Background: an optimization exercise with open tools, aiming at small area, a short achievable clock period and few clock cycles per item. Do not read the settings as production practice.
Function was checked by simulation only, so behaviour that the tests miss may differ from the original.
Some runs may be left out. An edit can pass the tests and still lose a function that they never use.

**Run 1: M2 wires**

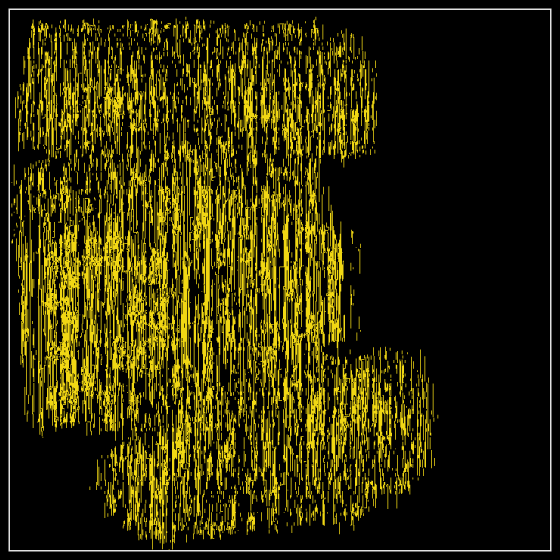
**Run 1: routed metal per tile**

Scale bar: 100 um. The die is cut into 33 by 33 equal tiles; dark blue is low, red is high, scaled to the fullest tile. Values are wire area over tile area, all layers added.
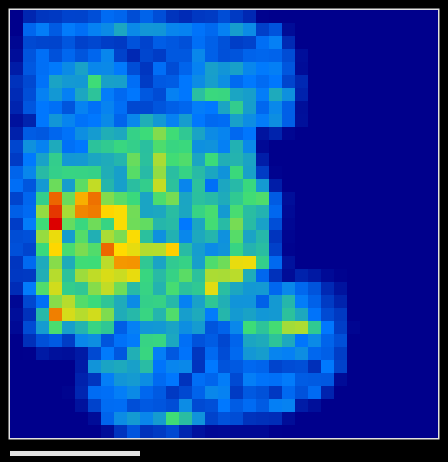
**Run 1: a small window of the routed layout**

Window x 139 to 189, y 139 to 189 um. Cells in grey, sequential cells in the stronger grey; small squares are vias.
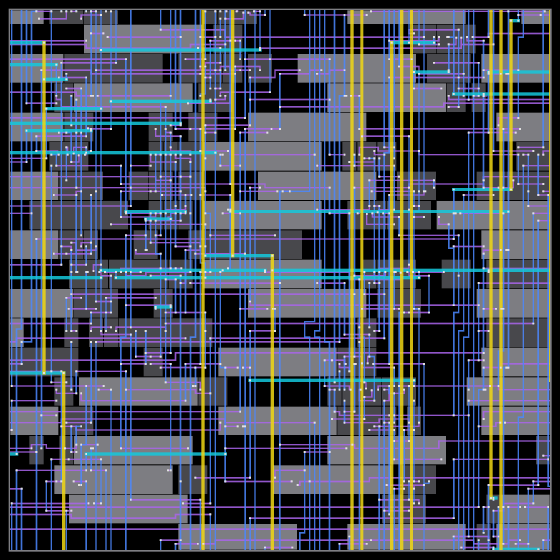
**Run 1: CTS result over the die**

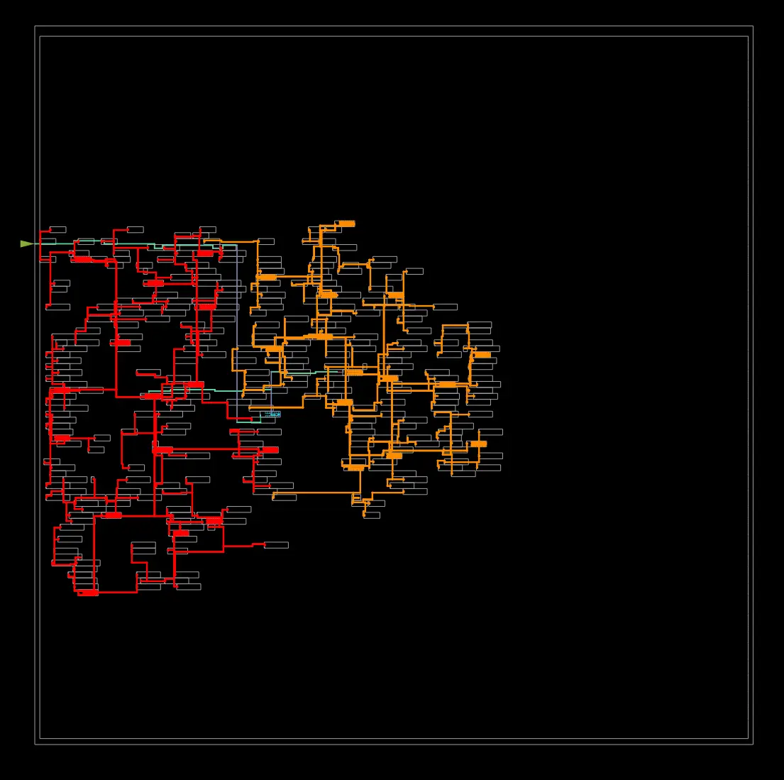
===== design.v =====
module geofence ( clk,reset,X,Y,valid,is_inside);
input clk;
input reset;
input [9:0] X;
input [9:0] Y;
output valid;
output is_inside;
reg [3:0]cur_st,nex_st;
reg [3:0]counter_7_read;
reg [3:0]counter_5_site;
reg [2:0]counter_pos;
reg [2:0]counter_neg;
reg [1:0]counter_4;
reg [2:0]counter_6_judge;
reg [2:0]judge_ans;
reg curve_ans;
reg [2:0]right_place;
reg [9:0]out_x[5:0];
reg [9:0]out_y[5:0];
reg [9:0]right_x[5:0];
reg [9:0]right_y[5:0];
reg [9:0]dot_x;
reg [9:0]dot_y;
reg [9:0]first_temp_x;
reg [9:0]first_temp_y;
reg [9:0]end_temp_x;
reg [9:0]end_temp_y;
reg [9:0]temp_x;
reg [9:0]temp_y;
parameter IDLE=4'd0,READ=4'd1,CAL=4'd2,SITE=4'd3,MOVE=4'd4,JUDGE=4'd5,OUTPUT=4'd6;
assign is_inside=((judge_ans==6)||(judge_ans==0))?1:0;
assign valid=(cur_st==OUTPUT)?1:0;
always @(posedge clk) begin
    if(reset)
        cur_st<=IDLE;
    else
        cur_st<=nex_st;
end
always @(*) begin
    case(cur_st)
        IDLE:nex_st=READ;
        READ:nex_st=(counter_7_read==7)?CAL:READ;
        CAL:nex_st=(counter_4==3)?SITE:CAL;
        SITE:nex_st=MOVE;
        MOVE:nex_st=(counter_5_site==5)?JUDGE:CAL;
        JUDGE:nex_st=(counter_6_judge==5)?OUTPUT:JUDGE;
        OUTPUT:nex_st=IDLE;
        default:nex_st=IDLE;
    endcase
end
always @(posedge clk) begin
    if(reset)
        counter_7_read<=0;
    else if(cur_st==READ)
        counter_7_read<=counter_7_read+1;
    else if(cur_st==CAL)
        counter_7_read<=0;
end
always @(posedge clk) begin
    if(reset)
        counter_4<=0;
    else if(cur_st==CAL)
        counter_4<=counter_4+1;
    else 
        counter_4<=0;
end
always @(*) begin
    case(counter_5_site)
    0:begin
        case(counter_4)
        0:begin
            temp_x=out_x[2];
            temp_y=out_y[2];
        end
        1:begin
            temp_x=out_x[3];
            temp_y=out_y[3];
        end
        2:begin
            temp_x=out_x[4];
            temp_y=out_y[4];
        end
        3:begin
            temp_x=out_x[5];
            temp_y=out_y[5];
        end
        endcase
    end
    1:begin
        case(counter_4)
        0:begin
            temp_x=out_x[1];
            temp_y=out_y[1];
        end
        1:begin
            temp_x=out_x[3];
            temp_y=out_y[3];
        end
        2:begin
            temp_x=out_x[4];
            temp_y=out_y[4];
        end
        3:begin
            temp_x=out_x[5];
            temp_y=out_y[5];
        end
        endcase
    end
    2:begin
        case(counter_4)
        0:begin
            temp_x=out_x[1];
            temp_y=out_y[1];
        end
        1:begin
            temp_x=out_x[2];
            temp_y=out_y[2];
        end
        2:begin
            temp_x=out_x[4];
            temp_y=out_y[4];
        end
        3:begin
            temp_x=out_x[5];
            temp_y=out_y[5];
        end
        endcase
    end
    3:begin
        case(counter_4)
        0:begin
            temp_x=out_x[1];
            temp_y=out_y[1];
        end
        1:begin
            temp_x=out_x[2];
            temp_y=out_y[2];
        end
        2:begin
            temp_x=out_x[3];
            temp_y=out_y[3];
        end
        3:begin
            temp_x=out_x[5];
            temp_y=out_y[5];
        end
        endcase
    end
    4:begin
        case(counter_4)
        0:begin
            temp_x=out_x[1];
            temp_y=out_y[1];
        end
        1:begin
            temp_x=out_x[2];
            temp_y=out_y[2];
        end
        2:begin
            temp_x=out_x[3];
            temp_y=out_y[3];
        end
        3:begin
            temp_x=out_x[4];
            temp_y=out_y[4];
        end
        endcase
    end
    default:begin
        temp_x=0;
        temp_y=0;
    end
    endcase
end
always @(posedge clk) begin
    if(reset)begin
        dot_x<=0;
        dot_y<=0;
    end
    else if(cur_st==IDLE)
        if(counter_7_read==0)begin
            dot_x<=X;
            dot_y<=Y;
        end
end
always @(posedge clk) begin
    if(cur_st==READ)begin
        case(counter_7_read)
        0:out_x[0]<=X;
        1:out_x[1]<=X;
        2:out_x[2]<=X;
        3:out_x[3]<=X;
        4:out_x[4]<=X;
        5:out_x[5]<=X;
        endcase
    end
end
always @(posedge clk) begin
    if(cur_st==READ)begin
        case(counter_7_read)
        0:out_y[0]<=Y;
        1:out_y[1]<=Y;
        2:out_y[2]<=Y;
        3:out_y[3]<=Y;
        4:out_y[4]<=Y;
        5:out_y[5]<=Y;
        endcase
    end
end
always @(posedge clk) begin
    if(reset)
    counter_pos<=0;
    else if(cur_st==CAL)begin
        if(curve_ans==1) 
        counter_pos<=counter_pos+1;
    end
    else if(cur_st==MOVE)
        counter_pos<=0;
end
always @(posedge clk) begin
    if(reset)
    counter_neg<=0;
    else if(cur_st==CAL)begin
        if(curve_ans==0)
        counter_neg<=counter_neg+1;
    end
    else if(cur_st==MOVE)
        counter_neg<=0;
end
always @(posedge clk) begin
    if(reset)
        counter_5_site<=0;
    else if(counter_4==3)
        counter_5_site<=counter_5_site+1;
    else if(cur_st==JUDGE)
        counter_5_site<=0;
end
always @(posedge clk) begin
    if(cur_st==SITE)
        case (counter_pos)
            3'b100: right_place<=5;
            3'b011: right_place<=4;
            3'b010: right_place<=3;
            3'b001: right_place<=2;
            3'b000: right_place<=1;
            default: right_place<=0;
        endcase
end
always @(posedge clk) begin
    if(cur_st==CAL)
    right_x[0]<=out_x[0];
    else if(cur_st==MOVE)begin
        case(right_place)
        1:right_x[1]<=out_x[counter_5_site];
        2:right_x[2]<=out_x[counter_5_site];
        3:right_x[3]<=out_x[counter_5_site];
        4:right_x[4]<=out_x[counter_5_site];
        5:right_x[5]<=out_x[counter_5_site];
        default:right_x[0]<=out_x[0];
    endcase
    end
end
always @(posedge clk) begin
    if(cur_st==CAL)
    right_y[0]<=out_y[0];
    if(cur_st==MOVE)begin
        case(right_place)
        1:right_y[1]<=out_y[counter_5_site];
        2:right_y[2]<=out_y[counter_5_site];
        3:right_y[3]<=out_y[counter_5_site];
        4:right_y[4]<=out_y[counter_5_site];
        5:right_y[5]<=out_y[counter_5_site];
        default:right_y[0]<=out_y[0];
    endcase
    end
end
always @(posedge clk) begin
    if(reset)
        counter_6_judge<=0;
    else if(cur_st==JUDGE)
        counter_6_judge<=counter_6_judge+1;
    else if(cur_st==OUTPUT)
        counter_6_judge<=0;
end
always @(*) begin
    if(cur_st==CAL)begin
        case (counter_5_site)
            0: first_temp_x=out_x[1];
            1: first_temp_x=out_x[2];
            2: first_temp_x=out_x[3];
            3: first_temp_x=out_x[4];
            4: first_temp_x=out_x[5];
            default: first_temp_x=0;
        endcase
    end
    else if(cur_st==JUDGE)begin
        case (counter_6_judge)
            0:first_temp_x=right_x[1];
            1:first_temp_x=right_x[2];
            2:first_temp_x=right_x[3];
            3:first_temp_x=right_x[4];
            4:first_temp_x=right_x[5];
            5:first_temp_x=right_x[0];
            default:first_temp_x=0;
        endcase
    end
    else
        first_temp_x=0;
end
always @(*) begin
    if(cur_st==CAL)begin
        case(counter_5_site)
            0: first_temp_y=out_y[1];
            1: first_temp_y=out_y[2];
            2: first_temp_y=out_y[3];
            3: first_temp_y=out_y[4];
            4: first_temp_y=out_y[5];
            default: first_temp_y=0; 
        endcase 
    end
    else if(cur_st==JUDGE)begin
        case (counter_6_judge)
            0:first_temp_y=right_y[1];
            1:first_temp_y=right_y[2];
            2:first_temp_y=right_y[3];
            3:first_temp_y=right_y[4];
            4:first_temp_y=right_y[5];
            5:first_temp_y=right_y[0];
            default:first_temp_y=0;
        endcase
    end
    else
        first_temp_y=0;
end
always @(*) begin
    if(cur_st==JUDGE)begin
        case (counter_6_judge)
        0:end_temp_x=right_x[0];
        1:end_temp_x=right_x[1];
        2:end_temp_x=right_x[2];
        3:end_temp_x=right_x[3];
        4:end_temp_x=right_x[4];
        5:end_temp_x=right_x[5];
        default:end_temp_x=0;
        endcase
    end
    else end_temp_x=0;
end
always @(*) begin
    if(cur_st==JUDGE)begin
        case (counter_6_judge)
        0:end_temp_y=right_y[0];
        1:end_temp_y=right_y[1];
        2:end_temp_y=right_y[2];
        3:end_temp_y=right_y[3];
        4:end_temp_y=right_y[4];
        5:end_temp_y=right_y[5];
        default:end_temp_y=0;
        endcase
    end
    else end_temp_y=0;
end
always @(*) begin
    if(cur_st==CAL)begin
        curve_ans=curve(first_temp_x,first_temp_y,temp_x,temp_y,out_x[0],out_y[0]);
    end
    else if(cur_st==JUDGE)begin
        curve_ans=curve(dot_x,dot_y,first_temp_x,first_temp_y,end_temp_x,end_temp_y);
    end
    else curve_ans=0;
end
always @(posedge clk) begin
    if(reset)
        judge_ans<=0;
    else if(cur_st==JUDGE)begin
        if(curve_ans==1)
            judge_ans<=judge_ans+1;
    end
    else if(cur_st==READ)
        judge_ans<=0;
end
function curve;
input [9:0]Ax,Ay,Bx,By,Cx,Cy;
reg signed [10:0]dis_1,dis_2,dis_3,dis_4;
reg signed [22:0]mul_1,mul_2; 
begin
    dis_1=Ax-Cx;
    dis_2=Ay-Cy;
    dis_3=Bx-Cx;
    dis_4=By-Cy;
    mul_1=dis_1*dis_4;
    mul_2=dis_3*dis_2;
    if(mul_1>mul_2)
        curve=1; 
    else
        curve=0; 
end
endfunction
endmodule

===== run.sh =====
#!/bin/bash
# synth_recipe.tcl (not shown) runs the flow's synth.tcl, then flattens the netlist and writes it again
# the make line also repeats each setting of config.mk as NAME=value (left out here)
make -C /OpenROAD-flow-scripts/flow DESIGN_CONFIG=/design/flow/config.mk WORK_HOME=/design/flow/orfs CLKGATE_MAP_FILE= SYNTH_SCRIPT=/design/flow/synth_recipe.tcl finish

===== config.mk =====
export PLATFORM = sky130hd
export DESIGN_NAME = geofence
export DESIGN_NICKNAME = geofence
export VERILOG_FILES = /design/flow/design.v
export SDC_FILE = /design/flow/constraint.sdc
export NUM_CORES = 4
export LEC_CHECK = 0
export CAP_MARGIN = 20
export CORE_MARGIN = 2
export CORE_UTILIZATION = 35
export SLEW_MARGIN = 20

===== constraint.sdc =====
create_clock -name core_clock -period 11.5 [get_ports {clk}]
set_input_delay 2.3000 -clock core_clock [delete_from_list [all_inputs] [get_ports {clk}]]
set_output_delay 2.3000 -clock core_clock [all_outputs]
set_load 0.01 [all_outputs]

==> summary.md, run 1 <==
| Metric | Value |
|---|---|
| Top cell type's share of synthesized area | 0.261 |
| CLK BUF | 37 |
| CTS sink cnt | 285 |
| CP max-delay cell | a221oi_1 |
| Multi-input logic area | 25,900 um^2 |
| Slowest cell delay on critical path | 0.50 ns |
| Most common cell after layout, fill and taps aside | inv_1 |
| Grt peak-use layer | met2 |
| RSZ-0062 raised after global routing | false |
| Grt met3 use | 0.0286 |
| Reg area | 8040 um^2 |
| First-pass GRT wire length | 167 mm |
| Reg clk slew, reported paths | 0.06 ns |
| Metal2 WL | 48.7 mm |
| Top Metal Used | met5 |
| Fill count | 10,501 |
| Final Max Slew Viols | 0 |
| Hold path depth | 2 |
| Sequential cell area share | 0.200 |
| Crit end category | register |
| Synth-to-layout area growth | 9.12% |
| Layout Cells excl Fill | 5,346 |
| Hold Fails Final Rpt | 0 |
| Global Route Usage Sum | 0.198 |
| End of the critical path | judge_ans[1] |
| Run status | no timing/DRC/antenna violations |
| Crit path buf inv count | 8 |
| DR WL/cell | 19.9 um |
| Synth area leader | fa_1 |
| Ports | 24 |
| Finish-stage setup viols | 0 |
| Via/cell ratio | 5.34 |
| Mapped Nets | 4,780 |
| Drt pass-1 iters | 9 |
| Req. time, crit path | 11.93 ns |
| Most frequent cell after synthesis | inv_1 |
| Top FF cell, synth | edfxtp_1 |
| Largest net degree at the start of global routing | 79 |
| Layout cell share with drive strength beyond 1 | 0.0686 |
| Routing usage on met1 | 0.276 |
| Bufs w/o clock | 127 |
| Post-synth EDFFs | 233 |
| Hold Buf Count CTS | 0 |
| Fin worst setup slack | 0.667 ns |
| Critical path class | reg -> reg |
| Antenna Diode Count | 0 |
| Non-clk invs | 645 |
| Post-synthesis mux area share | 0.0201 |
| Core area | 104,000 um^2 |
| Tapcell Cnt | 1,380 |
| DRC Markers | 0 |
| DR vias | 28,557 |
Testbench counts for the RTL of run 1, summed over its fixed seeds: cycles 73,600, items 1,600.
## Picture notes: 'M2 wires'
share of all routed wire: 46%
longest straight run: 130 um

## Picture notes: 'routed metal per tile'
tiles over half the peak: 9.3%
fullest tile: 0.79
emptiest ninth of the die: top right
densest ninth of the die: left middle

## Picture notes: 'a small window of the routed layout'
[yellow] M4
[blue] M2
[purple] M1
[cyan] M3
netlist names of flops here include: right_x (22), right_y (4), right_place (3)
most frequent: edfxtp_1 (28), nand2_1 (11), mux2_2 (9)
sequential cells in the window: 29
cells with their middle in the window: 105

## Picture notes: 'CTS result over the die'
root buf cell: clkbuf_16
H-Tree Level Count: 1

==> run 2, diff against run 1 <==
==> design.v (replaced) <==
module geofence (clk, reset, X, Y, valid, is_inside);
input clk;
input reset;
input [9:0] X;
input [9:0] Y;
output valid;
output is_inside;
reg [2:0] k;             
reg [9:0] px, py;        
reg signed [10:0] rx, ry, lx, ly;    
reg sur;                 
reg line;                
assign valid = (k == 3'd7);
assign is_inside = sur;
wire signed [10:0] xs = {1'b0, X};
wire signed [10:0] ys = {1'b0, Y};
wire signed [10:0] pxs = {1'b0, px};
wire signed [10:0] pys = {1'b0, py};
wire signed [10:0] qx = xs - pxs;
wire signed [10:0] qy = ys - pys;
wire signed [22:0] cr = rx * qy - ry * qx;     
wire signed [22:0] cl = lx * qy - ly * qx;     
wire cr_neg = cr[22];
wire cr_pos = !cr[22] && (cr != 23'sd0);
wire cl_neg = cl[22];
wire cl_pos = !cl[22] && (cl != 23'sd0);
wire cr_zero = !cr_neg && !cr_pos;
wire cl_zero = !cl_neg && !cl_pos;
wire opp = (rx[10] && !qx[10] && qx != 11'sd0) || (!rx[10] && rx != 11'sd0 && qx[10]) ||
           (ry[10] && !qy[10] && qy != 11'sd0) || (!ry[10] && ry != 11'sd0 && qy[10]);
always @(posedge clk) begin
    if (reset)
        k <= 3'd0;
    else
        k <= k + 3'd1;
end
always @(posedge clk) begin
    if (k == 3'd0) begin
        px <= X;
        py <= Y;
    end
end
always @(posedge clk) begin
    if (k == 3'd1) begin
        rx <= qx; ry <= qy;
        lx <= qx; ly <= qy;
        sur <= 1'b0;
        line <= 1'b0;
    end else if (k != 3'd0 && k != 3'd7 && !sur) begin
        if (line) begin
            line <= 1'b0;
            if (cr_neg) begin
                rx <= lx; ry <= ly;
                lx <= rx; ly <= ry;
            end
        end else if (cr_neg && cl_pos) begin
            sur <= 1'b1;
        end else if (!cr_neg && cl_pos) begin
            lx <= qx; ly <= qy;
        end else if (cr_neg && !cl_pos) begin
            rx <= qx; ry <= qy;
        end else if (cr_zero && cl_zero && opp) begin
            lx <= qx; ly <= qy;
            line <= 1'b1;
        end
    end
end
endmodule
**Run 2: supply network**

Pins as bars on the die edge.
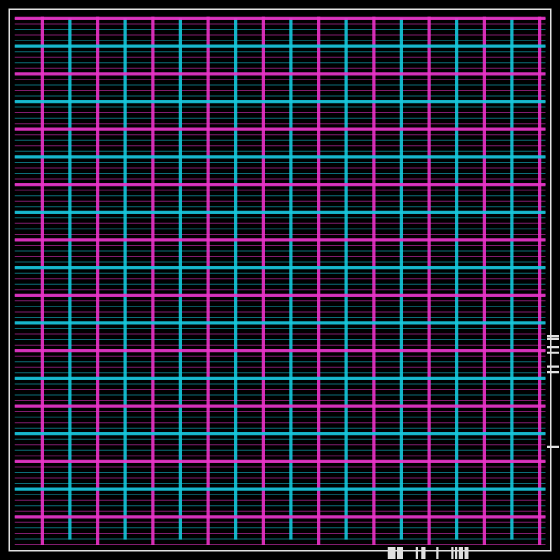
[cyan] VDD
[magenta] VSS
met1 rails: 96
met5 straps: 19
Die Span Y: 265 um
core area: 67,400 um^2

**Run 2: M2 wires**

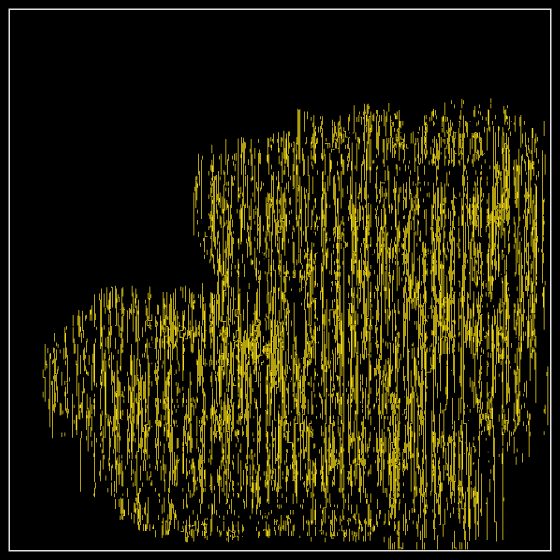
share of all routed wire: 48%
nets with wire on the layer: 2,865
final wirelength: 59.1 mm
met2 usage: 0.303
DR vias: 16,763

==> run 2 against run 1 <==
Against the previous run: still clean; cell count is 34% lower; fmax down 2.0%; cell area is 34% lower; routed wire length shrank 44%; highest routed layer unchanged.
==> summary.md, run 2 <==
| Metric | Value |
|---|---|
| Run status | no timing/DRC/antenna violations |
| CP max-delay cell | fa_1 |
| Top Metal Used | met5 |
| Routing usage on met1 | 0.247 |
| Sequential cell area share | 0.0761 |
| DR WL/cell | 16.9 um |
| Worst reg-to-reg path cell count | 27 |
| Iteration-0 DRC Markers | 1,030 |
| Tapcell Cnt | 873 |
| Hold Fails Final Rpt | 0 |
| Synth-to-layout area growth | 11.3% |
| Most common cell after layout, fill and taps aside | inv_1 |
| Non-clk invs | 664 |
| Adder-cell share of the synthesized area | 0.562 |
| Top cell type's share of synthesized area | 0.462 |
| Most frequent cell after synthesis | inv_1 |
| Hold Buf Count CTS | 0 |
| Critical path's top delay family | adder cells |
| Multi-input logic area | 19,200 um^2 |
| H-Tree Level Count | 3 |
| Fill count | 6,730 |
| Setup TNS | 0 ns |
| Metal2 WL | 28.6 mm |
| Slowest cell delay on critical path | 0.60 ns |
| Most frequent cells after synthesis | inv_1 (663), fa_1 (552), nand2_1 (276) |
| Via/cell ratio | 4.78 |
| First-pass GRT wire length | 98.9 mm |
| Hold slack | 0.480 ns |
| CTS sink cnt | 69 |
| Req. time, crit path | 11.56 ns |
| Bufs w/o clock | 165 |
| Hold Path Origin | k[0] |
| WL met3 | 3.44 mm |
| Crit end category | register |
| Layout net count | 3,390 |
| Layout Cells excl Fill | 3,504 |
| DRC Markers | 0 |
| Synth area leader | fa_1 |
| Post-synth EDFFs | 64 |
| Largest net degree at the start of global routing | 43 |
| Reg area | 2020 um^2 |
| Drt pass-1 iters | 5 |
| Antenna Diode Count | 0 |
| Top FF cell, synth | edfxtp_1 |
| End of the critical path | ly[7] |
| Crit path buf inv count | 6 |
| CLK BUF | 9 |
| Root buf cell | clkbuf_16 |
| Post-synthesis mux area share | 0.00173 |
| Reg clk slew, reported paths | 0.07 ns |
| Final Max Slew Viols | 0 |
| Mapped Nets | 3,314 |
| Fin worst setup slack | 0.449 ns |
| Finish-stage setup viols | 0 |
Testbench counts for the RTL of run 2, summed over its fixed seeds: cycles 12,800, items 1,600.
**Run 2: a small window of the routed layout**

Window x 108 to 158, y 108 to 158 um. Cells in grey, sequential cells in the stronger grey; small squares are vias.
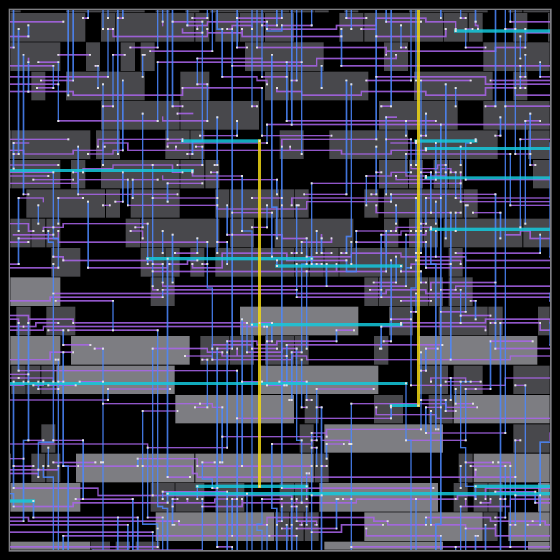
[blue] M2
[cyan] M3
[yellow] M4
[purple] M1
cells with their middle in the window: 133
most frequent: nand2_1 (38), fa_1 (24), edfxtp_1 (15)
sequential cells in the window: 15
netlist names of flops here include: ly (5), lx (4), ry (4)

--- run 3 (changed files replaced; the others as in run 2) ---
==> design.v <==
module geofence (clk, reset, X, Y, valid, is_inside);
input clk;
input reset;
input [9:0] X;
input [9:0] Y;
output valid;
output is_inside;
reg [3:0] k;
reg [9:0] px, py;        
reg qxs, qys;            
reg [9:0] qxm, qym;
reg axs, ays, bxs, bys;  
reg [9:0] axm, aym, bxm, bym;
reg rxs, rys, lxs, lys;  
reg [9:0] rxm, rym, lxm, lym;
reg crn, crp;            
reg sur;                 
reg line;                
reg [15:0] occ;          
wire ixs = X < px;
wire iys = Y < py;
always @(posedge clk) begin
    qxs <= ixs;
    qys <= iys;
    qxm <= ixs ? px - X : X - px;
    qym <= iys ? py - Y : Y - py;
end
always @(posedge clk) begin
    if (reset)
        k <= 4'd0;
    else if (valid)
        k <= 4'd0;
    else
        k <= k + 4'd1;
end
always @(posedge clk) begin
    if (k == 4'd0) begin
        px <= X;
        py <= Y;
    end
end
wire qxz = qxm == 10'd0;
wire qyz = qym == 10'd0;
wire ygt = qym > qxm;
wire yeq = qym == qxm;
reg [15:0] cls;
always @(*) begin
    cls = 16'd0;
    if (qyz) begin
        if (!qxz) cls[qxs ? 8 : 0] = 1'b1;
    end else if (qxz) begin
        cls[qys ? 12 : 4] = 1'b1;
    end else begin
        case ({qxs, qys})
        2'b00: cls[yeq ? 2 : (ygt ? 3 : 1)] = 1'b1;
        2'b10: cls[yeq ? 6 : (ygt ? 5 : 7)] = 1'b1;
        2'b11: cls[yeq ? 10 : (ygt ? 11 : 9)] = 1'b1;
        default: cls[yeq ? 14 : (ygt ? 13 : 15)] = 1'b1;
        endcase
    end
end
always @(posedge clk) begin
    if (k == 4'd2)
        occ <= cls;
    else if (k < 4'd8)
        occ <= occ | cls;
end
wire [15:0] allc = occ | cls;    
wire [31:0] allc2 = {allc, allc};
reg q_in, q_out;
integer c, m;
always @(*) begin
    q_in = 1'b1;
    for (c = 0; c < 16; c = c + 1)
        if (allc2[c] && allc2[c + 1 +: 7] == 7'd0)
            q_in = 1'b0;
    q_out = 1'b0;
    for (m = 0; m < 16; m = m + 2)
        if (allc2[m + 9 +: 7] == 7'd0)
            q_out = 1'b1;
end
wire wr = (k == 4'd3) || !k[0];
wire wxs = wr ? rxs : lxs;
wire wys = wr ? rys : lys;
wire [9:0] wxm = wr ? rxm : lxm;
wire [9:0] wym = wr ? rym : lym;
reg uxs, uys;
reg [9:0] uxm, uym;
always @(*) begin
    case (k)
    4'd3, 4'd4: begin uxs = qxs; uys = qys; uxm = qxm; uym = qym; end
    4'd5, 4'd8, 4'd9: begin uxs = axs; uys = ays; uxm = axm; uym = aym; end
    default: begin uxs = bxs; uys = bys; uxm = bxm; uym = bym; end
    endcase
end
always @(posedge clk) begin
    if (k == 4'd4 || k == 4'd6) begin
        axs <= qxs; ays <= qys; axm <= qxm; aym <= qym;
    end
    if (k == 4'd5 || k == 4'd7) begin
        bxs <= qxs; bys <= qys; bxm <= qxm; bym <= qym;
    end
end
reg [20:0] d;            
integer i;
always @(*) begin
    d = 21'd10;
    for (i = 0; i < 10; i = i + 1) begin
        d = d + ({21{uym[i]}} & ({11'd0, wxm} << i));
        d = d + ~({21{uxm[i]}} & ({11'd0, wym} << i));
    end
end
wire sa = wxs ^ uys;
wire sb = wys ^ uxs;
wire dz = d == 21'd0;
wire anz = wxm != 10'd0 && uym != 10'd0;
wire bnz = wym != 10'd0 && uxm != 10'd0;
wire cn = (sa == sb) ? (sa ? !d[20] && !dz : d[20]) : (sa && (anz || bnz));
wire cp = (sa == sb) ? (sa ? d[20] : !d[20] && !dz) : (!sa && (anz || bnz));
always @(posedge clk) begin
    crn <= cn;
    crp <= cp;
end
wire upd = (k == 4'd3) || (k[0] && k >= 4'd5 && k <= 4'd11);
wire rn = (k == 4'd3) ? cn : crn;
wire rp = (k == 4'd3) ? cp : crp;
wire opp = (wxm != 10'd0 && uxm != 10'd0 && wxs != uxs) ||
           (wym != 10'd0 && uym != 10'd0 && wys != uys);
always @(posedge clk) begin
    if (k == 4'd2) begin
        rxs <= qxs; rys <= qys; rxm <= qxm; rym <= qym;
        lxs <= qxs; lys <= qys; lxm <= qxm; lym <= qym;
        sur <= 1'b0;
        line <= 1'b0;
    end else if (upd && !sur) begin
        if (line) begin
            line <= 1'b0;
            if (rn) begin
                rxs <= lxs; rys <= lys; rxm <= lxm; rym <= lym;
                lxs <= rxs; lys <= rys; lxm <= rxm; lym <= rym;
            end
        end else if (rn && cp) begin
            sur <= 1'b1;
        end else if (!rn && cp) begin
            lxs <= uxs; lys <= uys; lxm <= uxm; lym <= uym;
        end else if (rn && !cp) begin
            rxs <= uxs; rys <= uys; rxm <= uxm; rym <= uym;
        end else if (!rn && !rp && !cn && !cp && opp) begin
            lxs <= uxs; lys <= uys; lxm <= uxm; lym <= uym;
            line <= 1'b1;
        end
    end
end
assign valid = ((k == 4'd7) && (q_in || q_out || sur)) ||
               (k > 4'd7 && (sur || k == 4'd12));
assign is_inside = sur || ((k == 4'd7) && q_in);
endmodule
**Run 3: routed metal per tile**

Scale bar: 50 um. The die is cut into 22 by 22 equal tiles; dark blue is low, red is high, scaled to the fullest tile. Values are wire area over tile area, all layers added.
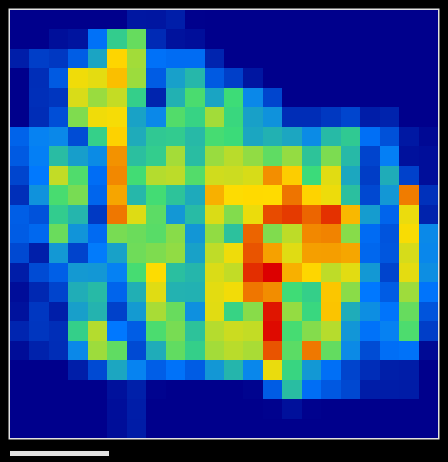
final wirelength: 43.3 mm
DR WL/cell: 19.1 um
Global Route Usage Sum: 0.187
DR vias: 12,216

**Run 3: M2 wires**

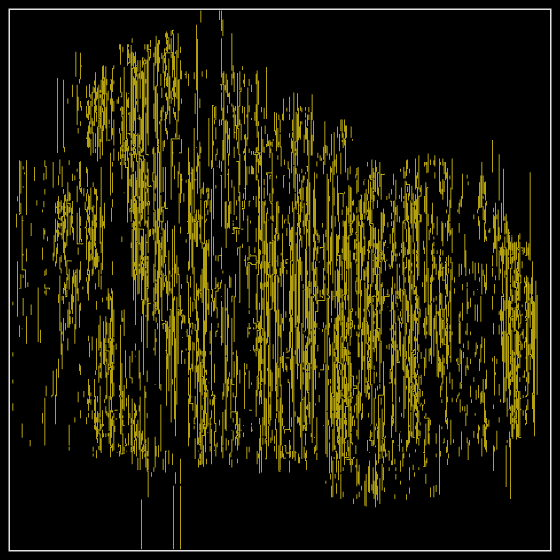
share of all routed wire: 47%
nets with wire on the layer: 1,661
longest straight run: 74.0 um

==> run 3 against run 2 <==
Against the previous run: largest cell class unchanged; synthesized cell count decreased by 36%; synthesized area fell by 34%; still clean.
==> summary.md, run 3 <==
| Metric | Value |
|---|---|
| Layout cell share with drive strength beyond 1 | 0.0657 |
| Most frequent cells after synthesis | inv_1 (222), nand2_1 (170), fa_1 (169) |
| First-pass GRT wire length | 69.1 mm |
| CTS sink cnt | 154 |
| Final Max Slew Viols | 0 |
| WL met3 | 2.14 mm |
| Sequential cell area share | 0.248 |
| Most frequent cell after synthesis | inv_1 |
| Reg clk slew, reported paths | 0.07 ns |
| Hold Path Origin | qxm[6] |
| Core area | 44,400 um^2 |
| DRC Markers | 0 |
| Mapped Nets | 1,952 |
| Top cell type's share of synthesized area | 0.235 |
| Setup TNS | 0 ns |
| Metal2 WL | 20.3 mm |
| Ports | 24 |
| Top FF cell, synth | edfxtp_1 |
| Layout net count | 1,982 |
| Bufs w/o clock | 56 |
| Largest net degree at the start of global routing | 73 |
| Fill count | 4,411 |
| Fin worst setup slack | 0.747 ns |
| H-Tree Level Count | 4 |
| Non-clk invs | 223 |
| Worst reg-to-reg path cell count | 27 |
| Run status | no timing/DRC/antenna violations |
| Iteration-0 DRC Markers | 973 |
| Routing usage on met1 | 0.256 |
Testbench counts for the RTL of run 3, summed over its fixed seeds: cycles 13,797, items 1,600.
**Run 3: supply network**

Pins as bars on the die edge.
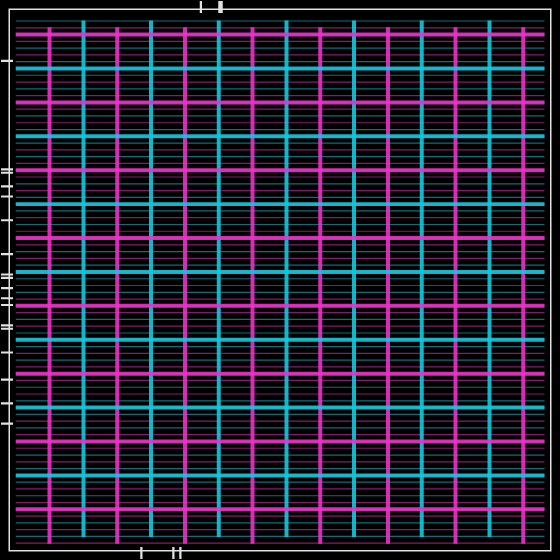
[magenta] VSS
[cyan] VDD
met5 straps: 15
rows: 77
signal pins: 24
met4 straps: 15
met1 rails: 78

==> run 4, diff against run 3 <==
--- a/config.mk
+++ b/config.mk
@@ -6,6 +6,8 @@
 export NUM_CORES = 4
 export LEC_CHECK = 0
+export ABC_CLOCK_PERIOD_IN_PS = 5000
 export CAP_MARGIN = 20
 export CORE_MARGIN = 2
 export CORE_UTILIZATION = 35
+export SETUP_SLACK_MARGIN = 5
 export SLEW_MARGIN = 20
**Run 4: CTS result over the die**

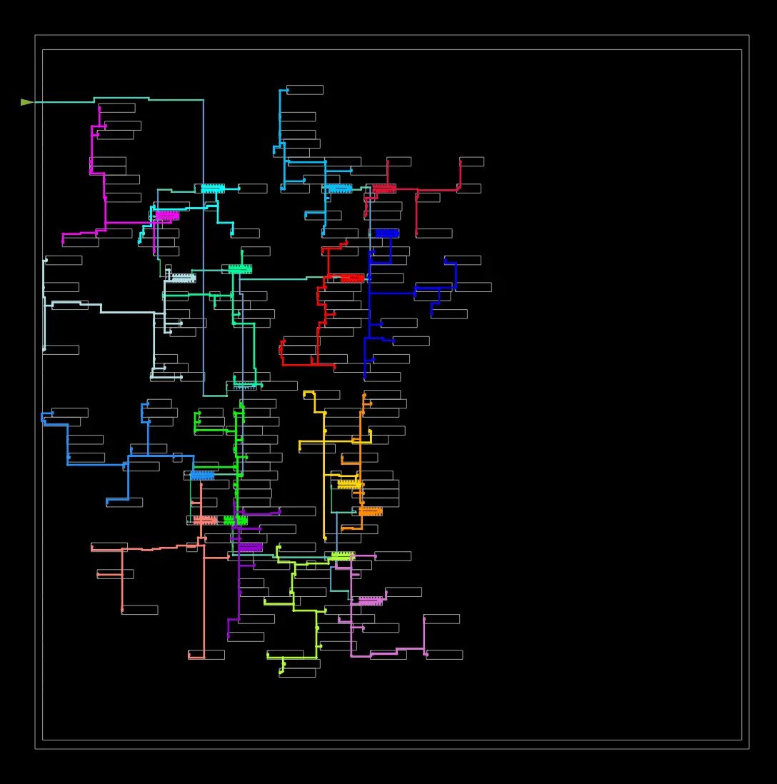
H-Tree Level Count: 4
Num CTS Buffers: 17
FFs & Latches: 154
CTS sink cnt: 154

**Run 4: routed metal per tile**

Scale bar: 50 um. The die is cut into 22 by 22 equal tiles; dark blue is low, red is high, scaled to the fullest tile. Values are wire area over tile area, all layers added.
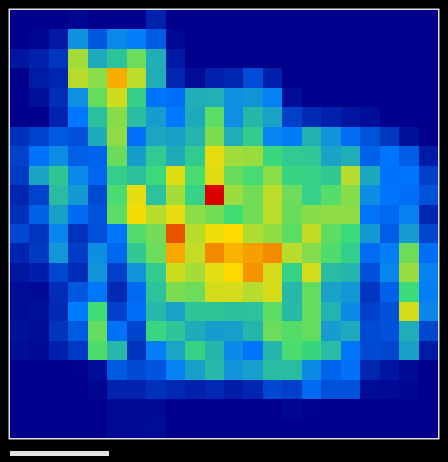
fullest tile: 0.66
emptiest ninth of the die: top right
mean over tiles: 0.17
tiles over half the peak: 19%
nearly empty tiles: 25%
densest ninth of the die: middle
final wirelength: 48.8 mm
Global Route Usage Sum: 0.205
DR vias: 13,365
DR WL/cell: 20.0 um

==> run 4 against run 3 <==
Against the previous run: highest routed layer unchanged; count of clock-buffer cells in the layout fell by 5; worst hold slack got worse by 0.032 ns; first-iteration DRC count rose by 31%; worst setup slack improved by 1.7 ns; cell area rose by 16%; fmax rose by 19%; register-to-register slack improved by 1.7 ns; global-route usage rose by 1.7 points; cell count rose by 7.4%; clock skew barely moved.
==> summary.md, run 4 <==
| Metric | Value |
|---|---|
| Non-clk invs | 223 |
| Post-synth EDFFs | 124 |
| Most frequent cell after synthesis | inv_1 |
| Tapcell Cnt | 592 |
| Critical path's top delay family | adder cells |
| Reg clk slew, reported paths | 0.07 ns |
| Final Max Slew Viols | 0 |
| Critical path class | reg -> reg |
| RSZ-0062 raised after global routing | true |
| Synth-to-layout area growth | 28.4% |
| Top cell type's share of synthesized area | 0.235 |
| Largest net degree at the start of global routing | 73 |
| Hold Buf Count CTS | 0 |
| Multi-input logic area | 11,700 um^2 |
| First-pass GRT wire length | 75.0 mm |
| Hold Fails Final Rpt | 0 |
| Met2 usage | 0.355 |
| Most common cell after layout, fill and taps aside | inv_1 |
| Top Metal Used | met4 |
| Hold path depth | 0 |
| Grt met3 use | 0.0230 |
| End of the critical path | lym[0] |
| Routing usage on met1 | 0.268 |
| Fill count | 4,132 |
| Reg area | 4370 um^2 |
| Layout Cells excl Fill | 2,434 |
| CLK BUF | 17 |
| Layout net count | 2,149 |
| Slowest cell delay on critical path | 0.59 ns |
| Root buf cell | clkbuf_16 |
| Post-synthesis mux area share | 0.0426 |
| Top FF cell, synth | edfxtp_1 |
| Run status | no timing/DRC/antenna violations |
| CP max-delay cell | fa_1 |
| Req. time, crit path | 11.58 ns |
| Metal2 WL | 23.8 mm |
| WL met3 | 3.05 mm |
| Sequential cell area share | 0.215 |
| Bufs w/o clock | 216 |
| Crit end category | register |
| Hold slack | 0.515 ns |
**Run 4: supply network**

Pins as bars on the die edge.
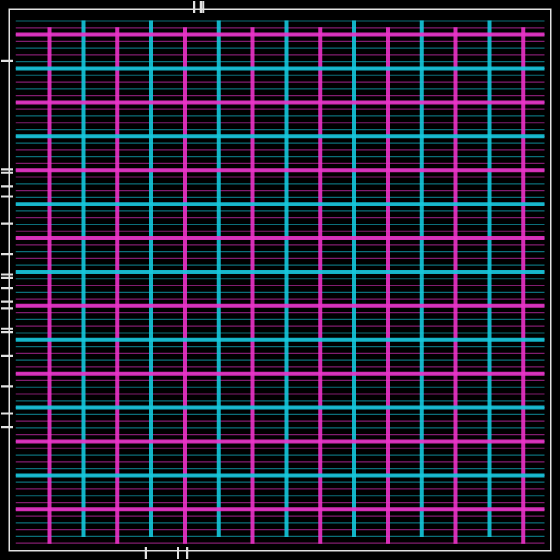
[cyan] VDD
[magenta] VSS
met4 straps: 15
signal pins: 24
core area: 44,400 um^2
Die Span Y: 217 um
Die Width: 217 um

--- run 5 (changed files replaced; the others as in run 4) ---
==> design.v <==
module geofence (clk, reset, X, Y, valid, is_inside);
input clk;
input reset;
input [9:0] X;
input [9:0] Y;
output valid;
output is_inside;
reg [4:0] k;
reg [9:0] px, py;        
reg [10:0] ps, pd;       
reg qxs, qys;            
reg [9:0] qxm, qym;
reg [15:0] cq;           
reg s0xs, s0ys, s1xs, s1ys, s2xs, s2ys;   
reg [9:0] s0xm, s0ym, s1xm, s1ym, s2xm, s2ym;
reg rxs, rys, lxs, lys;  
reg [9:0] rxm, rym, lxm, lym;
reg [15:0] occ;          
reg [15:0] vin, vout;    
reg sur;                 
reg line;                
wire ixs = X < px;
wire iys = Y < py;
wire ixz = X == px;
wire iyz = Y == py;
wire [10:0] isum = X + Y;
wire [10:0] idif = {1'b0, Y} + {1'b0, ~X};
wire u_neg = isum < ps;
wire u_zero = isum == ps;
wire w_neg = idif < pd;
wire w_zero = idif == pd;
reg ygt, yeq;
always @(*) begin
    case ({ixs, iys})
    2'b00: begin ygt = !w_neg && !w_zero; yeq = w_zero; end
    2'b10: begin ygt = !u_neg && !u_zero; yeq = u_zero; end
    2'b11: begin ygt = w_neg; yeq = w_zero; end
    default: begin ygt = u_neg; yeq = u_zero; end
    endcase
end
reg [15:0] icls;
always @(*) begin
    icls = 16'd0;
    if (iyz) begin
        if (!ixz) icls[ixs ? 8 : 0] = 1'b1;
    end else if (ixz) begin
        icls[iys ? 12 : 4] = 1'b1;
    end else begin
        case ({ixs, iys})
        2'b00: icls[yeq ? 2 : (ygt ? 3 : 1)] = 1'b1;
        2'b10: icls[yeq ? 6 : (ygt ? 5 : 7)] = 1'b1;
        2'b11: icls[yeq ? 10 : (ygt ? 11 : 9)] = 1'b1;
        default: icls[yeq ? 14 : (ygt ? 13 : 15)] = 1'b1;
        endcase
    end
end
always @(posedge clk) begin
    qxs <= ixs;
    qys <= iys;
    qxm <= ixs ? px - X : X - px;
    qym <= iys ? py - Y : Y - py;
    cq <= icls;
end
always @(posedge clk) begin
    if (k == 5'd0) begin
        px <= X;
        py <= Y;
        ps <= X + Y;
        pd <= {1'b0, Y} + {1'b0, ~X};
    end
end
wire done;
always @(posedge clk) begin
    if (reset || done)
        k <= 5'd0;
    else
        k <= k + 5'd1;
end
wire [4:0] kn = k + 5'd1;
wire go = !reset && !done;
reg u1_q, u1_s0, u1_s1, u1_s2;   
reg w1_l;                        
reg u2_s0, u2_s1, u2_s2;         
reg upd, upd1;                   
always @(posedge clk) begin
    u1_q <= go && kn == 5'd3;
    u1_s1 <= go && (kn == 5'd5 || kn == 5'd6 || kn == 5'd14 || kn == 5'd15);
    u1_s2 <= go && (kn == 5'd8 || kn == 5'd9);
    u1_s0 <= go && (kn == 5'd11 || kn == 5'd12);
    w1_l <= go && (kn == 5'd6 || kn == 5'd9 || kn == 5'd12 || kn == 5'd15);
    u2_s0 <= go && (kn == 5'd4 || kn == 5'd13);
    u2_s1 <= go && (kn == 5'd7 || kn == 5'd16);
    u2_s2 <= go && kn == 5'd10;
    upd <= go && (kn == 5'd4 || kn == 5'd7 || kn == 5'd10 || kn == 5'd13 || kn == 5'd16);
    upd1 <= go && kn == 5'd4;
end
always @(posedge clk) begin
    if (k == 5'd3 || k == 5'd6) begin
        s0xs <= qxs; s0ys <= qys; s0xm <= qxm; s0ym <= qym;
    end
    if (k == 5'd4 || k == 5'd7) begin
        s1xs <= qxs; s1ys <= qys; s1xm <= qxm; s1ym <= qym;
    end
    if (k == 5'd5) begin
        s2xs <= qxs; s2ys <= qys; s2xm <= qxm; s2ym <= qym;
    end
end
always @(posedge clk) begin
    if (k == 5'd2)
        occ <= cq;
    else
        occ <= occ | cq;
end
wire [15:0] o = occ | cq;
wire [31:0] o2 = {o, o};
reg [15:0] succ, bad, tin, tout;
reg [7:0] fit;
integer c, m;
always @(*) begin
    for (c = 0; c < 16; c = c + 1)
        succ[c] = o2[c + 1 +: 7] != 7'd0;
    bad = o & ~succ;
end
wire [31:0] bad2 = {bad, bad};
always @(*) begin
    for (c = 0; c < 16; c = c + 1)
        tin[c] = succ[c] && bad2[c + 1 +: 8] == 8'd0;
    for (m = 0; m < 8; m = m + 1)
        fit[m] = o2[2 * m + 9 +: 7] == 7'd0;
    for (c = 0; c < 16; c = c + 1) begin
        tout[c] = 1'b0;
        for (m = 0; m < 8; m = m + 1)
            if (((c - 2 * m + 16) % 16) <= 8 && fit[m])
                tout[c] = 1'b1;
    end
end
always @(posedge clk) begin
    vin <= tin;
    vout <= tin | tout;
end
wire wxs = w1_l ? lxs : rxs;
wire wys = w1_l ? lys : rys;
wire [9:0] wxm = w1_l ? lxm : rxm;
wire [9:0] wym = w1_l ? lym : rym;
wire uxs = (u1_q & qxs) | (u1_s0 & s0xs) | (u1_s1 & s1xs) | (u1_s2 & s2xs);
wire uys = (u1_q & qys) | (u1_s0 & s0ys) | (u1_s1 & s1ys) | (u1_s2 & s2ys);
wire [9:0] uxm = ({10{u1_q}} & qxm) | ({10{u1_s0}} & s0xm) | ({10{u1_s1}} & s1xm) | ({10{u1_s2}} & s2xm);
wire [9:0] uym = ({10{u1_q}} & qym) | ({10{u1_s0}} & s0ym) | ({10{u1_s1}} & s1ym) | ({10{u1_s2}} & s2ym);
wire [20:0] ts, tc;
xtree tree (.wxm(wxm), .wym(wym), .uxm(uxm), .uym(uym), .s(ts), .c(tc));
reg [20:0] xs, xc;       
reg sa, sb, anz, bnz, opp;
always @(posedge clk) begin
    xs <= ts;
    xc <= tc;
    sa <= wxs ^ uys;
    sb <= wys ^ uxs;
    anz <= wxm != 10'd0 && uym != 10'd0;
    bnz <= wym != 10'd0 && uxm != 10'd0;
    opp <= (wxm != 10'd0 && uxm != 10'd0 && wxs != uxs) ||
           (wym != 10'd0 && uym != 10'd0 && wys != uys);
end
wire [20:0] d = xs + xc;
wire dz = d == 21'd0;
wire cn = (sa == sb) ? (sa ? !d[20] && !dz : d[20]) : (sa && (anz || bnz));
wire cp = (sa == sb) ? (sa ? d[20] : !d[20] && !dz) : (!sa && (anz || bnz));
reg crn, crp;            
always @(posedge clk) begin
    crn <= cn;
    crp <= cp;
end
wire rn = upd1 ? cn : crn;
wire rp = upd1 ? cp : crp;
wire vxs = (u2_s0 & s0xs) | (u2_s1 & s1xs) | (u2_s2 & s2xs);
wire vys = (u2_s0 & s0ys) | (u2_s1 & s1ys) | (u2_s2 & s2ys);
wire [9:0] vxm = ({10{u2_s0}} & s0xm) | ({10{u2_s1}} & s1xm) | ({10{u2_s2}} & s2xm);
wire [9:0] vym = ({10{u2_s0}} & s0ym) | ({10{u2_s1}} & s1ym) | ({10{u2_s2}} & s2ym);
always @(posedge clk) begin
    if (k == 5'd2) begin
        rxs <= qxs; rys <= qys; rxm <= qxm; rym <= qym;
        lxs <= qxs; lys <= qys; lxm <= qxm; lym <= qym;
        sur <= 1'b0;
        line <= 1'b0;
    end else if (upd && !sur) begin
        if (line) begin
            line <= 1'b0;
            if (rn) begin
                rxs <= lxs; rys <= lys; rxm <= lxm; rym <= lym;
                lxs <= rxs; lys <= rys; lxm <= rxm; lym <= rym;
            end
        end else if (rn && cp) begin
            sur <= 1'b1;
        end else if (!rn && cp) begin
            lxs <= vxs; lys <= vys; lxm <= vxm; lym <= vym;
        end else if (rn && !cp) begin
            rxs <= vxs; rys <= vys; rxm <= vxm; rym <= vym;
        end else if (!rn && !rp && !cn && !cp && opp) begin
            lxs <= vxs; lys <= vys; lxm <= vxm; lym <= vym;
            line <= 1'b1;
        end
    end
end
wire k7 = k == 5'd7;
wire q_valid = (cq & vout) != 16'd0;
wire q_in = (cq & vin) != 16'd0;
assign done = (k7 && q_valid) || (k >= 5'd8 && sur) || k == 5'd17;
assign valid = done;
assign is_inside = sur || (k7 && q_in);
endmodule
module xtree (wxm, wym, uxm, uym, s, c);
input [9:0] wxm, wym, uxm, uym;
output [20:0] s, c;
wire t1 = (wxm[0] & uym[9]) ^ ~(wym[0] & uxm[9]) ^ (wxm[1] & uym[8]);
wire t2 = ((wxm[0] & uym[9]) & ~(wym[0] & uxm[9])) | ((wxm[0] & uym[9]) & (wxm[1] & uym[8])) | (~(wym[0] & uxm[9]) & (wxm[1] & uym[8]));
wire t3 = (wxm[1] & uym[9]) ^ ~(wym[1] & uxm[9]);
wire t4 = (wxm[1] & uym[9]) & ~(wym[1] & uxm[9]);
wire t5 = (wxm[0] & uym[6]) ^ ~(wym[0] & uxm[6]) ^ (wxm[1] & uym[5]);
wire t6 = ((wxm[0] & uym[6]) & ~(wym[0] & uxm[6])) | ((wxm[0] & uym[6]) & (wxm[1] & uym[5])) | (~(wym[0] & uxm[6]) & (wxm[1] & uym[5]));
wire t7 = (wxm[0] & uym[7]) ^ ~(wym[0] & uxm[7]) ^ (wxm[1] & uym[6]);
wire t8 = ((wxm[0] & uym[7]) & ~(wym[0] & uxm[7])) | ((wxm[0] & uym[7]) & (wxm[1] & uym[6])) | (~(wym[0] & uxm[7]) & (wxm[1] & uym[6]));
wire t9 = ~(wym[1] & uxm[6]) ^ (wxm[2] & uym[5]) ^ ~(wym[2] & uxm[5]);
wire t10 = (~(wym[1] & uxm[6]) & (wxm[2] & uym[5])) | (~(wym[1] & uxm[6]) & ~(wym[2] & uxm[5])) | ((wxm[2] & uym[5]) & ~(wym[2] & uxm[5]));
wire t11 = (wxm[3] & uym[4]) ^ ~(wym[3] & uxm[4]);
wire t12 = (wxm[3] & uym[4]) & ~(wym[3] & uxm[4]);
wire t13 = (wxm[0] & uym[8]) ^ ~(wym[0] & uxm[8]) ^ (wxm[1] & uym[7]);
wire t14 = ((wxm[0] & uym[8]) & ~(wym[0] & uxm[8])) | ((wxm[0] & uym[8]) & (wxm[1] & uym[7])) | (~(wym[0] & uxm[8]) & (wxm[1] & uym[7]));
wire t15 = ~(wym[1] & uxm[7]) ^ (wxm[2] & uym[6]) ^ ~(wym[2] & uxm[6]);
wire t16 = (~(wym[1] & uxm[7]) & (wxm[2] & uym[6])) | (~(wym[1] & uxm[7]) & ~(wym[2] & uxm[6])) | ((wxm[2] & uym[6]) & ~(wym[2] & uxm[6]));
wire t17 = (wxm[3] & uym[5]) ^ ~(wym[3] & uxm[5]) ^ (wxm[4] & uym[4]);
wire t18 = ((wxm[3] & uym[5]) & ~(wym[3] & uxm[5])) | ((wxm[3] & uym[5]) & (wxm[4] & uym[4])) | (~(wym[3] & uxm[5]) & (wxm[4] & uym[4]));
wire t19 = ~(wym[4] & uxm[4]) ^ (wxm[5] & uym[3]) ^ ~(wym[5] & uxm[3]);
wire t20 = (~(wym[4] & uxm[4]) & (wxm[5] & uym[3])) | (~(wym[4] & uxm[4]) & ~(wym[5] & uxm[3])) | ((wxm[5] & uym[3]) & ~(wym[5] & uxm[3]));
wire t21 = (wxm[6] & uym[2]) ^ ~(wym[6] & uxm[2]);
wire t22 = (wxm[6] & uym[2]) & ~(wym[6] & uxm[2]);
wire t23 = ~(wym[1] & uxm[8]) ^ (wxm[2] & uym[7]) ^ ~(wym[2] & uxm[7]);
wire t24 = (~(wym[1] & uxm[8]) & (wxm[2] & uym[7])) | (~(wym[1] & uxm[8]) & ~(wym[2] & uxm[7])) | ((wxm[2] & uym[7]) & ~(wym[2] & uxm[7]));
wire t25 = (wxm[3] & uym[6]) ^ ~(wym[3] & uxm[6]) ^ (wxm[4] & uym[5]);
wire t26 = ((wxm[3] & uym[6]) & ~(wym[3] & uxm[6])) | ((wxm[3] & uym[6]) & (wxm[4] & uym[5])) | (~(wym[3] & uxm[6]) & (wxm[4] & uym[5]));
wire t27 = ~(wym[4] & uxm[5]) ^ (wxm[5] & uym[4]) ^ ~(wym[5] & uxm[4]);
wire t28 = (~(wym[4] & uxm[5]) & (wxm[5] & uym[4])) | (~(wym[4] & uxm[5]) & ~(wym[5] & uxm[4])) | ((wxm[5] & uym[4]) & ~(wym[5] & uxm[4]));
wire t29 = (wxm[6] & uym[3]) ^ ~(wym[6] & uxm[3]) ^ (wxm[7] & uym[2]);
wire t30 = ((wxm[6] & uym[3]) & ~(wym[6] & uxm[3])) | ((wxm[6] & uym[3]) & (wxm[7] & uym[2])) | (~(wym[6] & uxm[3]) & (wxm[7] & uym[2]));
wire t31 = ~(wym[7] & uxm[2]) ^ (wxm[8] & uym[1]) ^ ~(wym[8] & uxm[1]);
wire t32 = (~(wym[7] & uxm[2]) & (wxm[8] & uym[1])) | (~(wym[7] & uxm[2]) & ~(wym[8] & uxm[1])) | ((wxm[8] & uym[1]) & ~(wym[8] & uxm[1]));
wire t33 = (wxm[9] & uym[0]) ^ ~(wym[9] & uxm[0]);
wire t34 = (wxm[9] & uym[0]) & ~(wym[9] & uxm[0]);
wire t35 = (wxm[2] & uym[8]) ^ ~(wym[2] & uxm[8]) ^ (wxm[3] & uym[7]);
wire t36 = ((wxm[2] & uym[8]) & ~(wym[2] & uxm[8])) | ((wxm[2] & uym[8]) & (wxm[3] & uym[7])) | (~(wym[2] & uxm[8]) & (wxm[3] & uym[7]));
wire t37 = ~(wym[3] & uxm[7]) ^ (wxm[4] & uym[6]) ^ ~(wym[4] & uxm[6]);
wire t38 = (~(wym[3] & uxm[7]) & (wxm[4] & uym[6])) | (~(wym[3] & uxm[7]) & ~(wym[4] & uxm[6])) | ((wxm[4] & uym[6]) & ~(wym[4] & uxm[6]));
wire t39 = (wxm[5] & uym[5]) ^ ~(wym[5] & uxm[5]) ^ (wxm[6] & uym[4]);
wire t40 = ((wxm[5] & uym[5]) & ~(wym[5] & uxm[5])) | ((wxm[5] & uym[5]) & (wxm[6] & uym[4])) | (~(wym[5] & uxm[5]) & (wxm[6] & uym[4]));
wire t41 = ~(wym[6] & uxm[4]) ^ (wxm[7] & uym[3]) ^ ~(wym[7] & uxm[3]);
wire t42 = (~(wym[6] & uxm[4]) & (wxm[7] & uym[3])) | (~(wym[6] & uxm[4]) & ~(wym[7] & uxm[3])) | ((wxm[7] & uym[3]) & ~(wym[7] & uxm[3]));
wire t43 = (wxm[8] & uym[2]) ^ ~(wym[8] & uxm[2]) ^ (wxm[9] & uym[1]);
wire t44 = ((wxm[8] & uym[2]) & ~(wym[8] & uxm[2])) | ((wxm[8] & uym[2]) & (wxm[9] & uym[1])) | (~(wym[8] & uxm[2]) & (wxm[9] & uym[1]));
wire t45 = ~(wym[9] & uxm[1]) ^ 1'b1 ^ t2;
wire t46 = (~(wym[9] & uxm[1]) & 1'b1) | (~(wym[9] & uxm[1]) & t2) | (1'b1 & t2);
wire t47 = (wxm[2] & uym[9]) ^ ~(wym[2] & uxm[9]) ^ (wxm[3] & uym[8]);
wire t48 = ((wxm[2] & uym[9]) & ~(wym[2] & uxm[9])) | ((wxm[2] & uym[9]) & (wxm[3] & uym[8])) | (~(wym[2] & uxm[9]) & (wxm[3] & uym[8]));
wire t49 = ~(wym[3] & uxm[8]) ^ (wxm[4] & uym[7]) ^ ~(wym[4] & uxm[7]);
wire t50 = (~(wym[3] & uxm[8]) & (wxm[4] & uym[7])) | (~(wym[3] & uxm[8]) & ~(wym[4] & uxm[7])) | ((wxm[4] & uym[7]) & ~(wym[4] & uxm[7]));
wire t51 = (wxm[5] & uym[6]) ^ ~(wym[5] & uxm[6]) ^ (wxm[6] & uym[5]);
wire t52 = ((wxm[5] & uym[6]) & ~(wym[5] & uxm[6])) | ((wxm[5] & uym[6]) & (wxm[6] & uym[5])) | (~(wym[5] & uxm[6]) & (wxm[6] & uym[5]));
wire t53 = ~(wym[6] & uxm[5]) ^ (wxm[7] & uym[4]) ^ ~(wym[7] & uxm[4]);
wire t54 = (~(wym[6] & uxm[5]) & (wxm[7] & uym[4])) | (~(wym[6] & uxm[5]) & ~(wym[7] & uxm[4])) | ((wxm[7] & uym[4]) & ~(wym[7] & uxm[4]));
wire t55 = (wxm[8] & uym[3]) ^ ~(wym[8] & uxm[3]) ^ (wxm[9] & uym[2]);
wire t56 = ((wxm[8] & uym[3]) & ~(wym[8] & uxm[3])) | ((wxm[8] & uym[3]) & (wxm[9] & uym[2])) | (~(wym[8] & uxm[3]) & (wxm[9] & uym[2]));
wire t57 = (wxm[3] & uym[9]) ^ ~(wym[3] & uxm[9]) ^ (wxm[4] & uym[8]);
wire t58 = ((wxm[3] & uym[9]) & ~(wym[3] & uxm[9])) | ((wxm[3] & uym[9]) & (wxm[4] & uym[8])) | (~(wym[3] & uxm[9]) & (wxm[4] & uym[8]));
wire t59 = ~(wym[4] & uxm[8]) ^ (wxm[5] & uym[7]) ^ ~(wym[5] & uxm[7]);
wire t60 = (~(wym[4] & uxm[8]) & (wxm[5] & uym[7])) | (~(wym[4] & uxm[8]) & ~(wym[5] & uxm[7])) | ((wxm[5] & uym[7]) & ~(wym[5] & uxm[7]));
wire t61 = (wxm[6] & uym[6]) ^ ~(wym[6] & uxm[6]) ^ (wxm[7] & uym[5]);
wire t62 = ((wxm[6] & uym[6]) & ~(wym[6] & uxm[6])) | ((wxm[6] & uym[6]) & (wxm[7] & uym[5])) | (~(wym[6] & uxm[6]) & (wxm[7] & uym[5]));
wire t63 = (wxm[4] & uym[9]) ^ ~(wym[4] & uxm[9]) ^ (wxm[5] & uym[8]);
wire t64 = ((wxm[4] & uym[9]) & ~(wym[4] & uxm[9])) | ((wxm[4] & uym[9]) & (wxm[5] & uym[8])) | (~(wym[4] & uxm[9]) & (wxm[5] & uym[8]));
wire t65 = (wxm[0] & uym[4]) ^ ~(wym[0] & uxm[4]) ^ (wxm[1] & uym[3]);
wire t66 = ((wxm[0] & uym[4]) & ~(wym[0] & uxm[4])) | ((wxm[0] & uym[4]) & (wxm[1] & uym[3])) | (~(wym[0] & uxm[4]) & (wxm[1] & uym[3]));
wire t67 = (wxm[0] & uym[5]) ^ ~(wym[0] & uxm[5]) ^ (wxm[1] & uym[4]);
wire t68 = ((wxm[0] & uym[5]) & ~(wym[0] & uxm[5])) | ((wxm[0] & uym[5]) & (wxm[1] & uym[4])) | (~(wym[0] & uxm[5]) & (wxm[1] & uym[4]));
wire t69 = ~(wym[1] & uxm[4]) ^ (wxm[2] & uym[3]) ^ ~(wym[2] & uxm[3]);
wire t70 = (~(wym[1] & uxm[4]) & (wxm[2] & uym[3])) | (~(wym[1] & uxm[4]) & ~(wym[2] & uxm[3])) | ((wxm[2] & uym[3]) & ~(wym[2] & uxm[3]));
wire t71 = (wxm[3] & uym[2]) ^ ~(wym[3] & uxm[2]);
wire t72 = (wxm[3] & uym[2]) & ~(wym[3] & uxm[2]);
wire t73 = ~(wym[1] & uxm[5]) ^ (wxm[2] & uym[4]) ^ ~(wym[2] & uxm[4]);
wire t74 = (~(wym[1] & uxm[5]) & (wxm[2] & uym[4])) | (~(wym[1] & uxm[5]) & ~(wym[2] & uxm[4])) | ((wxm[2] & uym[4]) & ~(wym[2] & uxm[4]));
wire t75 = (wxm[3] & uym[3]) ^ ~(wym[3] & uxm[3]) ^ (wxm[4] & uym[2]);
wire t76 = ((wxm[3] & uym[3]) & ~(wym[3] & uxm[3])) | ((wxm[3] & uym[3]) & (wxm[4] & uym[2])) | (~(wym[3] & uxm[3]) & (wxm[4] & uym[2]));
wire t77 = ~(wym[4] & uxm[2]) ^ (wxm[5] & uym[1]) ^ ~(wym[5] & uxm[1]);
wire t78 = (~(wym[4] & uxm[2]) & (wxm[5] & uym[1])) | (~(wym[4] & uxm[2]) & ~(wym[5] & uxm[1])) | ((wxm[5] & uym[1]) & ~(wym[5] & uxm[1]));
wire t79 = (wxm[6] & uym[0]) ^ ~(wym[6] & uxm[0]);
wire t80 = (wxm[6] & uym[0]) & ~(wym[6] & uxm[0]);
wire t81 = (wxm[4] & uym[3]) ^ ~(wym[4] & uxm[3]) ^ (wxm[5] & uym[2]);
wire t82 = ((wxm[4] & uym[3]) & ~(wym[4] & uxm[3])) | ((wxm[4] & uym[3]) & (wxm[5] & uym[2])) | (~(wym[4] & uxm[3]) & (wxm[5] & uym[2]));
wire t83 = ~(wym[5] & uxm[2]) ^ (wxm[6] & uym[1]) ^ ~(wym[6] & uxm[1]);
wire t84 = (~(wym[5] & uxm[2]) & (wxm[6] & uym[1])) | (~(wym[5] & uxm[2]) & ~(wym[6] & uxm[1])) | ((wxm[6] & uym[1]) & ~(wym[6] & uxm[1]));
wire t85 = (wxm[7] & uym[0]) ^ ~(wym[7] & uxm[0]) ^ 1'b1;
wire t86 = ((wxm[7] & uym[0]) & ~(wym[7] & uxm[0])) | ((wxm[7] & uym[0]) & 1'b1) | (~(wym[7] & uxm[0]) & 1'b1);
wire t87 = t6 ^ t7 ^ t9;
wire t88 = (t6 & t7) | (t6 & t9) | (t7 & t9);
wire t89 = (wxm[7] & uym[1]) ^ ~(wym[7] & uxm[1]) ^ (wxm[8] & uym[0]);
wire t90 = ((wxm[7] & uym[1]) & ~(wym[7] & uxm[1])) | ((wxm[7] & uym[1]) & (wxm[8] & uym[0])) | (~(wym[7] & uxm[1]) & (wxm[8] & uym[0]));
wire t91 = ~(wym[8] & uxm[0]) ^ 1'b1 ^ t8;
wire t92 = (~(wym[8] & uxm[0]) & 1'b1) | (~(wym[8] & uxm[0]) & t8) | (1'b1 & t8);
wire t93 = t10 ^ t12 ^ t13;
wire t94 = (t10 & t12) | (t10 & t13) | (t12 & t13);
wire t95 = t15 ^ t17 ^ t19;
wire t96 = (t15 & t17) | (t15 & t19) | (t17 & t19);
wire t97 = 1'b1 ^ t1 ^ t14;
wire t98 = (1'b1 & t1) | (1'b1 & t14) | (t1 & t14);
wire t99 = t16 ^ t18 ^ t20;
wire t100 = (t16 & t18) | (t16 & t20) | (t18 & t20);
wire t101 = t22 ^ t23 ^ t25;
wire t102 = (t22 & t23) | (t22 & t25) | (t23 & t25);
wire t103 = t27 ^ t29 ^ t31;
wire t104 = (t27 & t29) | (t27 & t31) | (t29 & t31);
wire t105 = t3 ^ t24 ^ t26;
wire t106 = (t3 & t24) | (t3 & t26) | (t24 & t26);
wire t107 = t28 ^ t30 ^ t32;
wire t108 = (t28 & t30) | (t28 & t32) | (t30 & t32);
wire t109 = t34 ^ t35 ^ t37;
wire t110 = (t34 & t35) | (t34 & t37) | (t35 & t37);
wire t111 = t39 ^ t41 ^ t43;
wire t112 = (t39 & t41) | (t39 & t43) | (t41 & t43);
wire t113 = ~(wym[9] & uxm[2]) ^ t4 ^ t36;
wire t114 = (~(wym[9] & uxm[2]) & t4) | (~(wym[9] & uxm[2]) & t36) | (t4 & t36);
wire t115 = t38 ^ t40 ^ t42;
wire t116 = (t38 & t40) | (t38 & t42) | (t40 & t42);
wire t117 = t44 ^ t46 ^ t47;
wire t118 = (t44 & t46) | (t44 & t47) | (t46 & t47);
wire t119 = t49 ^ t51 ^ t53;
wire t120 = (t49 & t51) | (t49 & t53) | (t51 & t53);
wire t121 = ~(wym[7] & uxm[5]) ^ (wxm[8] & uym[4]) ^ ~(wym[8] & uxm[4]);
wire t122 = (~(wym[7] & uxm[5]) & (wxm[8] & uym[4])) | (~(wym[7] & uxm[5]) & ~(wym[8] & uxm[4])) | ((wxm[8] & uym[4]) & ~(wym[8] & uxm[4]));
wire t123 = (wxm[9] & uym[3]) ^ ~(wym[9] & uxm[3]) ^ t48;
wire t124 = ((wxm[9] & uym[3]) & ~(wym[9] & uxm[3])) | ((wxm[9] & uym[3]) & t48) | (~(wym[9] & uxm[3]) & t48);
wire t125 = t50 ^ t52 ^ t54;
wire t126 = (t50 & t52) | (t50 & t54) | (t52 & t54);
wire t127 = t56 ^ t57 ^ t59;
wire t128 = (t56 & t57) | (t56 & t59) | (t57 & t59);
wire t129 = ~(wym[5] & uxm[8]) ^ (wxm[6] & uym[7]) ^ ~(wym[6] & uxm[7]);
wire t130 = (~(wym[5] & uxm[8]) & (wxm[6] & uym[7])) | (~(wym[5] & uxm[8]) & ~(wym[6] & uxm[7])) | ((wxm[6] & uym[7]) & ~(wym[6] & uxm[7]));
wire t131 = (wxm[7] & uym[6]) ^ ~(wym[7] & uxm[6]) ^ (wxm[8] & uym[5]);
wire t132 = ((wxm[7] & uym[6]) & ~(wym[7] & uxm[6])) | ((wxm[7] & uym[6]) & (wxm[8] & uym[5])) | (~(wym[7] & uxm[6]) & (wxm[8] & uym[5]));
wire t133 = ~(wym[8] & uxm[5]) ^ (wxm[9] & uym[4]) ^ ~(wym[9] & uxm[4]);
wire t134 = (~(wym[8] & uxm[5]) & (wxm[9] & uym[4])) | (~(wym[8] & uxm[5]) & ~(wym[9] & uxm[4])) | ((wxm[9] & uym[4]) & ~(wym[9] & uxm[4]));
wire t135 = t58 ^ t60 ^ t62;
wire t136 = (t58 & t60) | (t58 & t62) | (t60 & t62);
wire t137 = (wxm[5] & uym[9]) ^ ~(wym[5] & uxm[9]) ^ (wxm[6] & uym[8]);
wire t138 = ((wxm[5] & uym[9]) & ~(wym[5] & uxm[9])) | ((wxm[5] & uym[9]) & (wxm[6] & uym[8])) | (~(wym[5] & uxm[9]) & (wxm[6] & uym[8]));
wire t139 = ~(wym[6] & uxm[8]) ^ (wxm[7] & uym[7]) ^ ~(wym[7] & uxm[7]);
wire t140 = (~(wym[6] & uxm[8]) & (wxm[7] & uym[7])) | (~(wym[6] & uxm[8]) & ~(wym[7] & uxm[7])) | ((wxm[7] & uym[7]) & ~(wym[7] & uxm[7]));
wire t141 = (wxm[8] & uym[6]) ^ ~(wym[8] & uxm[6]) ^ (wxm[9] & uym[5]);
wire t142 = ((wxm[8] & uym[6]) & ~(wym[8] & uxm[6])) | ((wxm[8] & uym[6]) & (wxm[9] & uym[5])) | (~(wym[8] & uxm[6]) & (wxm[9] & uym[5]));
wire t143 = (wxm[6] & uym[9]) ^ ~(wym[6] & uxm[9]) ^ (wxm[7] & uym[8]);
wire t144 = ((wxm[6] & uym[9]) & ~(wym[6] & uxm[9])) | ((wxm[6] & uym[9]) & (wxm[7] & uym[8])) | (~(wym[6] & uxm[9]) & (wxm[7] & uym[8]));
wire t145 = (wxm[0] & uym[2]) ^ ~(wym[0] & uxm[2]);
wire t146 = (wxm[0] & uym[2]) & ~(wym[0] & uxm[2]);
wire t147 = (wxm[0] & uym[3]) ^ ~(wym[0] & uxm[3]) ^ (wxm[1] & uym[2]);
wire t148 = ((wxm[0] & uym[3]) & ~(wym[0] & uxm[3])) | ((wxm[0] & uym[3]) & (wxm[1] & uym[2])) | (~(wym[0] & uxm[3]) & (wxm[1] & uym[2]));
wire t149 = ~(wym[1] & uxm[2]) ^ (wxm[2] & uym[1]) ^ ~(wym[2] & uxm[1]);
wire t150 = (~(wym[1] & uxm[2]) & (wxm[2] & uym[1])) | (~(wym[1] & uxm[2]) & ~(wym[2] & uxm[1])) | ((wxm[2] & uym[1]) & ~(wym[2] & uxm[1]));
wire t151 = ~(wym[1] & uxm[3]) ^ (wxm[2] & uym[2]) ^ ~(wym[2] & uxm[2]);
wire t152 = (~(wym[1] & uxm[3]) & (wxm[2] & uym[2])) | (~(wym[1] & uxm[3]) & ~(wym[2] & uxm[2])) | ((wxm[2] & uym[2]) & ~(wym[2] & uxm[2]));
wire t153 = (wxm[3] & uym[1]) ^ ~(wym[3] & uxm[1]) ^ (wxm[4] & uym[0]);
wire t154 = ((wxm[3] & uym[1]) & ~(wym[3] & uxm[1])) | ((wxm[3] & uym[1]) & (wxm[4] & uym[0])) | (~(wym[3] & uxm[1]) & (wxm[4] & uym[0]));
wire t155 = ~(wym[4] & uxm[0]) ^ 1'b1;
wire t156 = ~(wym[4] & uxm[0]) & 1'b1;
wire t157 = (wxm[4] & uym[1]) ^ ~(wym[4] & uxm[1]) ^ (wxm[5] & uym[0]);
wire t158 = ((wxm[4] & uym[1]) & ~(wym[4] & uxm[1])) | ((wxm[4] & uym[1]) & (wxm[5] & uym[0])) | (~(wym[4] & uxm[1]) & (wxm[5] & uym[0]));
wire t159 = ~(wym[5] & uxm[0]) ^ 1'b1 ^ t66;
wire t160 = (~(wym[5] & uxm[0]) & 1'b1) | (~(wym[5] & uxm[0]) & t66) | (1'b1 & t66);
wire t161 = t67 ^ t69 ^ t71;
wire t162 = (t67 & t69) | (t67 & t71) | (t69 & t71);
wire t163 = 1'b1 ^ t5 ^ t68;
wire t164 = (1'b1 & t5) | (1'b1 & t68) | (t5 & t68);
wire t165 = t70 ^ t72 ^ t73;
wire t166 = (t70 & t72) | (t70 & t73) | (t72 & t73);
wire t167 = t75 ^ t77 ^ t79;
wire t168 = (t75 & t77) | (t75 & t79) | (t77 & t79);
wire t169 = t11 ^ t74 ^ t76;
wire t170 = (t11 & t74) | (t11 & t76) | (t74 & t76);
wire t171 = t78 ^ t80 ^ t81;
wire t172 = (t78 & t80) | (t78 & t81) | (t80 & t81);
wire t173 = t83 ^ t85 ^ t87;
wire t174 = (t83 & t85) | (t83 & t87) | (t85 & t87);
wire t175 = t21 ^ t82 ^ t84;
wire t176 = (t21 & t82) | (t21 & t84) | (t82 & t84);
wire t177 = t86 ^ t88 ^ t89;
wire t178 = (t86 & t88) | (t86 & t89) | (t88 & t89);
wire t179 = t91 ^ t93 ^ t95;
wire t180 = (t91 & t93) | (t91 & t95) | (t93 & t95);
wire t181 = t33 ^ t90 ^ t92;
wire t182 = (t33 & t90) | (t33 & t92) | (t90 & t92);
wire t183 = t94 ^ t96 ^ t97;
wire t184 = (t94 & t96) | (t94 & t97) | (t96 & t97);
wire t185 = t99 ^ t101 ^ t103;
wire t186 = (t99 & t101) | (t99 & t103) | (t101 & t103);
wire t187 = t45 ^ t98 ^ t100;
wire t188 = (t45 & t98) | (t45 & t100) | (t98 & t100);
wire t189 = t102 ^ t104 ^ t105;
wire t190 = (t102 & t104) | (t102 & t105) | (t104 & t105);
wire t191 = t107 ^ t109 ^ t111;
wire t192 = (t107 & t109) | (t107 & t111) | (t109 & t111);
wire t193 = t55 ^ t106 ^ t108;
wire t194 = (t55 & t106) | (t55 & t108) | (t106 & t108);
wire t195 = t110 ^ t112 ^ t113;
wire t196 = (t110 & t112) | (t110 & t113) | (t112 & t113);
wire t197 = t115 ^ t117 ^ t119;
wire t198 = (t115 & t117) | (t115 & t119) | (t117 & t119);
wire t199 = t61 ^ t114 ^ t116;
wire t200 = (t61 & t114) | (t61 & t116) | (t114 & t116);
wire t201 = t118 ^ t120 ^ t121;
wire t202 = (t118 & t120) | (t118 & t121) | (t120 & t121);
wire t203 = t123 ^ t125 ^ t127;
wire t204 = (t123 & t125) | (t123 & t127) | (t125 & t127);
wire t205 = t63 ^ t122 ^ t124;
wire t206 = (t63 & t122) | (t63 & t124) | (t122 & t124);
wire t207 = t126 ^ t128 ^ t129;
wire t208 = (t126 & t128) | (t126 & t129) | (t128 & t129);
wire t209 = t131 ^ t133 ^ t135;
wire t210 = (t131 & t133) | (t131 & t135) | (t133 & t135);
wire t211 = ~(wym[9] & uxm[5]) ^ t64 ^ t130;
wire t212 = (~(wym[9] & uxm[5]) & t64) | (~(wym[9] & uxm[5]) & t130) | (t64 & t130);
wire t213 = t132 ^ t134 ^ t136;
wire t214 = (t132 & t134) | (t132 & t136) | (t134 & t136);
wire t215 = t137 ^ t139 ^ t141;
wire t216 = (t137 & t139) | (t137 & t141) | (t139 & t141);
wire t217 = ~(wym[7] & uxm[8]) ^ (wxm[8] & uym[7]) ^ ~(wym[8] & uxm[7]);
wire t218 = (~(wym[7] & uxm[8]) & (wxm[8] & uym[7])) | (~(wym[7] & uxm[8]) & ~(wym[8] & uxm[7])) | ((wxm[8] & uym[7]) & ~(wym[8] & uxm[7]));
wire t219 = (wxm[9] & uym[6]) ^ ~(wym[9] & uxm[6]) ^ t138;
wire t220 = ((wxm[9] & uym[6]) & ~(wym[9] & uxm[6])) | ((wxm[9] & uym[6]) & t138) | (~(wym[9] & uxm[6]) & t138);
wire t221 = t140 ^ t142 ^ t143;
wire t222 = (t140 & t142) | (t140 & t143) | (t142 & t143);
wire t223 = (wxm[7] & uym[9]) ^ ~(wym[7] & uxm[9]) ^ (wxm[8] & uym[8]);
wire t224 = ((wxm[7] & uym[9]) & ~(wym[7] & uxm[9])) | ((wxm[7] & uym[9]) & (wxm[8] & uym[8])) | (~(wym[7] & uxm[9]) & (wxm[8] & uym[8]));
wire t225 = ~(wym[8] & uxm[8]) ^ (wxm[9] & uym[7]) ^ ~(wym[9] & uxm[7]);
wire t226 = (~(wym[8] & uxm[8]) & (wxm[9] & uym[7])) | (~(wym[8] & uxm[8]) & ~(wym[9] & uxm[7])) | ((wxm[9] & uym[7]) & ~(wym[9] & uxm[7]));
wire t227 = (wxm[0] & uym[1]) ^ ~(wym[0] & uxm[1]);
wire t228 = (wxm[0] & uym[1]) & ~(wym[0] & uxm[1]);
wire t229 = (wxm[1] & uym[1]) ^ ~(wym[1] & uxm[1]) ^ (wxm[2] & uym[0]);
wire t230 = ((wxm[1] & uym[1]) & ~(wym[1] & uxm[1])) | ((wxm[1] & uym[1]) & (wxm[2] & uym[0])) | (~(wym[1] & uxm[1]) & (wxm[2] & uym[0]));
wire t231 = ~(wym[2] & uxm[0]) ^ 1'b1;
wire t232 = ~(wym[2] & uxm[0]) & 1'b1;
wire t233 = (wxm[3] & uym[0]) ^ ~(wym[3] & uxm[0]) ^ 1'b1;
wire t234 = ((wxm[3] & uym[0]) & ~(wym[3] & uxm[0])) | ((wxm[3] & uym[0]) & 1'b1) | (~(wym[3] & uxm[0]) & 1'b1);
wire t235 = t146 ^ t147 ^ t149;
wire t236 = (t146 & t147) | (t146 & t149) | (t147 & t149);
wire t237 = t65 ^ t148 ^ t150;
wire t238 = (t65 & t148) | (t65 & t150) | (t148 & t150);
wire t239 = t151 ^ t153 ^ t155;
wire t240 = (t151 & t153) | (t151 & t155) | (t153 & t155);
wire t241 = t152 ^ t154 ^ t156;
wire t242 = (t152 & t154) | (t152 & t156) | (t154 & t156);
wire t243 = t157 ^ t159 ^ t161;
wire t244 = (t157 & t159) | (t157 & t161) | (t159 & t161);
wire t245 = t158 ^ t160 ^ t162;
wire t246 = (t158 & t160) | (t158 & t162) | (t160 & t162);
wire t247 = t163 ^ t165 ^ t167;
wire t248 = (t163 & t165) | (t163 & t167) | (t165 & t167);
wire t249 = t164 ^ t166 ^ t168;
wire t250 = (t164 & t166) | (t164 & t168) | (t166 & t168);
wire t251 = t169 ^ t171 ^ t173;
wire t252 = (t169 & t171) | (t169 & t173) | (t171 & t173);
wire t253 = t170 ^ t172 ^ t174;
wire t254 = (t170 & t172) | (t170 & t174) | (t172 & t174);
wire t255 = t175 ^ t177 ^ t179;
wire t256 = (t175 & t177) | (t175 & t179) | (t177 & t179);
wire t257 = t176 ^ t178 ^ t180;
wire t258 = (t176 & t178) | (t176 & t180) | (t178 & t180);
wire t259 = t181 ^ t183 ^ t185;
wire t260 = (t181 & t183) | (t181 & t185) | (t183 & t185);
wire t261 = t182 ^ t184 ^ t186;
wire t262 = (t182 & t184) | (t182 & t186) | (t184 & t186);
wire t263 = t187 ^ t189 ^ t191;
wire t264 = (t187 & t189) | (t187 & t191) | (t189 & t191);
wire t265 = t188 ^ t190 ^ t192;
wire t266 = (t188 & t190) | (t188 & t192) | (t190 & t192);
wire t267 = t193 ^ t195 ^ t197;
wire t268 = (t193 & t195) | (t193 & t197) | (t195 & t197);
wire t269 = t194 ^ t196 ^ t198;
wire t270 = (t194 & t196) | (t194 & t198) | (t196 & t198);
wire t271 = t199 ^ t201 ^ t203;
wire t272 = (t199 & t201) | (t199 & t203) | (t201 & t203);
wire t273 = t200 ^ t202 ^ t204;
wire t274 = (t200 & t202) | (t200 & t204) | (t202 & t204);
wire t275 = t205 ^ t207 ^ t209;
wire t276 = (t205 & t207) | (t205 & t209) | (t207 & t209);
wire t277 = t206 ^ t208 ^ t210;
wire t278 = (t206 & t208) | (t206 & t210) | (t208 & t210);
wire t279 = t211 ^ t213 ^ t215;
wire t280 = (t211 & t213) | (t211 & t215) | (t213 & t215);
wire t281 = t212 ^ t214 ^ t216;
wire t282 = (t212 & t214) | (t212 & t216) | (t214 & t216);
wire t283 = t217 ^ t219 ^ t221;
wire t284 = (t217 & t219) | (t217 & t221) | (t219 & t221);
wire t285 = t144 ^ t218 ^ t220;
wire t286 = (t144 & t218) | (t144 & t220) | (t218 & t220);
wire t287 = t222 ^ t223 ^ t225;
wire t288 = (t222 & t223) | (t222 & t225) | (t223 & t225);
wire t289 = (wxm[8] & uym[9]) ^ ~(wym[8] & uxm[9]) ^ (wxm[9] & uym[8]);
wire t290 = ((wxm[8] & uym[9]) & ~(wym[8] & uxm[9])) | ((wxm[8] & uym[9]) & (wxm[9] & uym[8])) | (~(wym[8] & uxm[9]) & (wxm[9] & uym[8]));
wire t291 = ~(wym[9] & uxm[8]) ^ t224 ^ t226;
wire t292 = (~(wym[9] & uxm[8]) & t224) | (~(wym[9] & uxm[8]) & t226) | (t224 & t226);
wire t293 = (wxm[1] & uym[0]) ^ ~(wym[1] & uxm[0]);
wire t294 = (wxm[1] & uym[0]) & ~(wym[1] & uxm[0]);
wire t295 = t145 ^ t228 ^ t229;
wire t296 = (t145 & t228) | (t145 & t229) | (t228 & t229);
wire t297 = t230 ^ t232 ^ t233;
wire t298 = (t230 & t232) | (t230 & t233) | (t232 & t233);
wire t299 = t234 ^ t236 ^ t237;
wire t300 = (t234 & t236) | (t234 & t237) | (t236 & t237);
wire t301 = t238 ^ t240 ^ t241;
wire t302 = (t238 & t240) | (t238 & t241) | (t240 & t241);
wire t303 = t242 ^ t244 ^ t245;
wire t304 = (t242 & t244) | (t242 & t245) | (t244 & t245);
wire t305 = t246 ^ t248 ^ t249;
wire t306 = (t246 & t248) | (t246 & t249) | (t248 & t249);
wire t307 = t250 ^ t252 ^ t253;
wire t308 = (t250 & t252) | (t250 & t253) | (t252 & t253);
wire t309 = t254 ^ t256 ^ t257;
wire t310 = (t254 & t256) | (t254 & t257) | (t256 & t257);
wire t311 = t258 ^ t260 ^ t261;
wire t312 = (t258 & t260) | (t258 & t261) | (t260 & t261);
wire t313 = t262 ^ t264 ^ t265;
wire t314 = (t262 & t264) | (t262 & t265) | (t264 & t265);
wire t315 = t266 ^ t268 ^ t269;
wire t316 = (t266 & t268) | (t266 & t269) | (t268 & t269);
wire t317 = t270 ^ t272 ^ t273;
wire t318 = (t270 & t272) | (t270 & t273) | (t272 & t273);
wire t319 = t274 ^ t276 ^ t277;
wire t320 = (t274 & t276) | (t274 & t277) | (t276 & t277);
wire t321 = t278 ^ t280 ^ t281;
wire t322 = (t278 & t280) | (t278 & t281) | (t280 & t281);
wire t323 = t282 ^ t284 ^ t285;
wire t324 = (t282 & t284) | (t282 & t285) | (t284 & t285);
wire t325 = t286 ^ t288 ^ t289;
wire t326 = (t286 & t288) | (t286 & t289) | (t288 & t289);
wire t327 = (wxm[9] & uym[9]) ^ ~(wym[9] & uxm[9]) ^ t290;
wire t328 = ((wxm[9] & uym[9]) & ~(wym[9] & uxm[9])) | ((wxm[9] & uym[9]) & t290) | (~(wym[9] & uxm[9]) & t290);
wire t329 = (wxm[0] & uym[0]) ^ ~(wym[0] & uxm[0]);
wire t330 = (wxm[0] & uym[0]) & ~(wym[0] & uxm[0]);
wire t331 = 1'b1 ^ t227 ^ t293;
wire t332 = (1'b1 & t227) | (1'b1 & t293) | (t227 & t293);
wire t333 = t231 ^ t294 ^ t295;
wire t334 = (t231 & t294) | (t231 & t295) | (t294 & t295);
wire t335 = t235 ^ t296 ^ t297;
wire t336 = (t235 & t296) | (t235 & t297) | (t296 & t297);
wire t337 = t239 ^ t298 ^ t299;
wire t338 = (t239 & t298) | (t239 & t299) | (t298 & t299);
wire t339 = t243 ^ t300 ^ t301;
wire t340 = (t243 & t300) | (t243 & t301) | (t300 & t301);
wire t341 = t247 ^ t302 ^ t303;
wire t342 = (t247 & t302) | (t247 & t303) | (t302 & t303);
wire t343 = t251 ^ t304 ^ t305;
wire t344 = (t251 & t304) | (t251 & t305) | (t304 & t305);
wire t345 = t255 ^ t306 ^ t307;
wire t346 = (t255 & t306) | (t255 & t307) | (t306 & t307);
wire t347 = t259 ^ t308 ^ t309;
wire t348 = (t259 & t308) | (t259 & t309) | (t308 & t309);
wire t349 = t263 ^ t310 ^ t311;
wire t350 = (t263 & t310) | (t263 & t311) | (t310 & t311);
wire t351 = t267 ^ t312 ^ t313;
wire t352 = (t267 & t312) | (t267 & t313) | (t312 & t313);
wire t353 = t271 ^ t314 ^ t315;
wire t354 = (t271 & t314) | (t271 & t315) | (t314 & t315);
wire t355 = t275 ^ t316 ^ t317;
wire t356 = (t275 & t316) | (t275 & t317) | (t316 & t317);
wire t357 = t279 ^ t318 ^ t319;
wire t358 = (t279 & t318) | (t279 & t319) | (t318 & t319);
wire t359 = t283 ^ t320 ^ t321;
wire t360 = (t283 & t320) | (t283 & t321) | (t320 & t321);
wire t361 = t287 ^ t322 ^ t323;
wire t362 = (t287 & t322) | (t287 & t323) | (t322 & t323);
wire t363 = t291 ^ t324 ^ t325;
wire t364 = (t291 & t324) | (t291 & t325) | (t324 & t325);
wire t365 = t292 ^ t326 ^ t327;
wire t366 = (t292 & t326) | (t292 & t327) | (t326 & t327);
assign s[0] = 1'b1;
assign c[0] = t329;
assign s[1] = t330;
assign c[1] = t331;
assign s[2] = t332;
assign c[2] = t333;
assign s[3] = t334;
assign c[3] = t335;
assign s[4] = t336;
assign c[4] = t337;
assign s[5] = t338;
assign c[5] = t339;
assign s[6] = t340;
assign c[6] = t341;
assign s[7] = t342;
assign c[7] = t343;
assign s[8] = t344;
assign c[8] = t345;
assign s[9] = t346;
assign c[9] = t347;
assign s[10] = t348;
assign c[10] = t349;
assign s[11] = t350;
assign c[11] = t351;
assign s[12] = t352;
assign c[12] = t353;
assign s[13] = t354;
assign c[13] = t355;
assign s[14] = t356;
assign c[14] = t357;
assign s[15] = t358;
assign c[15] = t359;
assign s[16] = t360;
assign c[16] = t361;
assign s[17] = t362;
assign c[17] = t363;
assign s[18] = t364;
assign c[18] = t365;
assign s[19] = t328;
assign c[19] = t366;
assign s[20] = 1'b1;
assign c[20] = 1'b0;
endmodule
==> config.mk <==
export PLATFORM = sky130hd
export DESIGN_NAME = geofence
export DESIGN_NICKNAME = geofence
export VERILOG_FILES = /design/flow/design.v
export SDC_FILE = /design/flow/constraint.sdc
export NUM_CORES = 4
export LEC_CHECK = 0
export CAP_MARGIN = 20
export CORE_MARGIN = 2
export CORE_UTILIZATION = 35
export SETUP_SLACK_MARGIN = 5
export SLEW_MARGIN = 20
**Run 5: CTS result over the die**

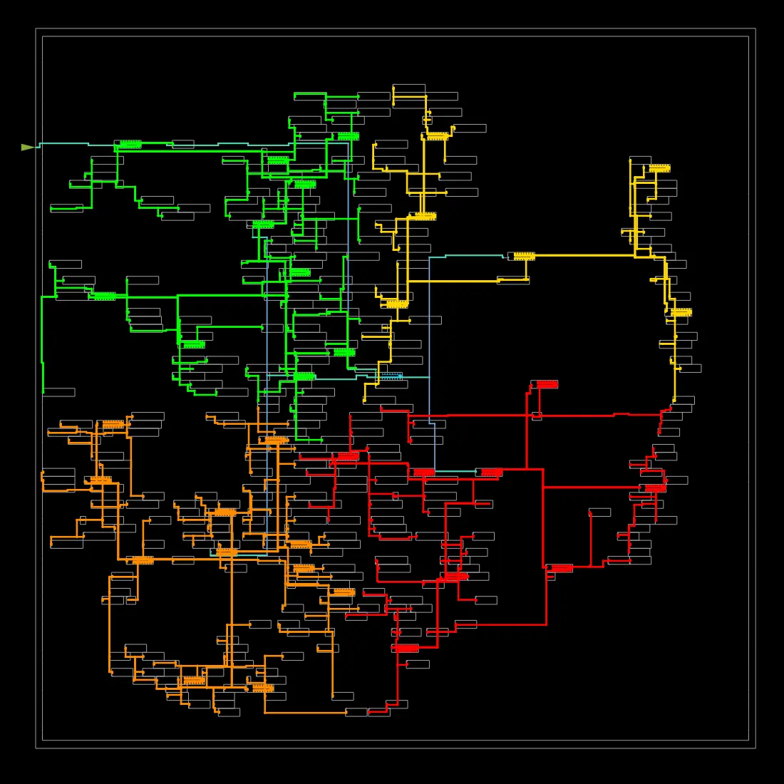
FFs & Latches: 301
CTS sink cnt: 301
Num CTS Buffers: 36

**Run 5: M2 wires**

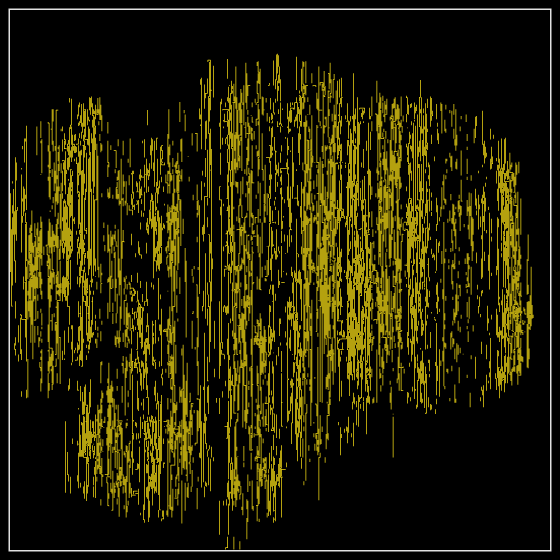
longest straight run: 74.3 um
share of all routed wire: 47%
main direction: vertical

==> run 5 against run 4 <==
Against the previous run: synthesized area grew 28%; count of clock-buffer cells in the layout grew 24; register-to-register slack gained 4.0 ns; flip-flop and latch count grew 147; cell count grew 19%; synthesized cell count grew 27%; global-route usage shrank 2.2 points; routed wire length grew 12%; largest cell class unchanged.
==> summary.md, run 5 <==
| Metric | Value |
|---|---|
| Final wirelength | 54.8 mm |
| Hold Fails Final Rpt | 0 |
| Top FF cell, synth | edfxtp_1 |
| Drt pass-1 iters | 5 |
| Run status | no timing/DRC/antenna violations |
| Crit path buf inv count | 1 |
| Adder-cell share of the synthesized area | 0.245 |
| DRC Markers | 0 |
| End of the critical path | cq[14] |
| Hold Path Origin | occ[9] |
| Most common cell after layout, fill and taps aside | inv_1 |
| Final Max Slew Viols | 0 |
| Hold slack | 0.453 ns |
| Synth-to-layout area growth | 12.1% |
| Slowest cell delay on critical path | 0.55 ns |
| Critical path's top delay family | compound AO/OA/AOI/OAI gates |
| Routing usage on met1 | 0.239 |
| Layout cell share with drive strength beyond 1 | 0.0649 |
| Root buf cell | clkbuf_16 |
| Critical path class | in -> reg |
| Antenna Diode Count | 0 |
| Fill count | 5,626 |
| Fin worst setup slack | 5.25 ns |
| Hold Buf Count CTS | 0 |
| Fmax | 160 MHz |
| Metal2 WL | 25.8 mm |
| RSZ-0062 raised after global routing | false |
| CLK BUF | 41 |
| Hold path depth | 1 |
| Iteration-0 DRC Markers | 1,006 |
| Grt peak-use layer | met2 |
| First-pass GRT wire length | 86.6 mm |
| WL met3 | 2.87 mm |
| H-Tree Level Count | 2 |
| Layout net count | 2,416 |
| Tapcell Cnt | 765 |
| Reg clk slew, reported paths | 0.06 ns |
| Mapped Nets | 2,390 |
| DR WL/cell | 19.0 um |
| Finish-stage setup viols | 0 |
| Setup TNS | 0 ns |
| CP Max Fanout | 9 |
| Worst reg-to-reg path cell count | 12 |
| CP max-delay cell | clkdlybuf4s50_1 |
| Req. time, crit path | 11.94 ns |
| Post-synth EDFFs | 152 |
| Post-synthesis mux area share | 0.0334 |
| Most frequent cell after synthesis | inv_1 |
| Non-clk invs | 266 |
| Bufs w/o clock | 42 |
| Multi-input logic area | 11,600 um^2 |
| Ports | 24 |
| Crit end category | register |
Testbench counts for the RTL of run 5, summed over its fixed seeds: cycles 15,062, items 1,600.
**Run 5: supply network**

Pins as bars on the die edge.
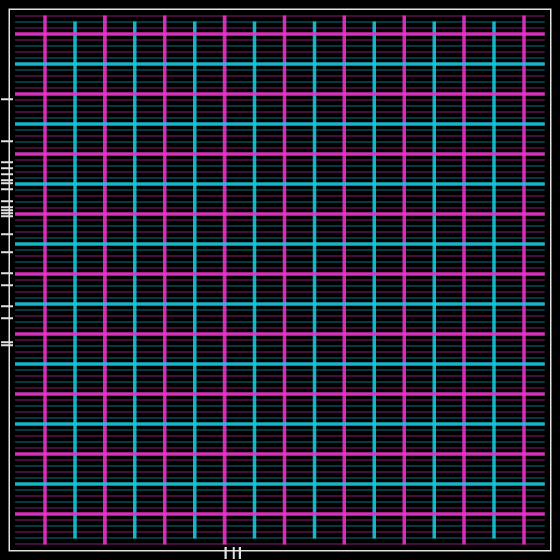
[cyan] VDD
[magenta] VSS
met5 straps: 17
rows: 88
met4 straps: 17
Die Width: 245 um
core area: 57,500 um^2
Die Span Y: 245 um

==> run 6, diff against run 5 <==
==> flow/run.sh (new file) <==
#!/bin/bash
# Standard layout, with timing repair aiming for a period of about 4.7 ns
# (setup margin 6.8 ns at the design's 11.5 ns clock).
set -euo pipefail
bash standard.sh SETUP_SLACK_MARGIN=6.8 finish > flow.log 2>&1
==> standard.sh (new file) <==
#!/bin/bash
# synth_recipe.tcl (not shown) runs the flow's synth.tcl, then flattens the netlist and writes it again
# the make line also repeats each setting of config.mk as NAME=value (left out here)
make -C /OpenROAD-flow-scripts/flow DESIGN_CONFIG=/design/flow/config.mk WORK_HOME=/design/flow/orfs CLKGATE_MAP_FILE= SYNTH_SCRIPT=/design/flow/synth_recipe.tcl "${@:-finish}"
--- a/config.mk
+++ b/config.mk
@@ -9,4 +9,3 @@
 export CORE_MARGIN = 2
 export CORE_UTILIZATION = 35
-export SETUP_SLACK_MARGIN = 5
 export SLEW_MARGIN = 20
removed: run.sh
**Run 6: CTS result over the die**

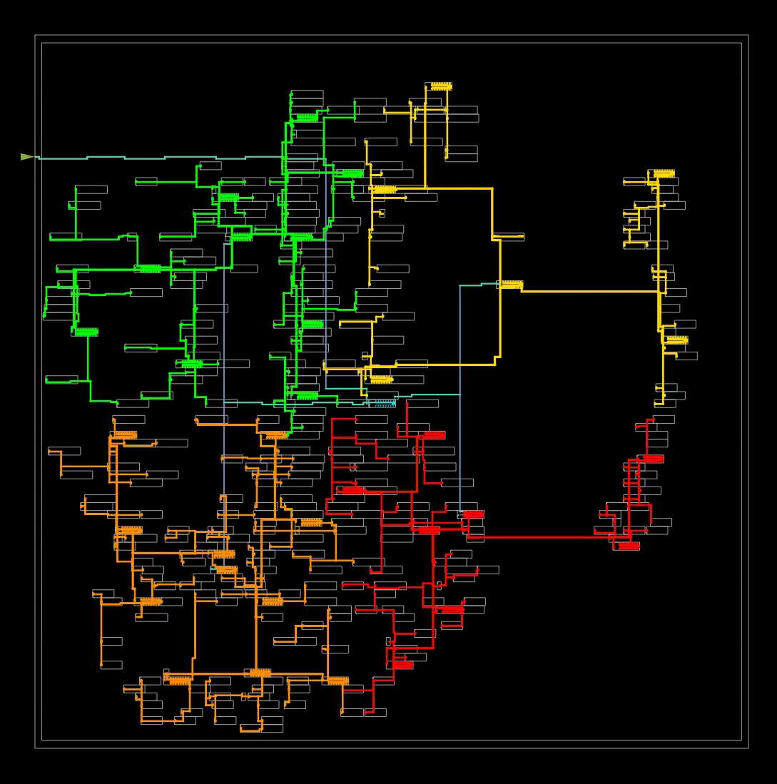
H-Tree Level Count: 2

**Run 6: M2 wires**

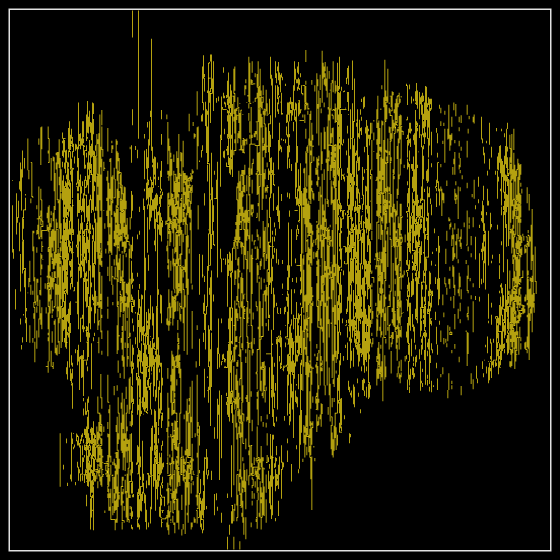
nets with wire on the layer: 2,046
main direction: vertical
share of all routed wire: 48%
longest straight run: 79.0 um
wire length on this layer: 26.6 mm

==> run 6 against run 5 <==
Against the previous run: clock skew decreased by 0.0031 ns; cell area is 4.6% higher; critical endpoint is now cq[8]; highest routed layer unchanged.
==> summary.md, run 6 <==
| Metric | Value |
|---|---|
| Run status | no timing/DRC/antenna violations |
| Die Width | 245 um |
| CP max-delay cell | a211o_1 |
| Grt peak-use layer | met2 |
| FFs & Latches | 301 |
| Multi-input logic area | 12,200 um^2 |
| Fmax | 185 MHz |
| Post-synth EDFFs | 152 |
| Most frequent cells after synthesis | inv_1 (265), nand2_1 (253), nor2_1 (213) |
| Root buf cell | clkbuf_16 |
| Layout net count | 2,462 |
| DR vias | 15,316 |
| DR WL/cell | 19.0 um |
| Hold slack | 0.446 ns |
| Synth-to-layout area growth | 17.3% |
| Synth area leader | edfxtp_1 |
| Most frequent cell after synthesis | inv_1 |
| DRC Markers | 0 |
| Bufs w/o clock | 87 |
| Iteration-0 DRC Markers | 1,037 |
| Mapped Nets | 2,390 |
| Critical path's top delay family | compound AO/OA/AOI/OAI gates |
| Crit path buf inv count | 3 |
| Final wirelength | 55.8 mm |
| Hold path depth | 1 |
| Hold Fails Final Rpt | 0 |
| RSZ-0062 raised after global routing | true |
| Most common cell after layout, fill and taps aside | inv_1 |
| Worst reg-to-reg path cell count | 13 |
| Num CTS Buffers | 36 |
| Hold Buf Count CTS | 0 |
| Layout cell share with drive strength beyond 1 | 0.139 |
| Crit end category | register |
| CP Max Fanout | 5 |
| First-pass GRT wire length | 88.9 mm |
| CLK BUF | 45 |
| Layout Cells excl Fill | 2,937 |
| Ports | 24 |
| Routing usage on met1 | 0.240 |
| Via/cell ratio | 5.21 |
| Reg area | 7560 um^2 |
| Metal2 WL | 26.6 mm |
| Core area | 57,500 um^2 |
| Post-synthesis mux area share | 0.0334 |
**Run 6: supply network**

Pins as bars on the die edge.
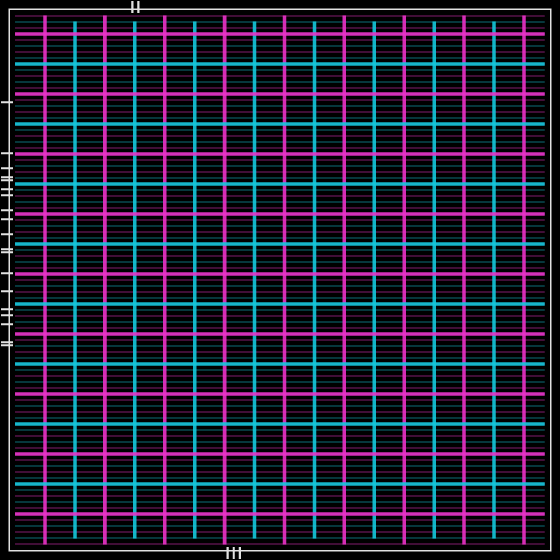
[magenta] VSS
[cyan] VDD
met5 straps: 17
rows: 88

==> run 7, diff against run 6 <==
--- a/design.v
+++ b/design.v
@@ -8,5 +8,5 @@
 reg [4:0] k;
 reg [9:0] px, py;        
-reg [10:0] ps, pd;       
+reg [11:0] ms, md;       
 reg qxs, qys;            
 reg [9:0] qxm, qym;
@@ -20,14 +20,16 @@
 reg sur;                 
 reg line;                
-wire ixs = X < px;
-wire iys = Y < py;
-wire ixz = X == px;
-wire iyz = Y == py;
-wire [10:0] isum = X + Y;
-wire [10:0] idif = {1'b0, Y} + {1'b0, ~X};
-wire u_neg = isum < ps;
-wire u_zero = isum == ps;
-wire w_neg = idif < pd;
-wire w_zero = idif == pd;
+wire [10:0] dx = {1'b0, X} - {1'b0, px};
+wire [10:0] dy = {1'b0, Y} - {1'b0, py};
+wire ixs = dx[10];
+wire iys = dy[10];
+wire ixz = dx == 11'd0;
+wire iyz = dy == 11'd0;
+wire [11:0] ut = {2'b0, X} + {2'b0, Y} + ms;
+wire [11:0] wt = {2'b0, Y} - {2'b0, X} + md;
+wire u_neg = ut[11];
+wire u_zero = ut == 12'd0;
+wire w_neg = wt[11];
+wire w_zero = wt == 12'd0;
 reg ygt, yeq;
 always @(*) begin
@@ -58,6 +60,6 @@
     qxs <= ixs;
     qys <= iys;
-    qxm <= ixs ? px - X : X - px;
-    qym <= iys ? py - Y : Y - py;
+    qxm <= ixs ? px - X : dx[9:0];
+    qym <= iys ? py - Y : dy[9:0];
     cq <= icls;
 end
@@ -66,6 +68,6 @@
         px <= X;
         py <= Y;
-        ps <= X + Y;
-        pd <= {1'b0, Y} + {1'b0, ~X};
+        ms <= 12'd0 - {2'b0, X} - {2'b0, Y};
+        md <= {2'b0, X} - {2'b0, Y};
     end
 end
==> run.sh (new file) <==
#!/bin/bash
# synth_recipe.tcl (not shown) runs the flow's synth.tcl, then flattens the netlist and writes it again
# the make line also repeats each setting of config.mk as NAME=value (left out here)
make -C /OpenROAD-flow-scripts/flow DESIGN_CONFIG=/design/flow/config.mk WORK_HOME=/design/flow/orfs CLKGATE_MAP_FILE= SYNTH_SCRIPT=/design/flow/synth_recipe.tcl finish
--- a/config.mk
+++ b/config.mk
@@ -6,6 +6,8 @@
 export NUM_CORES = 4
 export LEC_CHECK = 0
+export ABC_CLOCK_PERIOD_IN_PS = 4500
 export CAP_MARGIN = 20
 export CORE_MARGIN = 2
 export CORE_UTILIZATION = 35
+export SETUP_SLACK_MARGIN = 5
 export SLEW_MARGIN = 20
removed: flow/run.sh
removed: standard.sh
**Run 7: M2 wires**

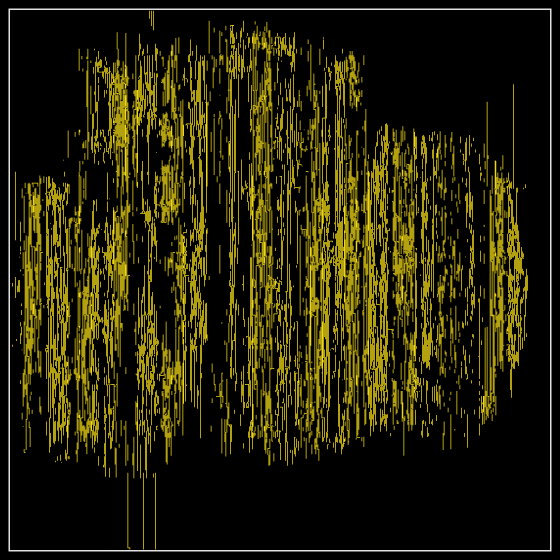
wire length on this layer: 28.4 mm
nets with wire on the layer: 2,178
share of all routed wire: 48%
main direction: vertical
longest straight run: 98.9 um
final wirelength: 59.7 mm
met2 usage: 0.325
DR vias: 16,468

**Run 7: a small window of the routed layout**

Window x 102 to 152, y 102 to 152 um. Cells in grey, sequential cells in the stronger grey; small squares are vias.
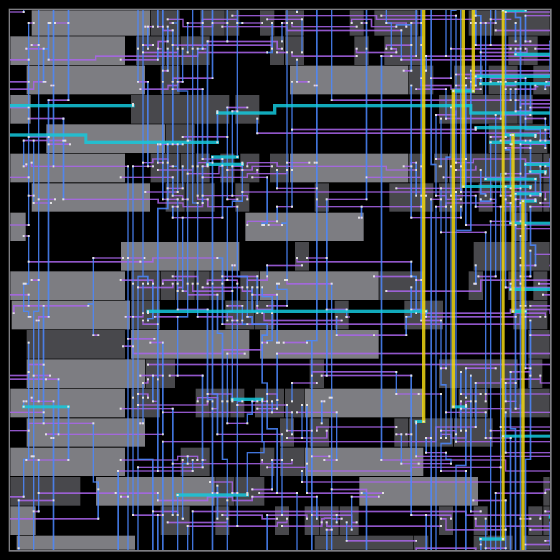
[purple] M1
[cyan] M3
[yellow] M4
[blue] M2
most frequent: nand2_1 (27), edfxtp_1 (24)
cells with their middle in the window: 131
sequential cells in the window: 24
netlist names of flops here include: s0ym (4), lym (3), s1ym (3)

==> run 7 against run 6 <==
Against the previous run: synthesized area up 7.6%; cell count rose by 6.2%; clock skew grew 0.0015 ns; fmax is 13% lower; sequential share of layout area down 0.68 points; critical path type unchanged; die area rose by 7.5%.
==> summary.md, run 7 <==
| Metric | Value |
|---|---|
| Most frequent cells after synthesis | nand2_1 (255), inv_1 (243), nor2_1 (226) |
| End of the critical path | cq[1] |
| Synth-to-layout area growth | 11.2% |
| Non-clk invs | 243 |
| Adder-cell share of the synthesized area | 0.245 |
| Final Max Slew Viols | 0 |
| DRC Markers | 0 |
| Die Span Y | 254 um |
| Grt met3 use | 0.0238 |
| Req. time, crit path | 12.00 ns |
| Layout cell share with drive strength beyond 1 | 0.0693 |
| Critical path class | in -> reg |
| Hold Fails Final Rpt | 0 |
| Multi-input logic area | 13,100 um^2 |
| Largest net degree at the start of global routing | 44 |
| Finish-stage setup viols | 0 |
| DR WL/cell | 19.1 um |
| Root buf cell | clkbuf_16 |
| Most frequent cell after synthesis | nand2_1 |
| Grt peak-use layer | met2 |
| Run status | no timing/DRC/antenna violations |
| Global Route Usage Sum | 0.188 |
| Reg clk slew, reported paths | 0.06 ns |
| Drt pass-1 iters | 5 |
| Layout Cells excl Fill | 3,118 |
| CLK BUF | 47 |
| Reg area | 7550 um^2 |
| Routing usage on met1 | 0.241 |
| RSZ-0062 raised after global routing | false |
| FFs & Latches | 301 |
| Fin worst setup slack | 5.24 ns |
| Die Width | 254 um |
| Via/cell ratio | 5.28 |
| CP max-delay cell | or4_4 |
| H-Tree Level Count | 2 |
| Hold slack | 0.476 ns |
| Post-synth EDFFs | 152 |
| Hold Path Origin | occ[2] |
| CTS sink cnt | 301 |
| Top Metal Used | met4 |
| First-pass GRT wire length | 94.8 mm |
| WL met3 | 3.46 mm |
| Fmax | 160 MHz |
| Post-synthesis mux area share | 0.0309 |
| Tapcell Cnt | 837 |
| Fill count | 6,121 |
| Top cell type's share of synthesized area | 0.209 |
| Antenna Diode Count | 0 |
| Metal2 WL | 28.4 mm |
| Critical path's top delay family | compound AO/OA/AOI/OAI gates |
| Top FF cell, synth | edfxtp_1 |
| Core area | 61,700 um^2 |
| Crit path buf inv count | 2 |
| Mapped Nets | 2,578 |
Testbench counts for the RTL of run 7, summed over its fixed seeds: cycles 15,062, items 1,600.
**Run 7: CTS result over the die**

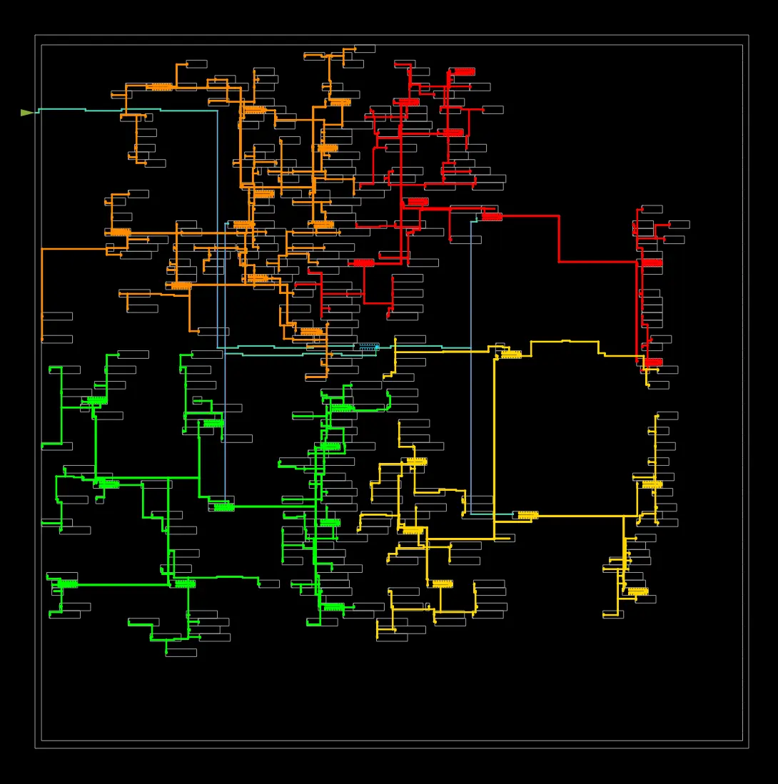
Num CTS Buffers: 37

==> run 8, diff against run 7 <==
==> flow/run.sh (new file) <==
#!/bin/bash
# Standard layout, with timing repair aiming for a period of about 4.3 ns
# (setup margin 7.2 ns at the design's 11.5 ns clock).
set -euo pipefail
bash standard.sh SETUP_SLACK_MARGIN=7.2 finish > flow.log 2>&1
==> standard.sh (new file) <==
#!/bin/bash
# synth_recipe.tcl (not shown) runs the flow's synth.tcl, then flattens the netlist and writes it again
# the make line also repeats each setting of config.mk as NAME=value (left out here)
make -C /OpenROAD-flow-scripts/flow DESIGN_CONFIG=/design/flow/config.mk WORK_HOME=/design/flow/orfs CLKGATE_MAP_FILE= SYNTH_SCRIPT=/design/flow/synth_recipe.tcl "${@:-finish}"
--- a/config.mk
+++ b/config.mk
@@ -10,4 +10,3 @@
 export CORE_MARGIN = 2
 export CORE_UTILIZATION = 35
-export SETUP_SLACK_MARGIN = 5
 export SLEW_MARGIN = 20
removed: run.sh
**Run 8: M2 wires**

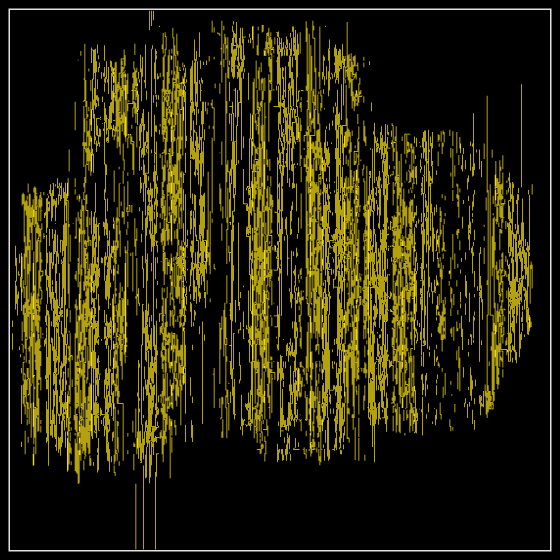
met2 usage: 0.344
final wirelength: 64.3 mm
DR vias: 17,155

**Run 8: supply network**

Pins as bars on the die edge.
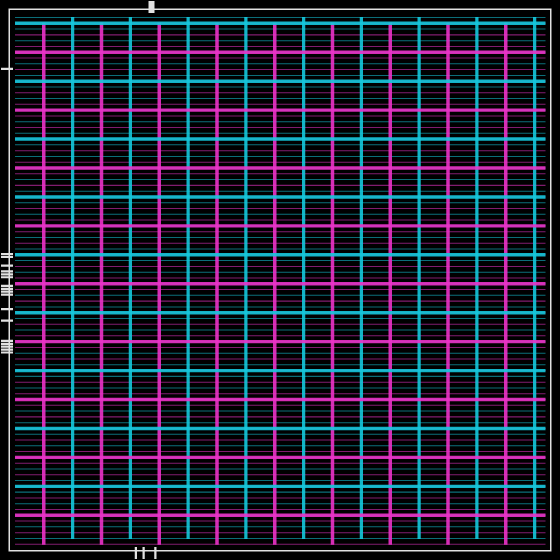
[cyan] VDD
[magenta] VSS
met1 rails: 92
signal pins: 24
met4 straps: 18
met5 straps: 18
rows: 91

==> run 8 against run 7 <==
Against the previous run: die area unchanged; non-clock buffer count is 121 higher; first-iteration DRC count rose by 6.0%; synthesized area unchanged; highest routed layer unchanged.
==> summary.md, run 8 <==
| Metric | Value |
|---|---|
| Run status | no timing/DRC/antenna violations |
| Post-synthesis mux area share | 0.0309 |
| Non-clk invs | 243 |
| Crit end category | register |
| Hold path depth | 1 |
| First-pass GRT wire length | 98.8 mm |
| Routing usage on met1 | 0.249 |
| Die Width | 254 um |
| Slowest cell delay on critical path | 0.57 ns |
| Layout net count | 2,713 |
| Mapped Nets | 2,578 |
| FFs & Latches | 301 |
| CLK BUF | 48 |
| Fin worst setup slack | 5.82 ns |
| Top cell type's share of synthesized area | 0.209 |
| Root buf cell | clkbuf_16 |
| Fmax | 176 MHz |
| Via/cell ratio | 5.30 |
| Drt pass-1 iters | 5 |
| Die Span Y | 254 um |
| Critical path class | in -> reg |
| Worst reg-to-reg path cell count | 13 |
| Synth-to-layout area growth | 23.0% |
| Most frequent cell after synthesis | nand2_1 |
| Sequential cell area share | 0.282 |
| Ports | 24 |
| Finish-stage setup viols | 0 |
| Top FF cell, synth | edfxtp_1 |
| Tapcell Cnt | 837 |
| H-Tree Level Count | 2 |
| Layout Cells excl Fill | 3,238 |
| Reg clk slew, reported paths | 0.06 ns |
| Core area | 61,700 um^2 |
| Fill count | 5,900 |
| Iteration-0 DRC Markers | 1,217 |
**Run 8: CTS result over the die**

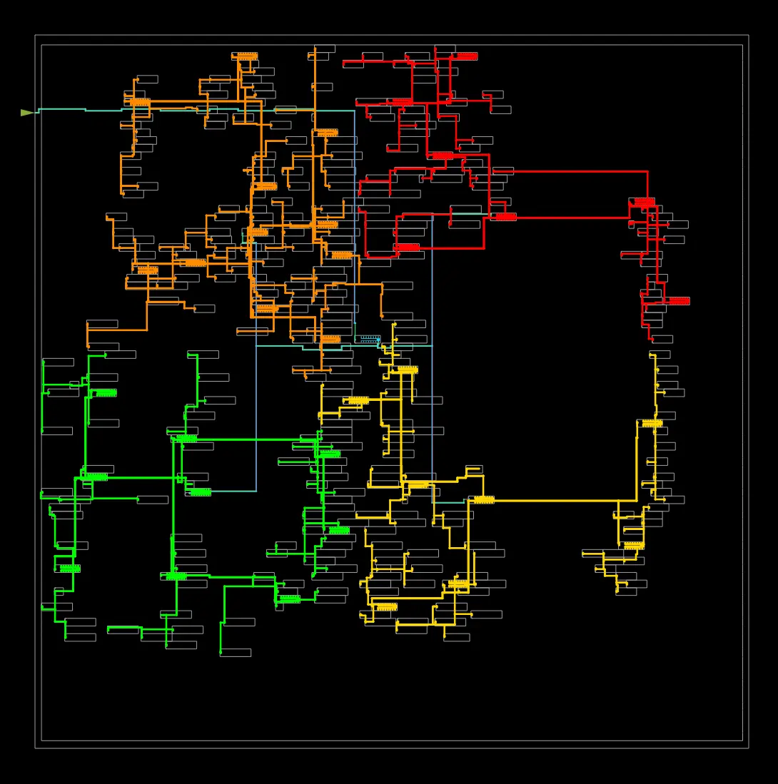
Num CTS Buffers: 36

==> run 9, diff against run 8 <==
--- a/design.v
+++ b/design.v
@@ -9,11 +9,9 @@
 reg [9:0] px, py;        
 reg [11:0] ms, md;       
-reg qxs, qys;            
-reg [9:0] qxm, qym;
+reg [21:0] q;            
 reg [15:0] cq;           
-reg s0xs, s0ys, s1xs, s1ys, s2xs, s2ys;   
-reg [9:0] s0xm, s0ym, s1xm, s1ym, s2xm, s2ym;
-reg rxs, rys, lxs, lys;  
-reg [9:0] rxm, rym, lxm, lym;
+reg [21:0] sa3, sb4;     
+reg [21:0] r, l;         
+reg [21:0] w, u;         
 reg [15:0] occ;          
 reg [15:0] vin, vout;    
@@ -57,9 +55,7 @@
     end
 end
+wire [21:0] iq = {ixs, iys, ixs ? px - X : dx[9:0], iys ? py - Y : dy[9:0]};
 always @(posedge clk) begin
-    qxs <= ixs;
-    qys <= iys;
-    qxm <= ixs ? px - X : dx[9:0];
-    qym <= iys ? py - Y : dy[9:0];
+    q <= iq;
     cq <= icls;
 end
@@ -79,32 +75,18 @@
         k <= k + 5'd1;
 end
-wire [4:0] kn = k + 5'd1;
-wire go = !reset && !done;
-reg u1_q, u1_s0, u1_s1, u1_s2;   
-reg w1_l;                        
-reg u2_s0, u2_s1, u2_s2;         
-reg upd, upd1;                   
-always @(posedge clk) begin
-    u1_q <= go && kn == 5'd3;
-    u1_s1 <= go && (kn == 5'd5 || kn == 5'd6 || kn == 5'd14 || kn == 5'd15);
-    u1_s2 <= go && (kn == 5'd8 || kn == 5'd9);
-    u1_s0 <= go && (kn == 5'd11 || kn == 5'd12);
-    w1_l <= go && (kn == 5'd6 || kn == 5'd9 || kn == 5'd12 || kn == 5'd15);
-    u2_s0 <= go && (kn == 5'd4 || kn == 5'd13);
-    u2_s1 <= go && (kn == 5'd7 || kn == 5'd16);
-    u2_s2 <= go && kn == 5'd10;
-    upd <= go && (kn == 5'd4 || kn == 5'd7 || kn == 5'd10 || kn == 5'd13 || kn == 5'd16);
-    upd1 <= go && kn == 5'd4;
+wire ld_r = k == 5'd2 || k == 5'd4 || k == 5'd7 || k == 5'd10 || k == 5'd13;
+wire ld_l = k == 5'd5 || k == 5'd8 || k == 5'd11 || k == 5'd14;
+reg upd, upd1;           
+always @(posedge clk) begin
+    upd <= !reset && !done && (k == 5'd3 || k == 5'd6 || k == 5'd9 || k == 5'd12 || k == 5'd15);
+    upd1 <= !reset && !done && k == 5'd3;
 end
 always @(posedge clk) begin
-    if (k == 5'd3 || k == 5'd6) begin
-        s0xs <= qxs; s0ys <= qys; s0xm <= qxm; s0ym <= qym;
-    end
-    if (k == 5'd4 || k == 5'd7) begin
-        s1xs <= qxs; s1ys <= qys; s1xm <= qxm; s1ym <= qym;
-    end
-    if (k == 5'd5) begin
-        s2xs <= qxs; s2ys <= qys; s2xm <= qxm; s2ym <= qym;
-    end
+    if (k == 5'd5)
+        sa3 <= q;
+    else if (k == 5'd7)
+        sa3 <= q;
+    if (k == 5'd6)
+        sb4 <= q;
 end
 always @(posedge clk) begin
@@ -141,12 +123,6 @@
     vout <= tin | tout;
 end
-wire wxs = w1_l ? lxs : rxs;
-wire wys = w1_l ? lys : rys;
-wire [9:0] wxm = w1_l ? lxm : rxm;
-wire [9:0] wym = w1_l ? lym : rym;
-wire uxs = (u1_q & qxs) | (u1_s0 & s0xs) | (u1_s1 & s1xs) | (u1_s2 & s2xs);
-wire uys = (u1_q & qys) | (u1_s0 & s0ys) | (u1_s1 & s1ys) | (u1_s2 & s2ys);
-wire [9:0] uxm = ({10{u1_q}} & qxm) | ({10{u1_s0}} & s0xm) | ({10{u1_s1}} & s1xm) | ({10{u1_s2}} & s2xm);
-wire [9:0] uym = ({10{u1_q}} & qym) | ({10{u1_s0}} & s0ym) | ({10{u1_s1}} & s1ym) | ({10{u1_s2}} & s2ym);
+wire wxs = w[21], wys = w[20], uxs = u[21], uys = u[20];
+wire [9:0] wxm = w[19:10], wym = w[9:0], uxm = u[19:10], uym = u[9:0];
 wire [20:0] ts, tc;
 xtree tree (.wxm(wxm), .wym(wym), .uxm(uxm), .uym(uym), .s(ts), .c(tc));
@@ -174,33 +150,55 @@
 wire rn = upd1 ? cn : crn;
 wire rp = upd1 ? cp : crp;
-wire vxs = (u2_s0 & s0xs) | (u2_s1 & s1xs) | (u2_s2 & s2xs);
-wire vys = (u2_s0 & s0ys) | (u2_s1 & s1ys) | (u2_s2 & s2ys);
-wire [9:0] vxm = ({10{u2_s0}} & s0xm) | ({10{u2_s1}} & s1xm) | ({10{u2_s2}} & s2xm);
-wire [9:0] vym = ({10{u2_s0}} & s0ym) | ({10{u2_s1}} & s1ym) | ({10{u2_s2}} & s2ym);
-always @(posedge clk) begin
+reg [21:0] rnx, lnx;
+reg surnx, linenx;
+always @(*) begin
+    rnx = r;
+    lnx = l;
+    surnx = sur;
+    linenx = line;
     if (k == 5'd2) begin
-        rxs <= qxs; rys <= qys; rxm <= qxm; rym <= qym;
-        lxs <= qxs; lys <= qys; lxm <= qxm; lym <= qym;
-        sur <= 1'b0;
-        line <= 1'b0;
+        rnx = q;
+        lnx = q;
+        surnx = 1'b0;
+        linenx = 1'b0;
     end else if (upd && !sur) begin
         if (line) begin
-            line <= 1'b0;
+            linenx = 1'b0;
             if (rn) begin
-                rxs <= lxs; rys <= lys; rxm <= lxm; rym <= lym;
-                lxs <= rxs; lys <= rys; lxm <= rxm; lym <= rym;
+                rnx = l;
+                lnx = r;
             end
         end else if (rn && cp) begin
-            sur <= 1'b1;
+            surnx = 1'b1;
         end else if (!rn && cp) begin
-            lxs <= vxs; lys <= vys; lxm <= vxm; lym <= vym;
+            lnx = u;
         end else if (rn && !cp) begin
-            rxs <= vxs; rys <= vys; rxm <= vxm; rym <= vym;
+            rnx = u;
         end else if (!rn && !rp && !cn && !cp && opp) begin
-            lxs <= vxs; lys <= vys; lxm <= vxm; lym <= vym;
-            line <= 1'b1;
+            lnx = u;
+            linenx = 1'b1;
         end
     end
 end
+always @(posedge clk) begin
+    r <= rnx;
+    l <= lnx;
+    sur <= surnx;
+    line <= linenx;
+end
+always @(posedge clk) begin
+    if (ld_r)
+        w <= rnx;
+    else if (ld_l)
+        w <= l;
+    case (k)
+    5'd2: u <= iq;
+    5'd4: u <= q;
+    5'd7: u <= sa3;
+    5'd10: u <= sb4;
+    5'd13: u <= sa3;
+    default: ;
+    endcase
+end
 wire k7 = k == 5'd7;
 wire q_valid = (cq & vout) != 16'd0;
--- a/config.mk
+++ b/config.mk
@@ -6,5 +6,4 @@
 export NUM_CORES = 4
 export LEC_CHECK = 0
-export ABC_CLOCK_PERIOD_IN_PS = 4500
 export CAP_MARGIN = 20
 export CORE_MARGIN = 2
**Run 9: M2 wires**

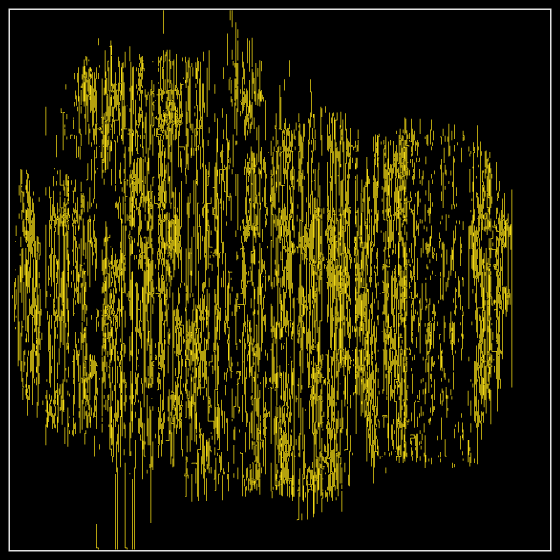
wire length on this layer: 31.1 mm
longest straight run: 95.9 um
main direction: vertical
met2 usage: 0.327
final wirelength: 62.8 mm
DR vias: 17,671

**Run 9: CTS result over the die**

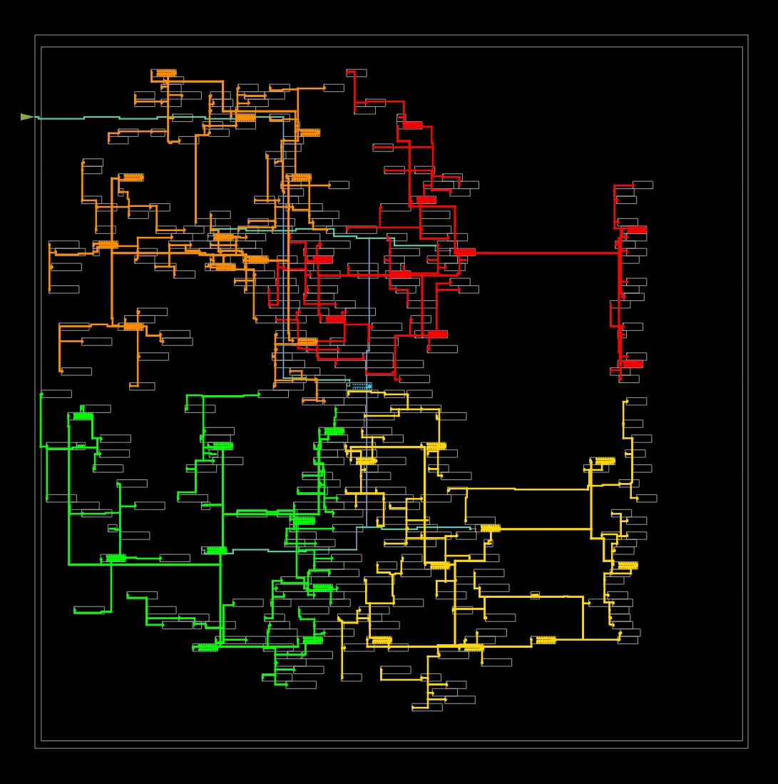
CTS sink cnt: 315
FFs & Latches: 315
Num CTS Buffers: 39

==> run 9 against run 8 <==
Against the previous run: die area up 5.0%; cell count is 2.7% higher; critical path depth decreased by 3; synthesized area is 5.1% higher; routed wire length is 2.3% lower; flip-flop and latch count is 14 higher; sequential share of layout area is 0.39 points higher; register-to-register slack better by 0.20 ns; critical path type unchanged; largest cell class unchanged.
==> summary.md, run 9 <==
| Metric | Value |
|---|---|
| Sequential cell area share | 0.286 |
| Iteration-0 DRC Markers | 1,194 |
| Reg area | 7840 um^2 |
| Run status | no timing/DRC/antenna violations |
| Top cell type's share of synthesized area | 0.199 |
| Largest net degree at the start of global routing | 48 |
| Hold Buf Count CTS | 0 |
| Most common cell after layout, fill and taps aside | nand2_1 |
| Non-clk invs | 267 |
| End of the critical path | cq[14] |
| Slowest cell delay on critical path | 0.47 ns |
| Top Metal Used | met4 |
| Final Max Slew Viols | 0 |
| Fmax | 192 MHz |
| Fill count | 6,234 |
| DRC Markers | 0 |
| Critical path class | in -> reg |
| Synth area leader | edfxtp_1 |
| Layout net count | 2,779 |
| Hold path depth | 1 |
| First-pass GRT wire length | 100 mm |
| Critical path's top delay family | simple AND/OR/NAND/NOR gates |
| Metal2 WL | 31.1 mm |
| Adder-cell share of the synthesized area | 0.233 |
| Layout Cells excl Fill | 3,325 |
| Mapped Nets | 2,701 |
| CP max-delay cell | fa_1 |
| Most frequent cells after synthesis | inv_1 (265), nand2_1 (264), fa_1 (182) |
| Die Span Y | 260 um |
| Worst reg-to-reg path cell count | 15 |
| Multi-input logic area | 14,800 um^2 |
| Post-synthesis mux area share | 0.0312 |
| Reg clk slew, reported paths | 0.06 ns |
| Antenna Diode Count | 0 |
| Tapcell Cnt | 855 |
| Grt met3 use | 0.0325 |
| Crit end category | register |
| Drt pass-1 iters | 5 |
Testbench counts for the RTL of run 9, summed over its fixed seeds: cycles 15,062, items 1,600.
**Run 9: routed metal per tile**

Scale bar: 100 um. The die is cut into 26 by 26 equal tiles; dark blue is low, red is high, scaled to the fullest tile. Values are wire area over tile area, all layers added.
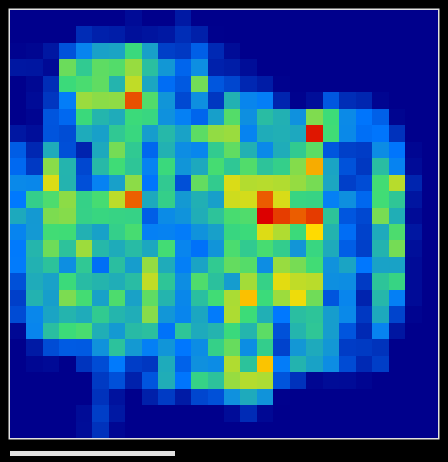
nearly empty tiles: 28%
densest ninth of the die: middle
tiles over half the peak: 16%
DR WL/cell: 18.9 um
Global Route Usage Sum: 0.186

afterwards: timing with drivers on the ports:
In the flow no input, the clock included, has a driving cell. The finished layouts below were timed again as built, in two steps. Step 1: set_driving_cell puts a clkbuf_16 on clk and a buf_2 on each other input, an assumption about the parent block. Step 2 times the ports against the registers' clock, not the clock port: input delays grow and output delays shrink by t, the midpoint of the rising clock arrivals with the driver on. Three values: ideal, step 1, step 2; two values: the first two.
run	shift t [ns]	setup WS [ns]	latest minus earliest clock arrival (ns)	slew at the worst register clock pin (ns)
run 1	0.638	0.667 / 0.667 / 0.667	0.022 / 0.022	0.07 / 0.07
run 2	0.395	0.449 / 0.465 / 0.070	0.019 / 0.019	0.08 / 0.08
run 3	0.474	0.747 / 0.747 / 0.747	0.012 / 0.012	0.07 / 0.07
run 4	0.480	2.482 / 2.482 / 2.482	0.012 / 0.012	0.07 / 0.07
run 5	0.608	5.249 / 5.280 / 4.672	0.026 / 0.026	0.07 / 0.07
run 6	0.607	6.082 / 6.074 / 5.467	0.022 / 0.023	0.06 / 0.06
run 7	0.612	5.239 / 5.274 / 4.662	0.023 / 0.022	0.06 / 0.06
run 8	0.623	5.818 / 5.821 / 5.198	0.016 / 0.016	0.06 / 0.06
run 9	0.616	6.296 / 6.283 / 5.667	0.015 / 0.016	0.07 / 0.07
After both steps every run listed still meets setup and hold. For run 9, which loses most, drivers alone change the setup slack by -0.013 ns; drivers and shift together by -0.629 ns.
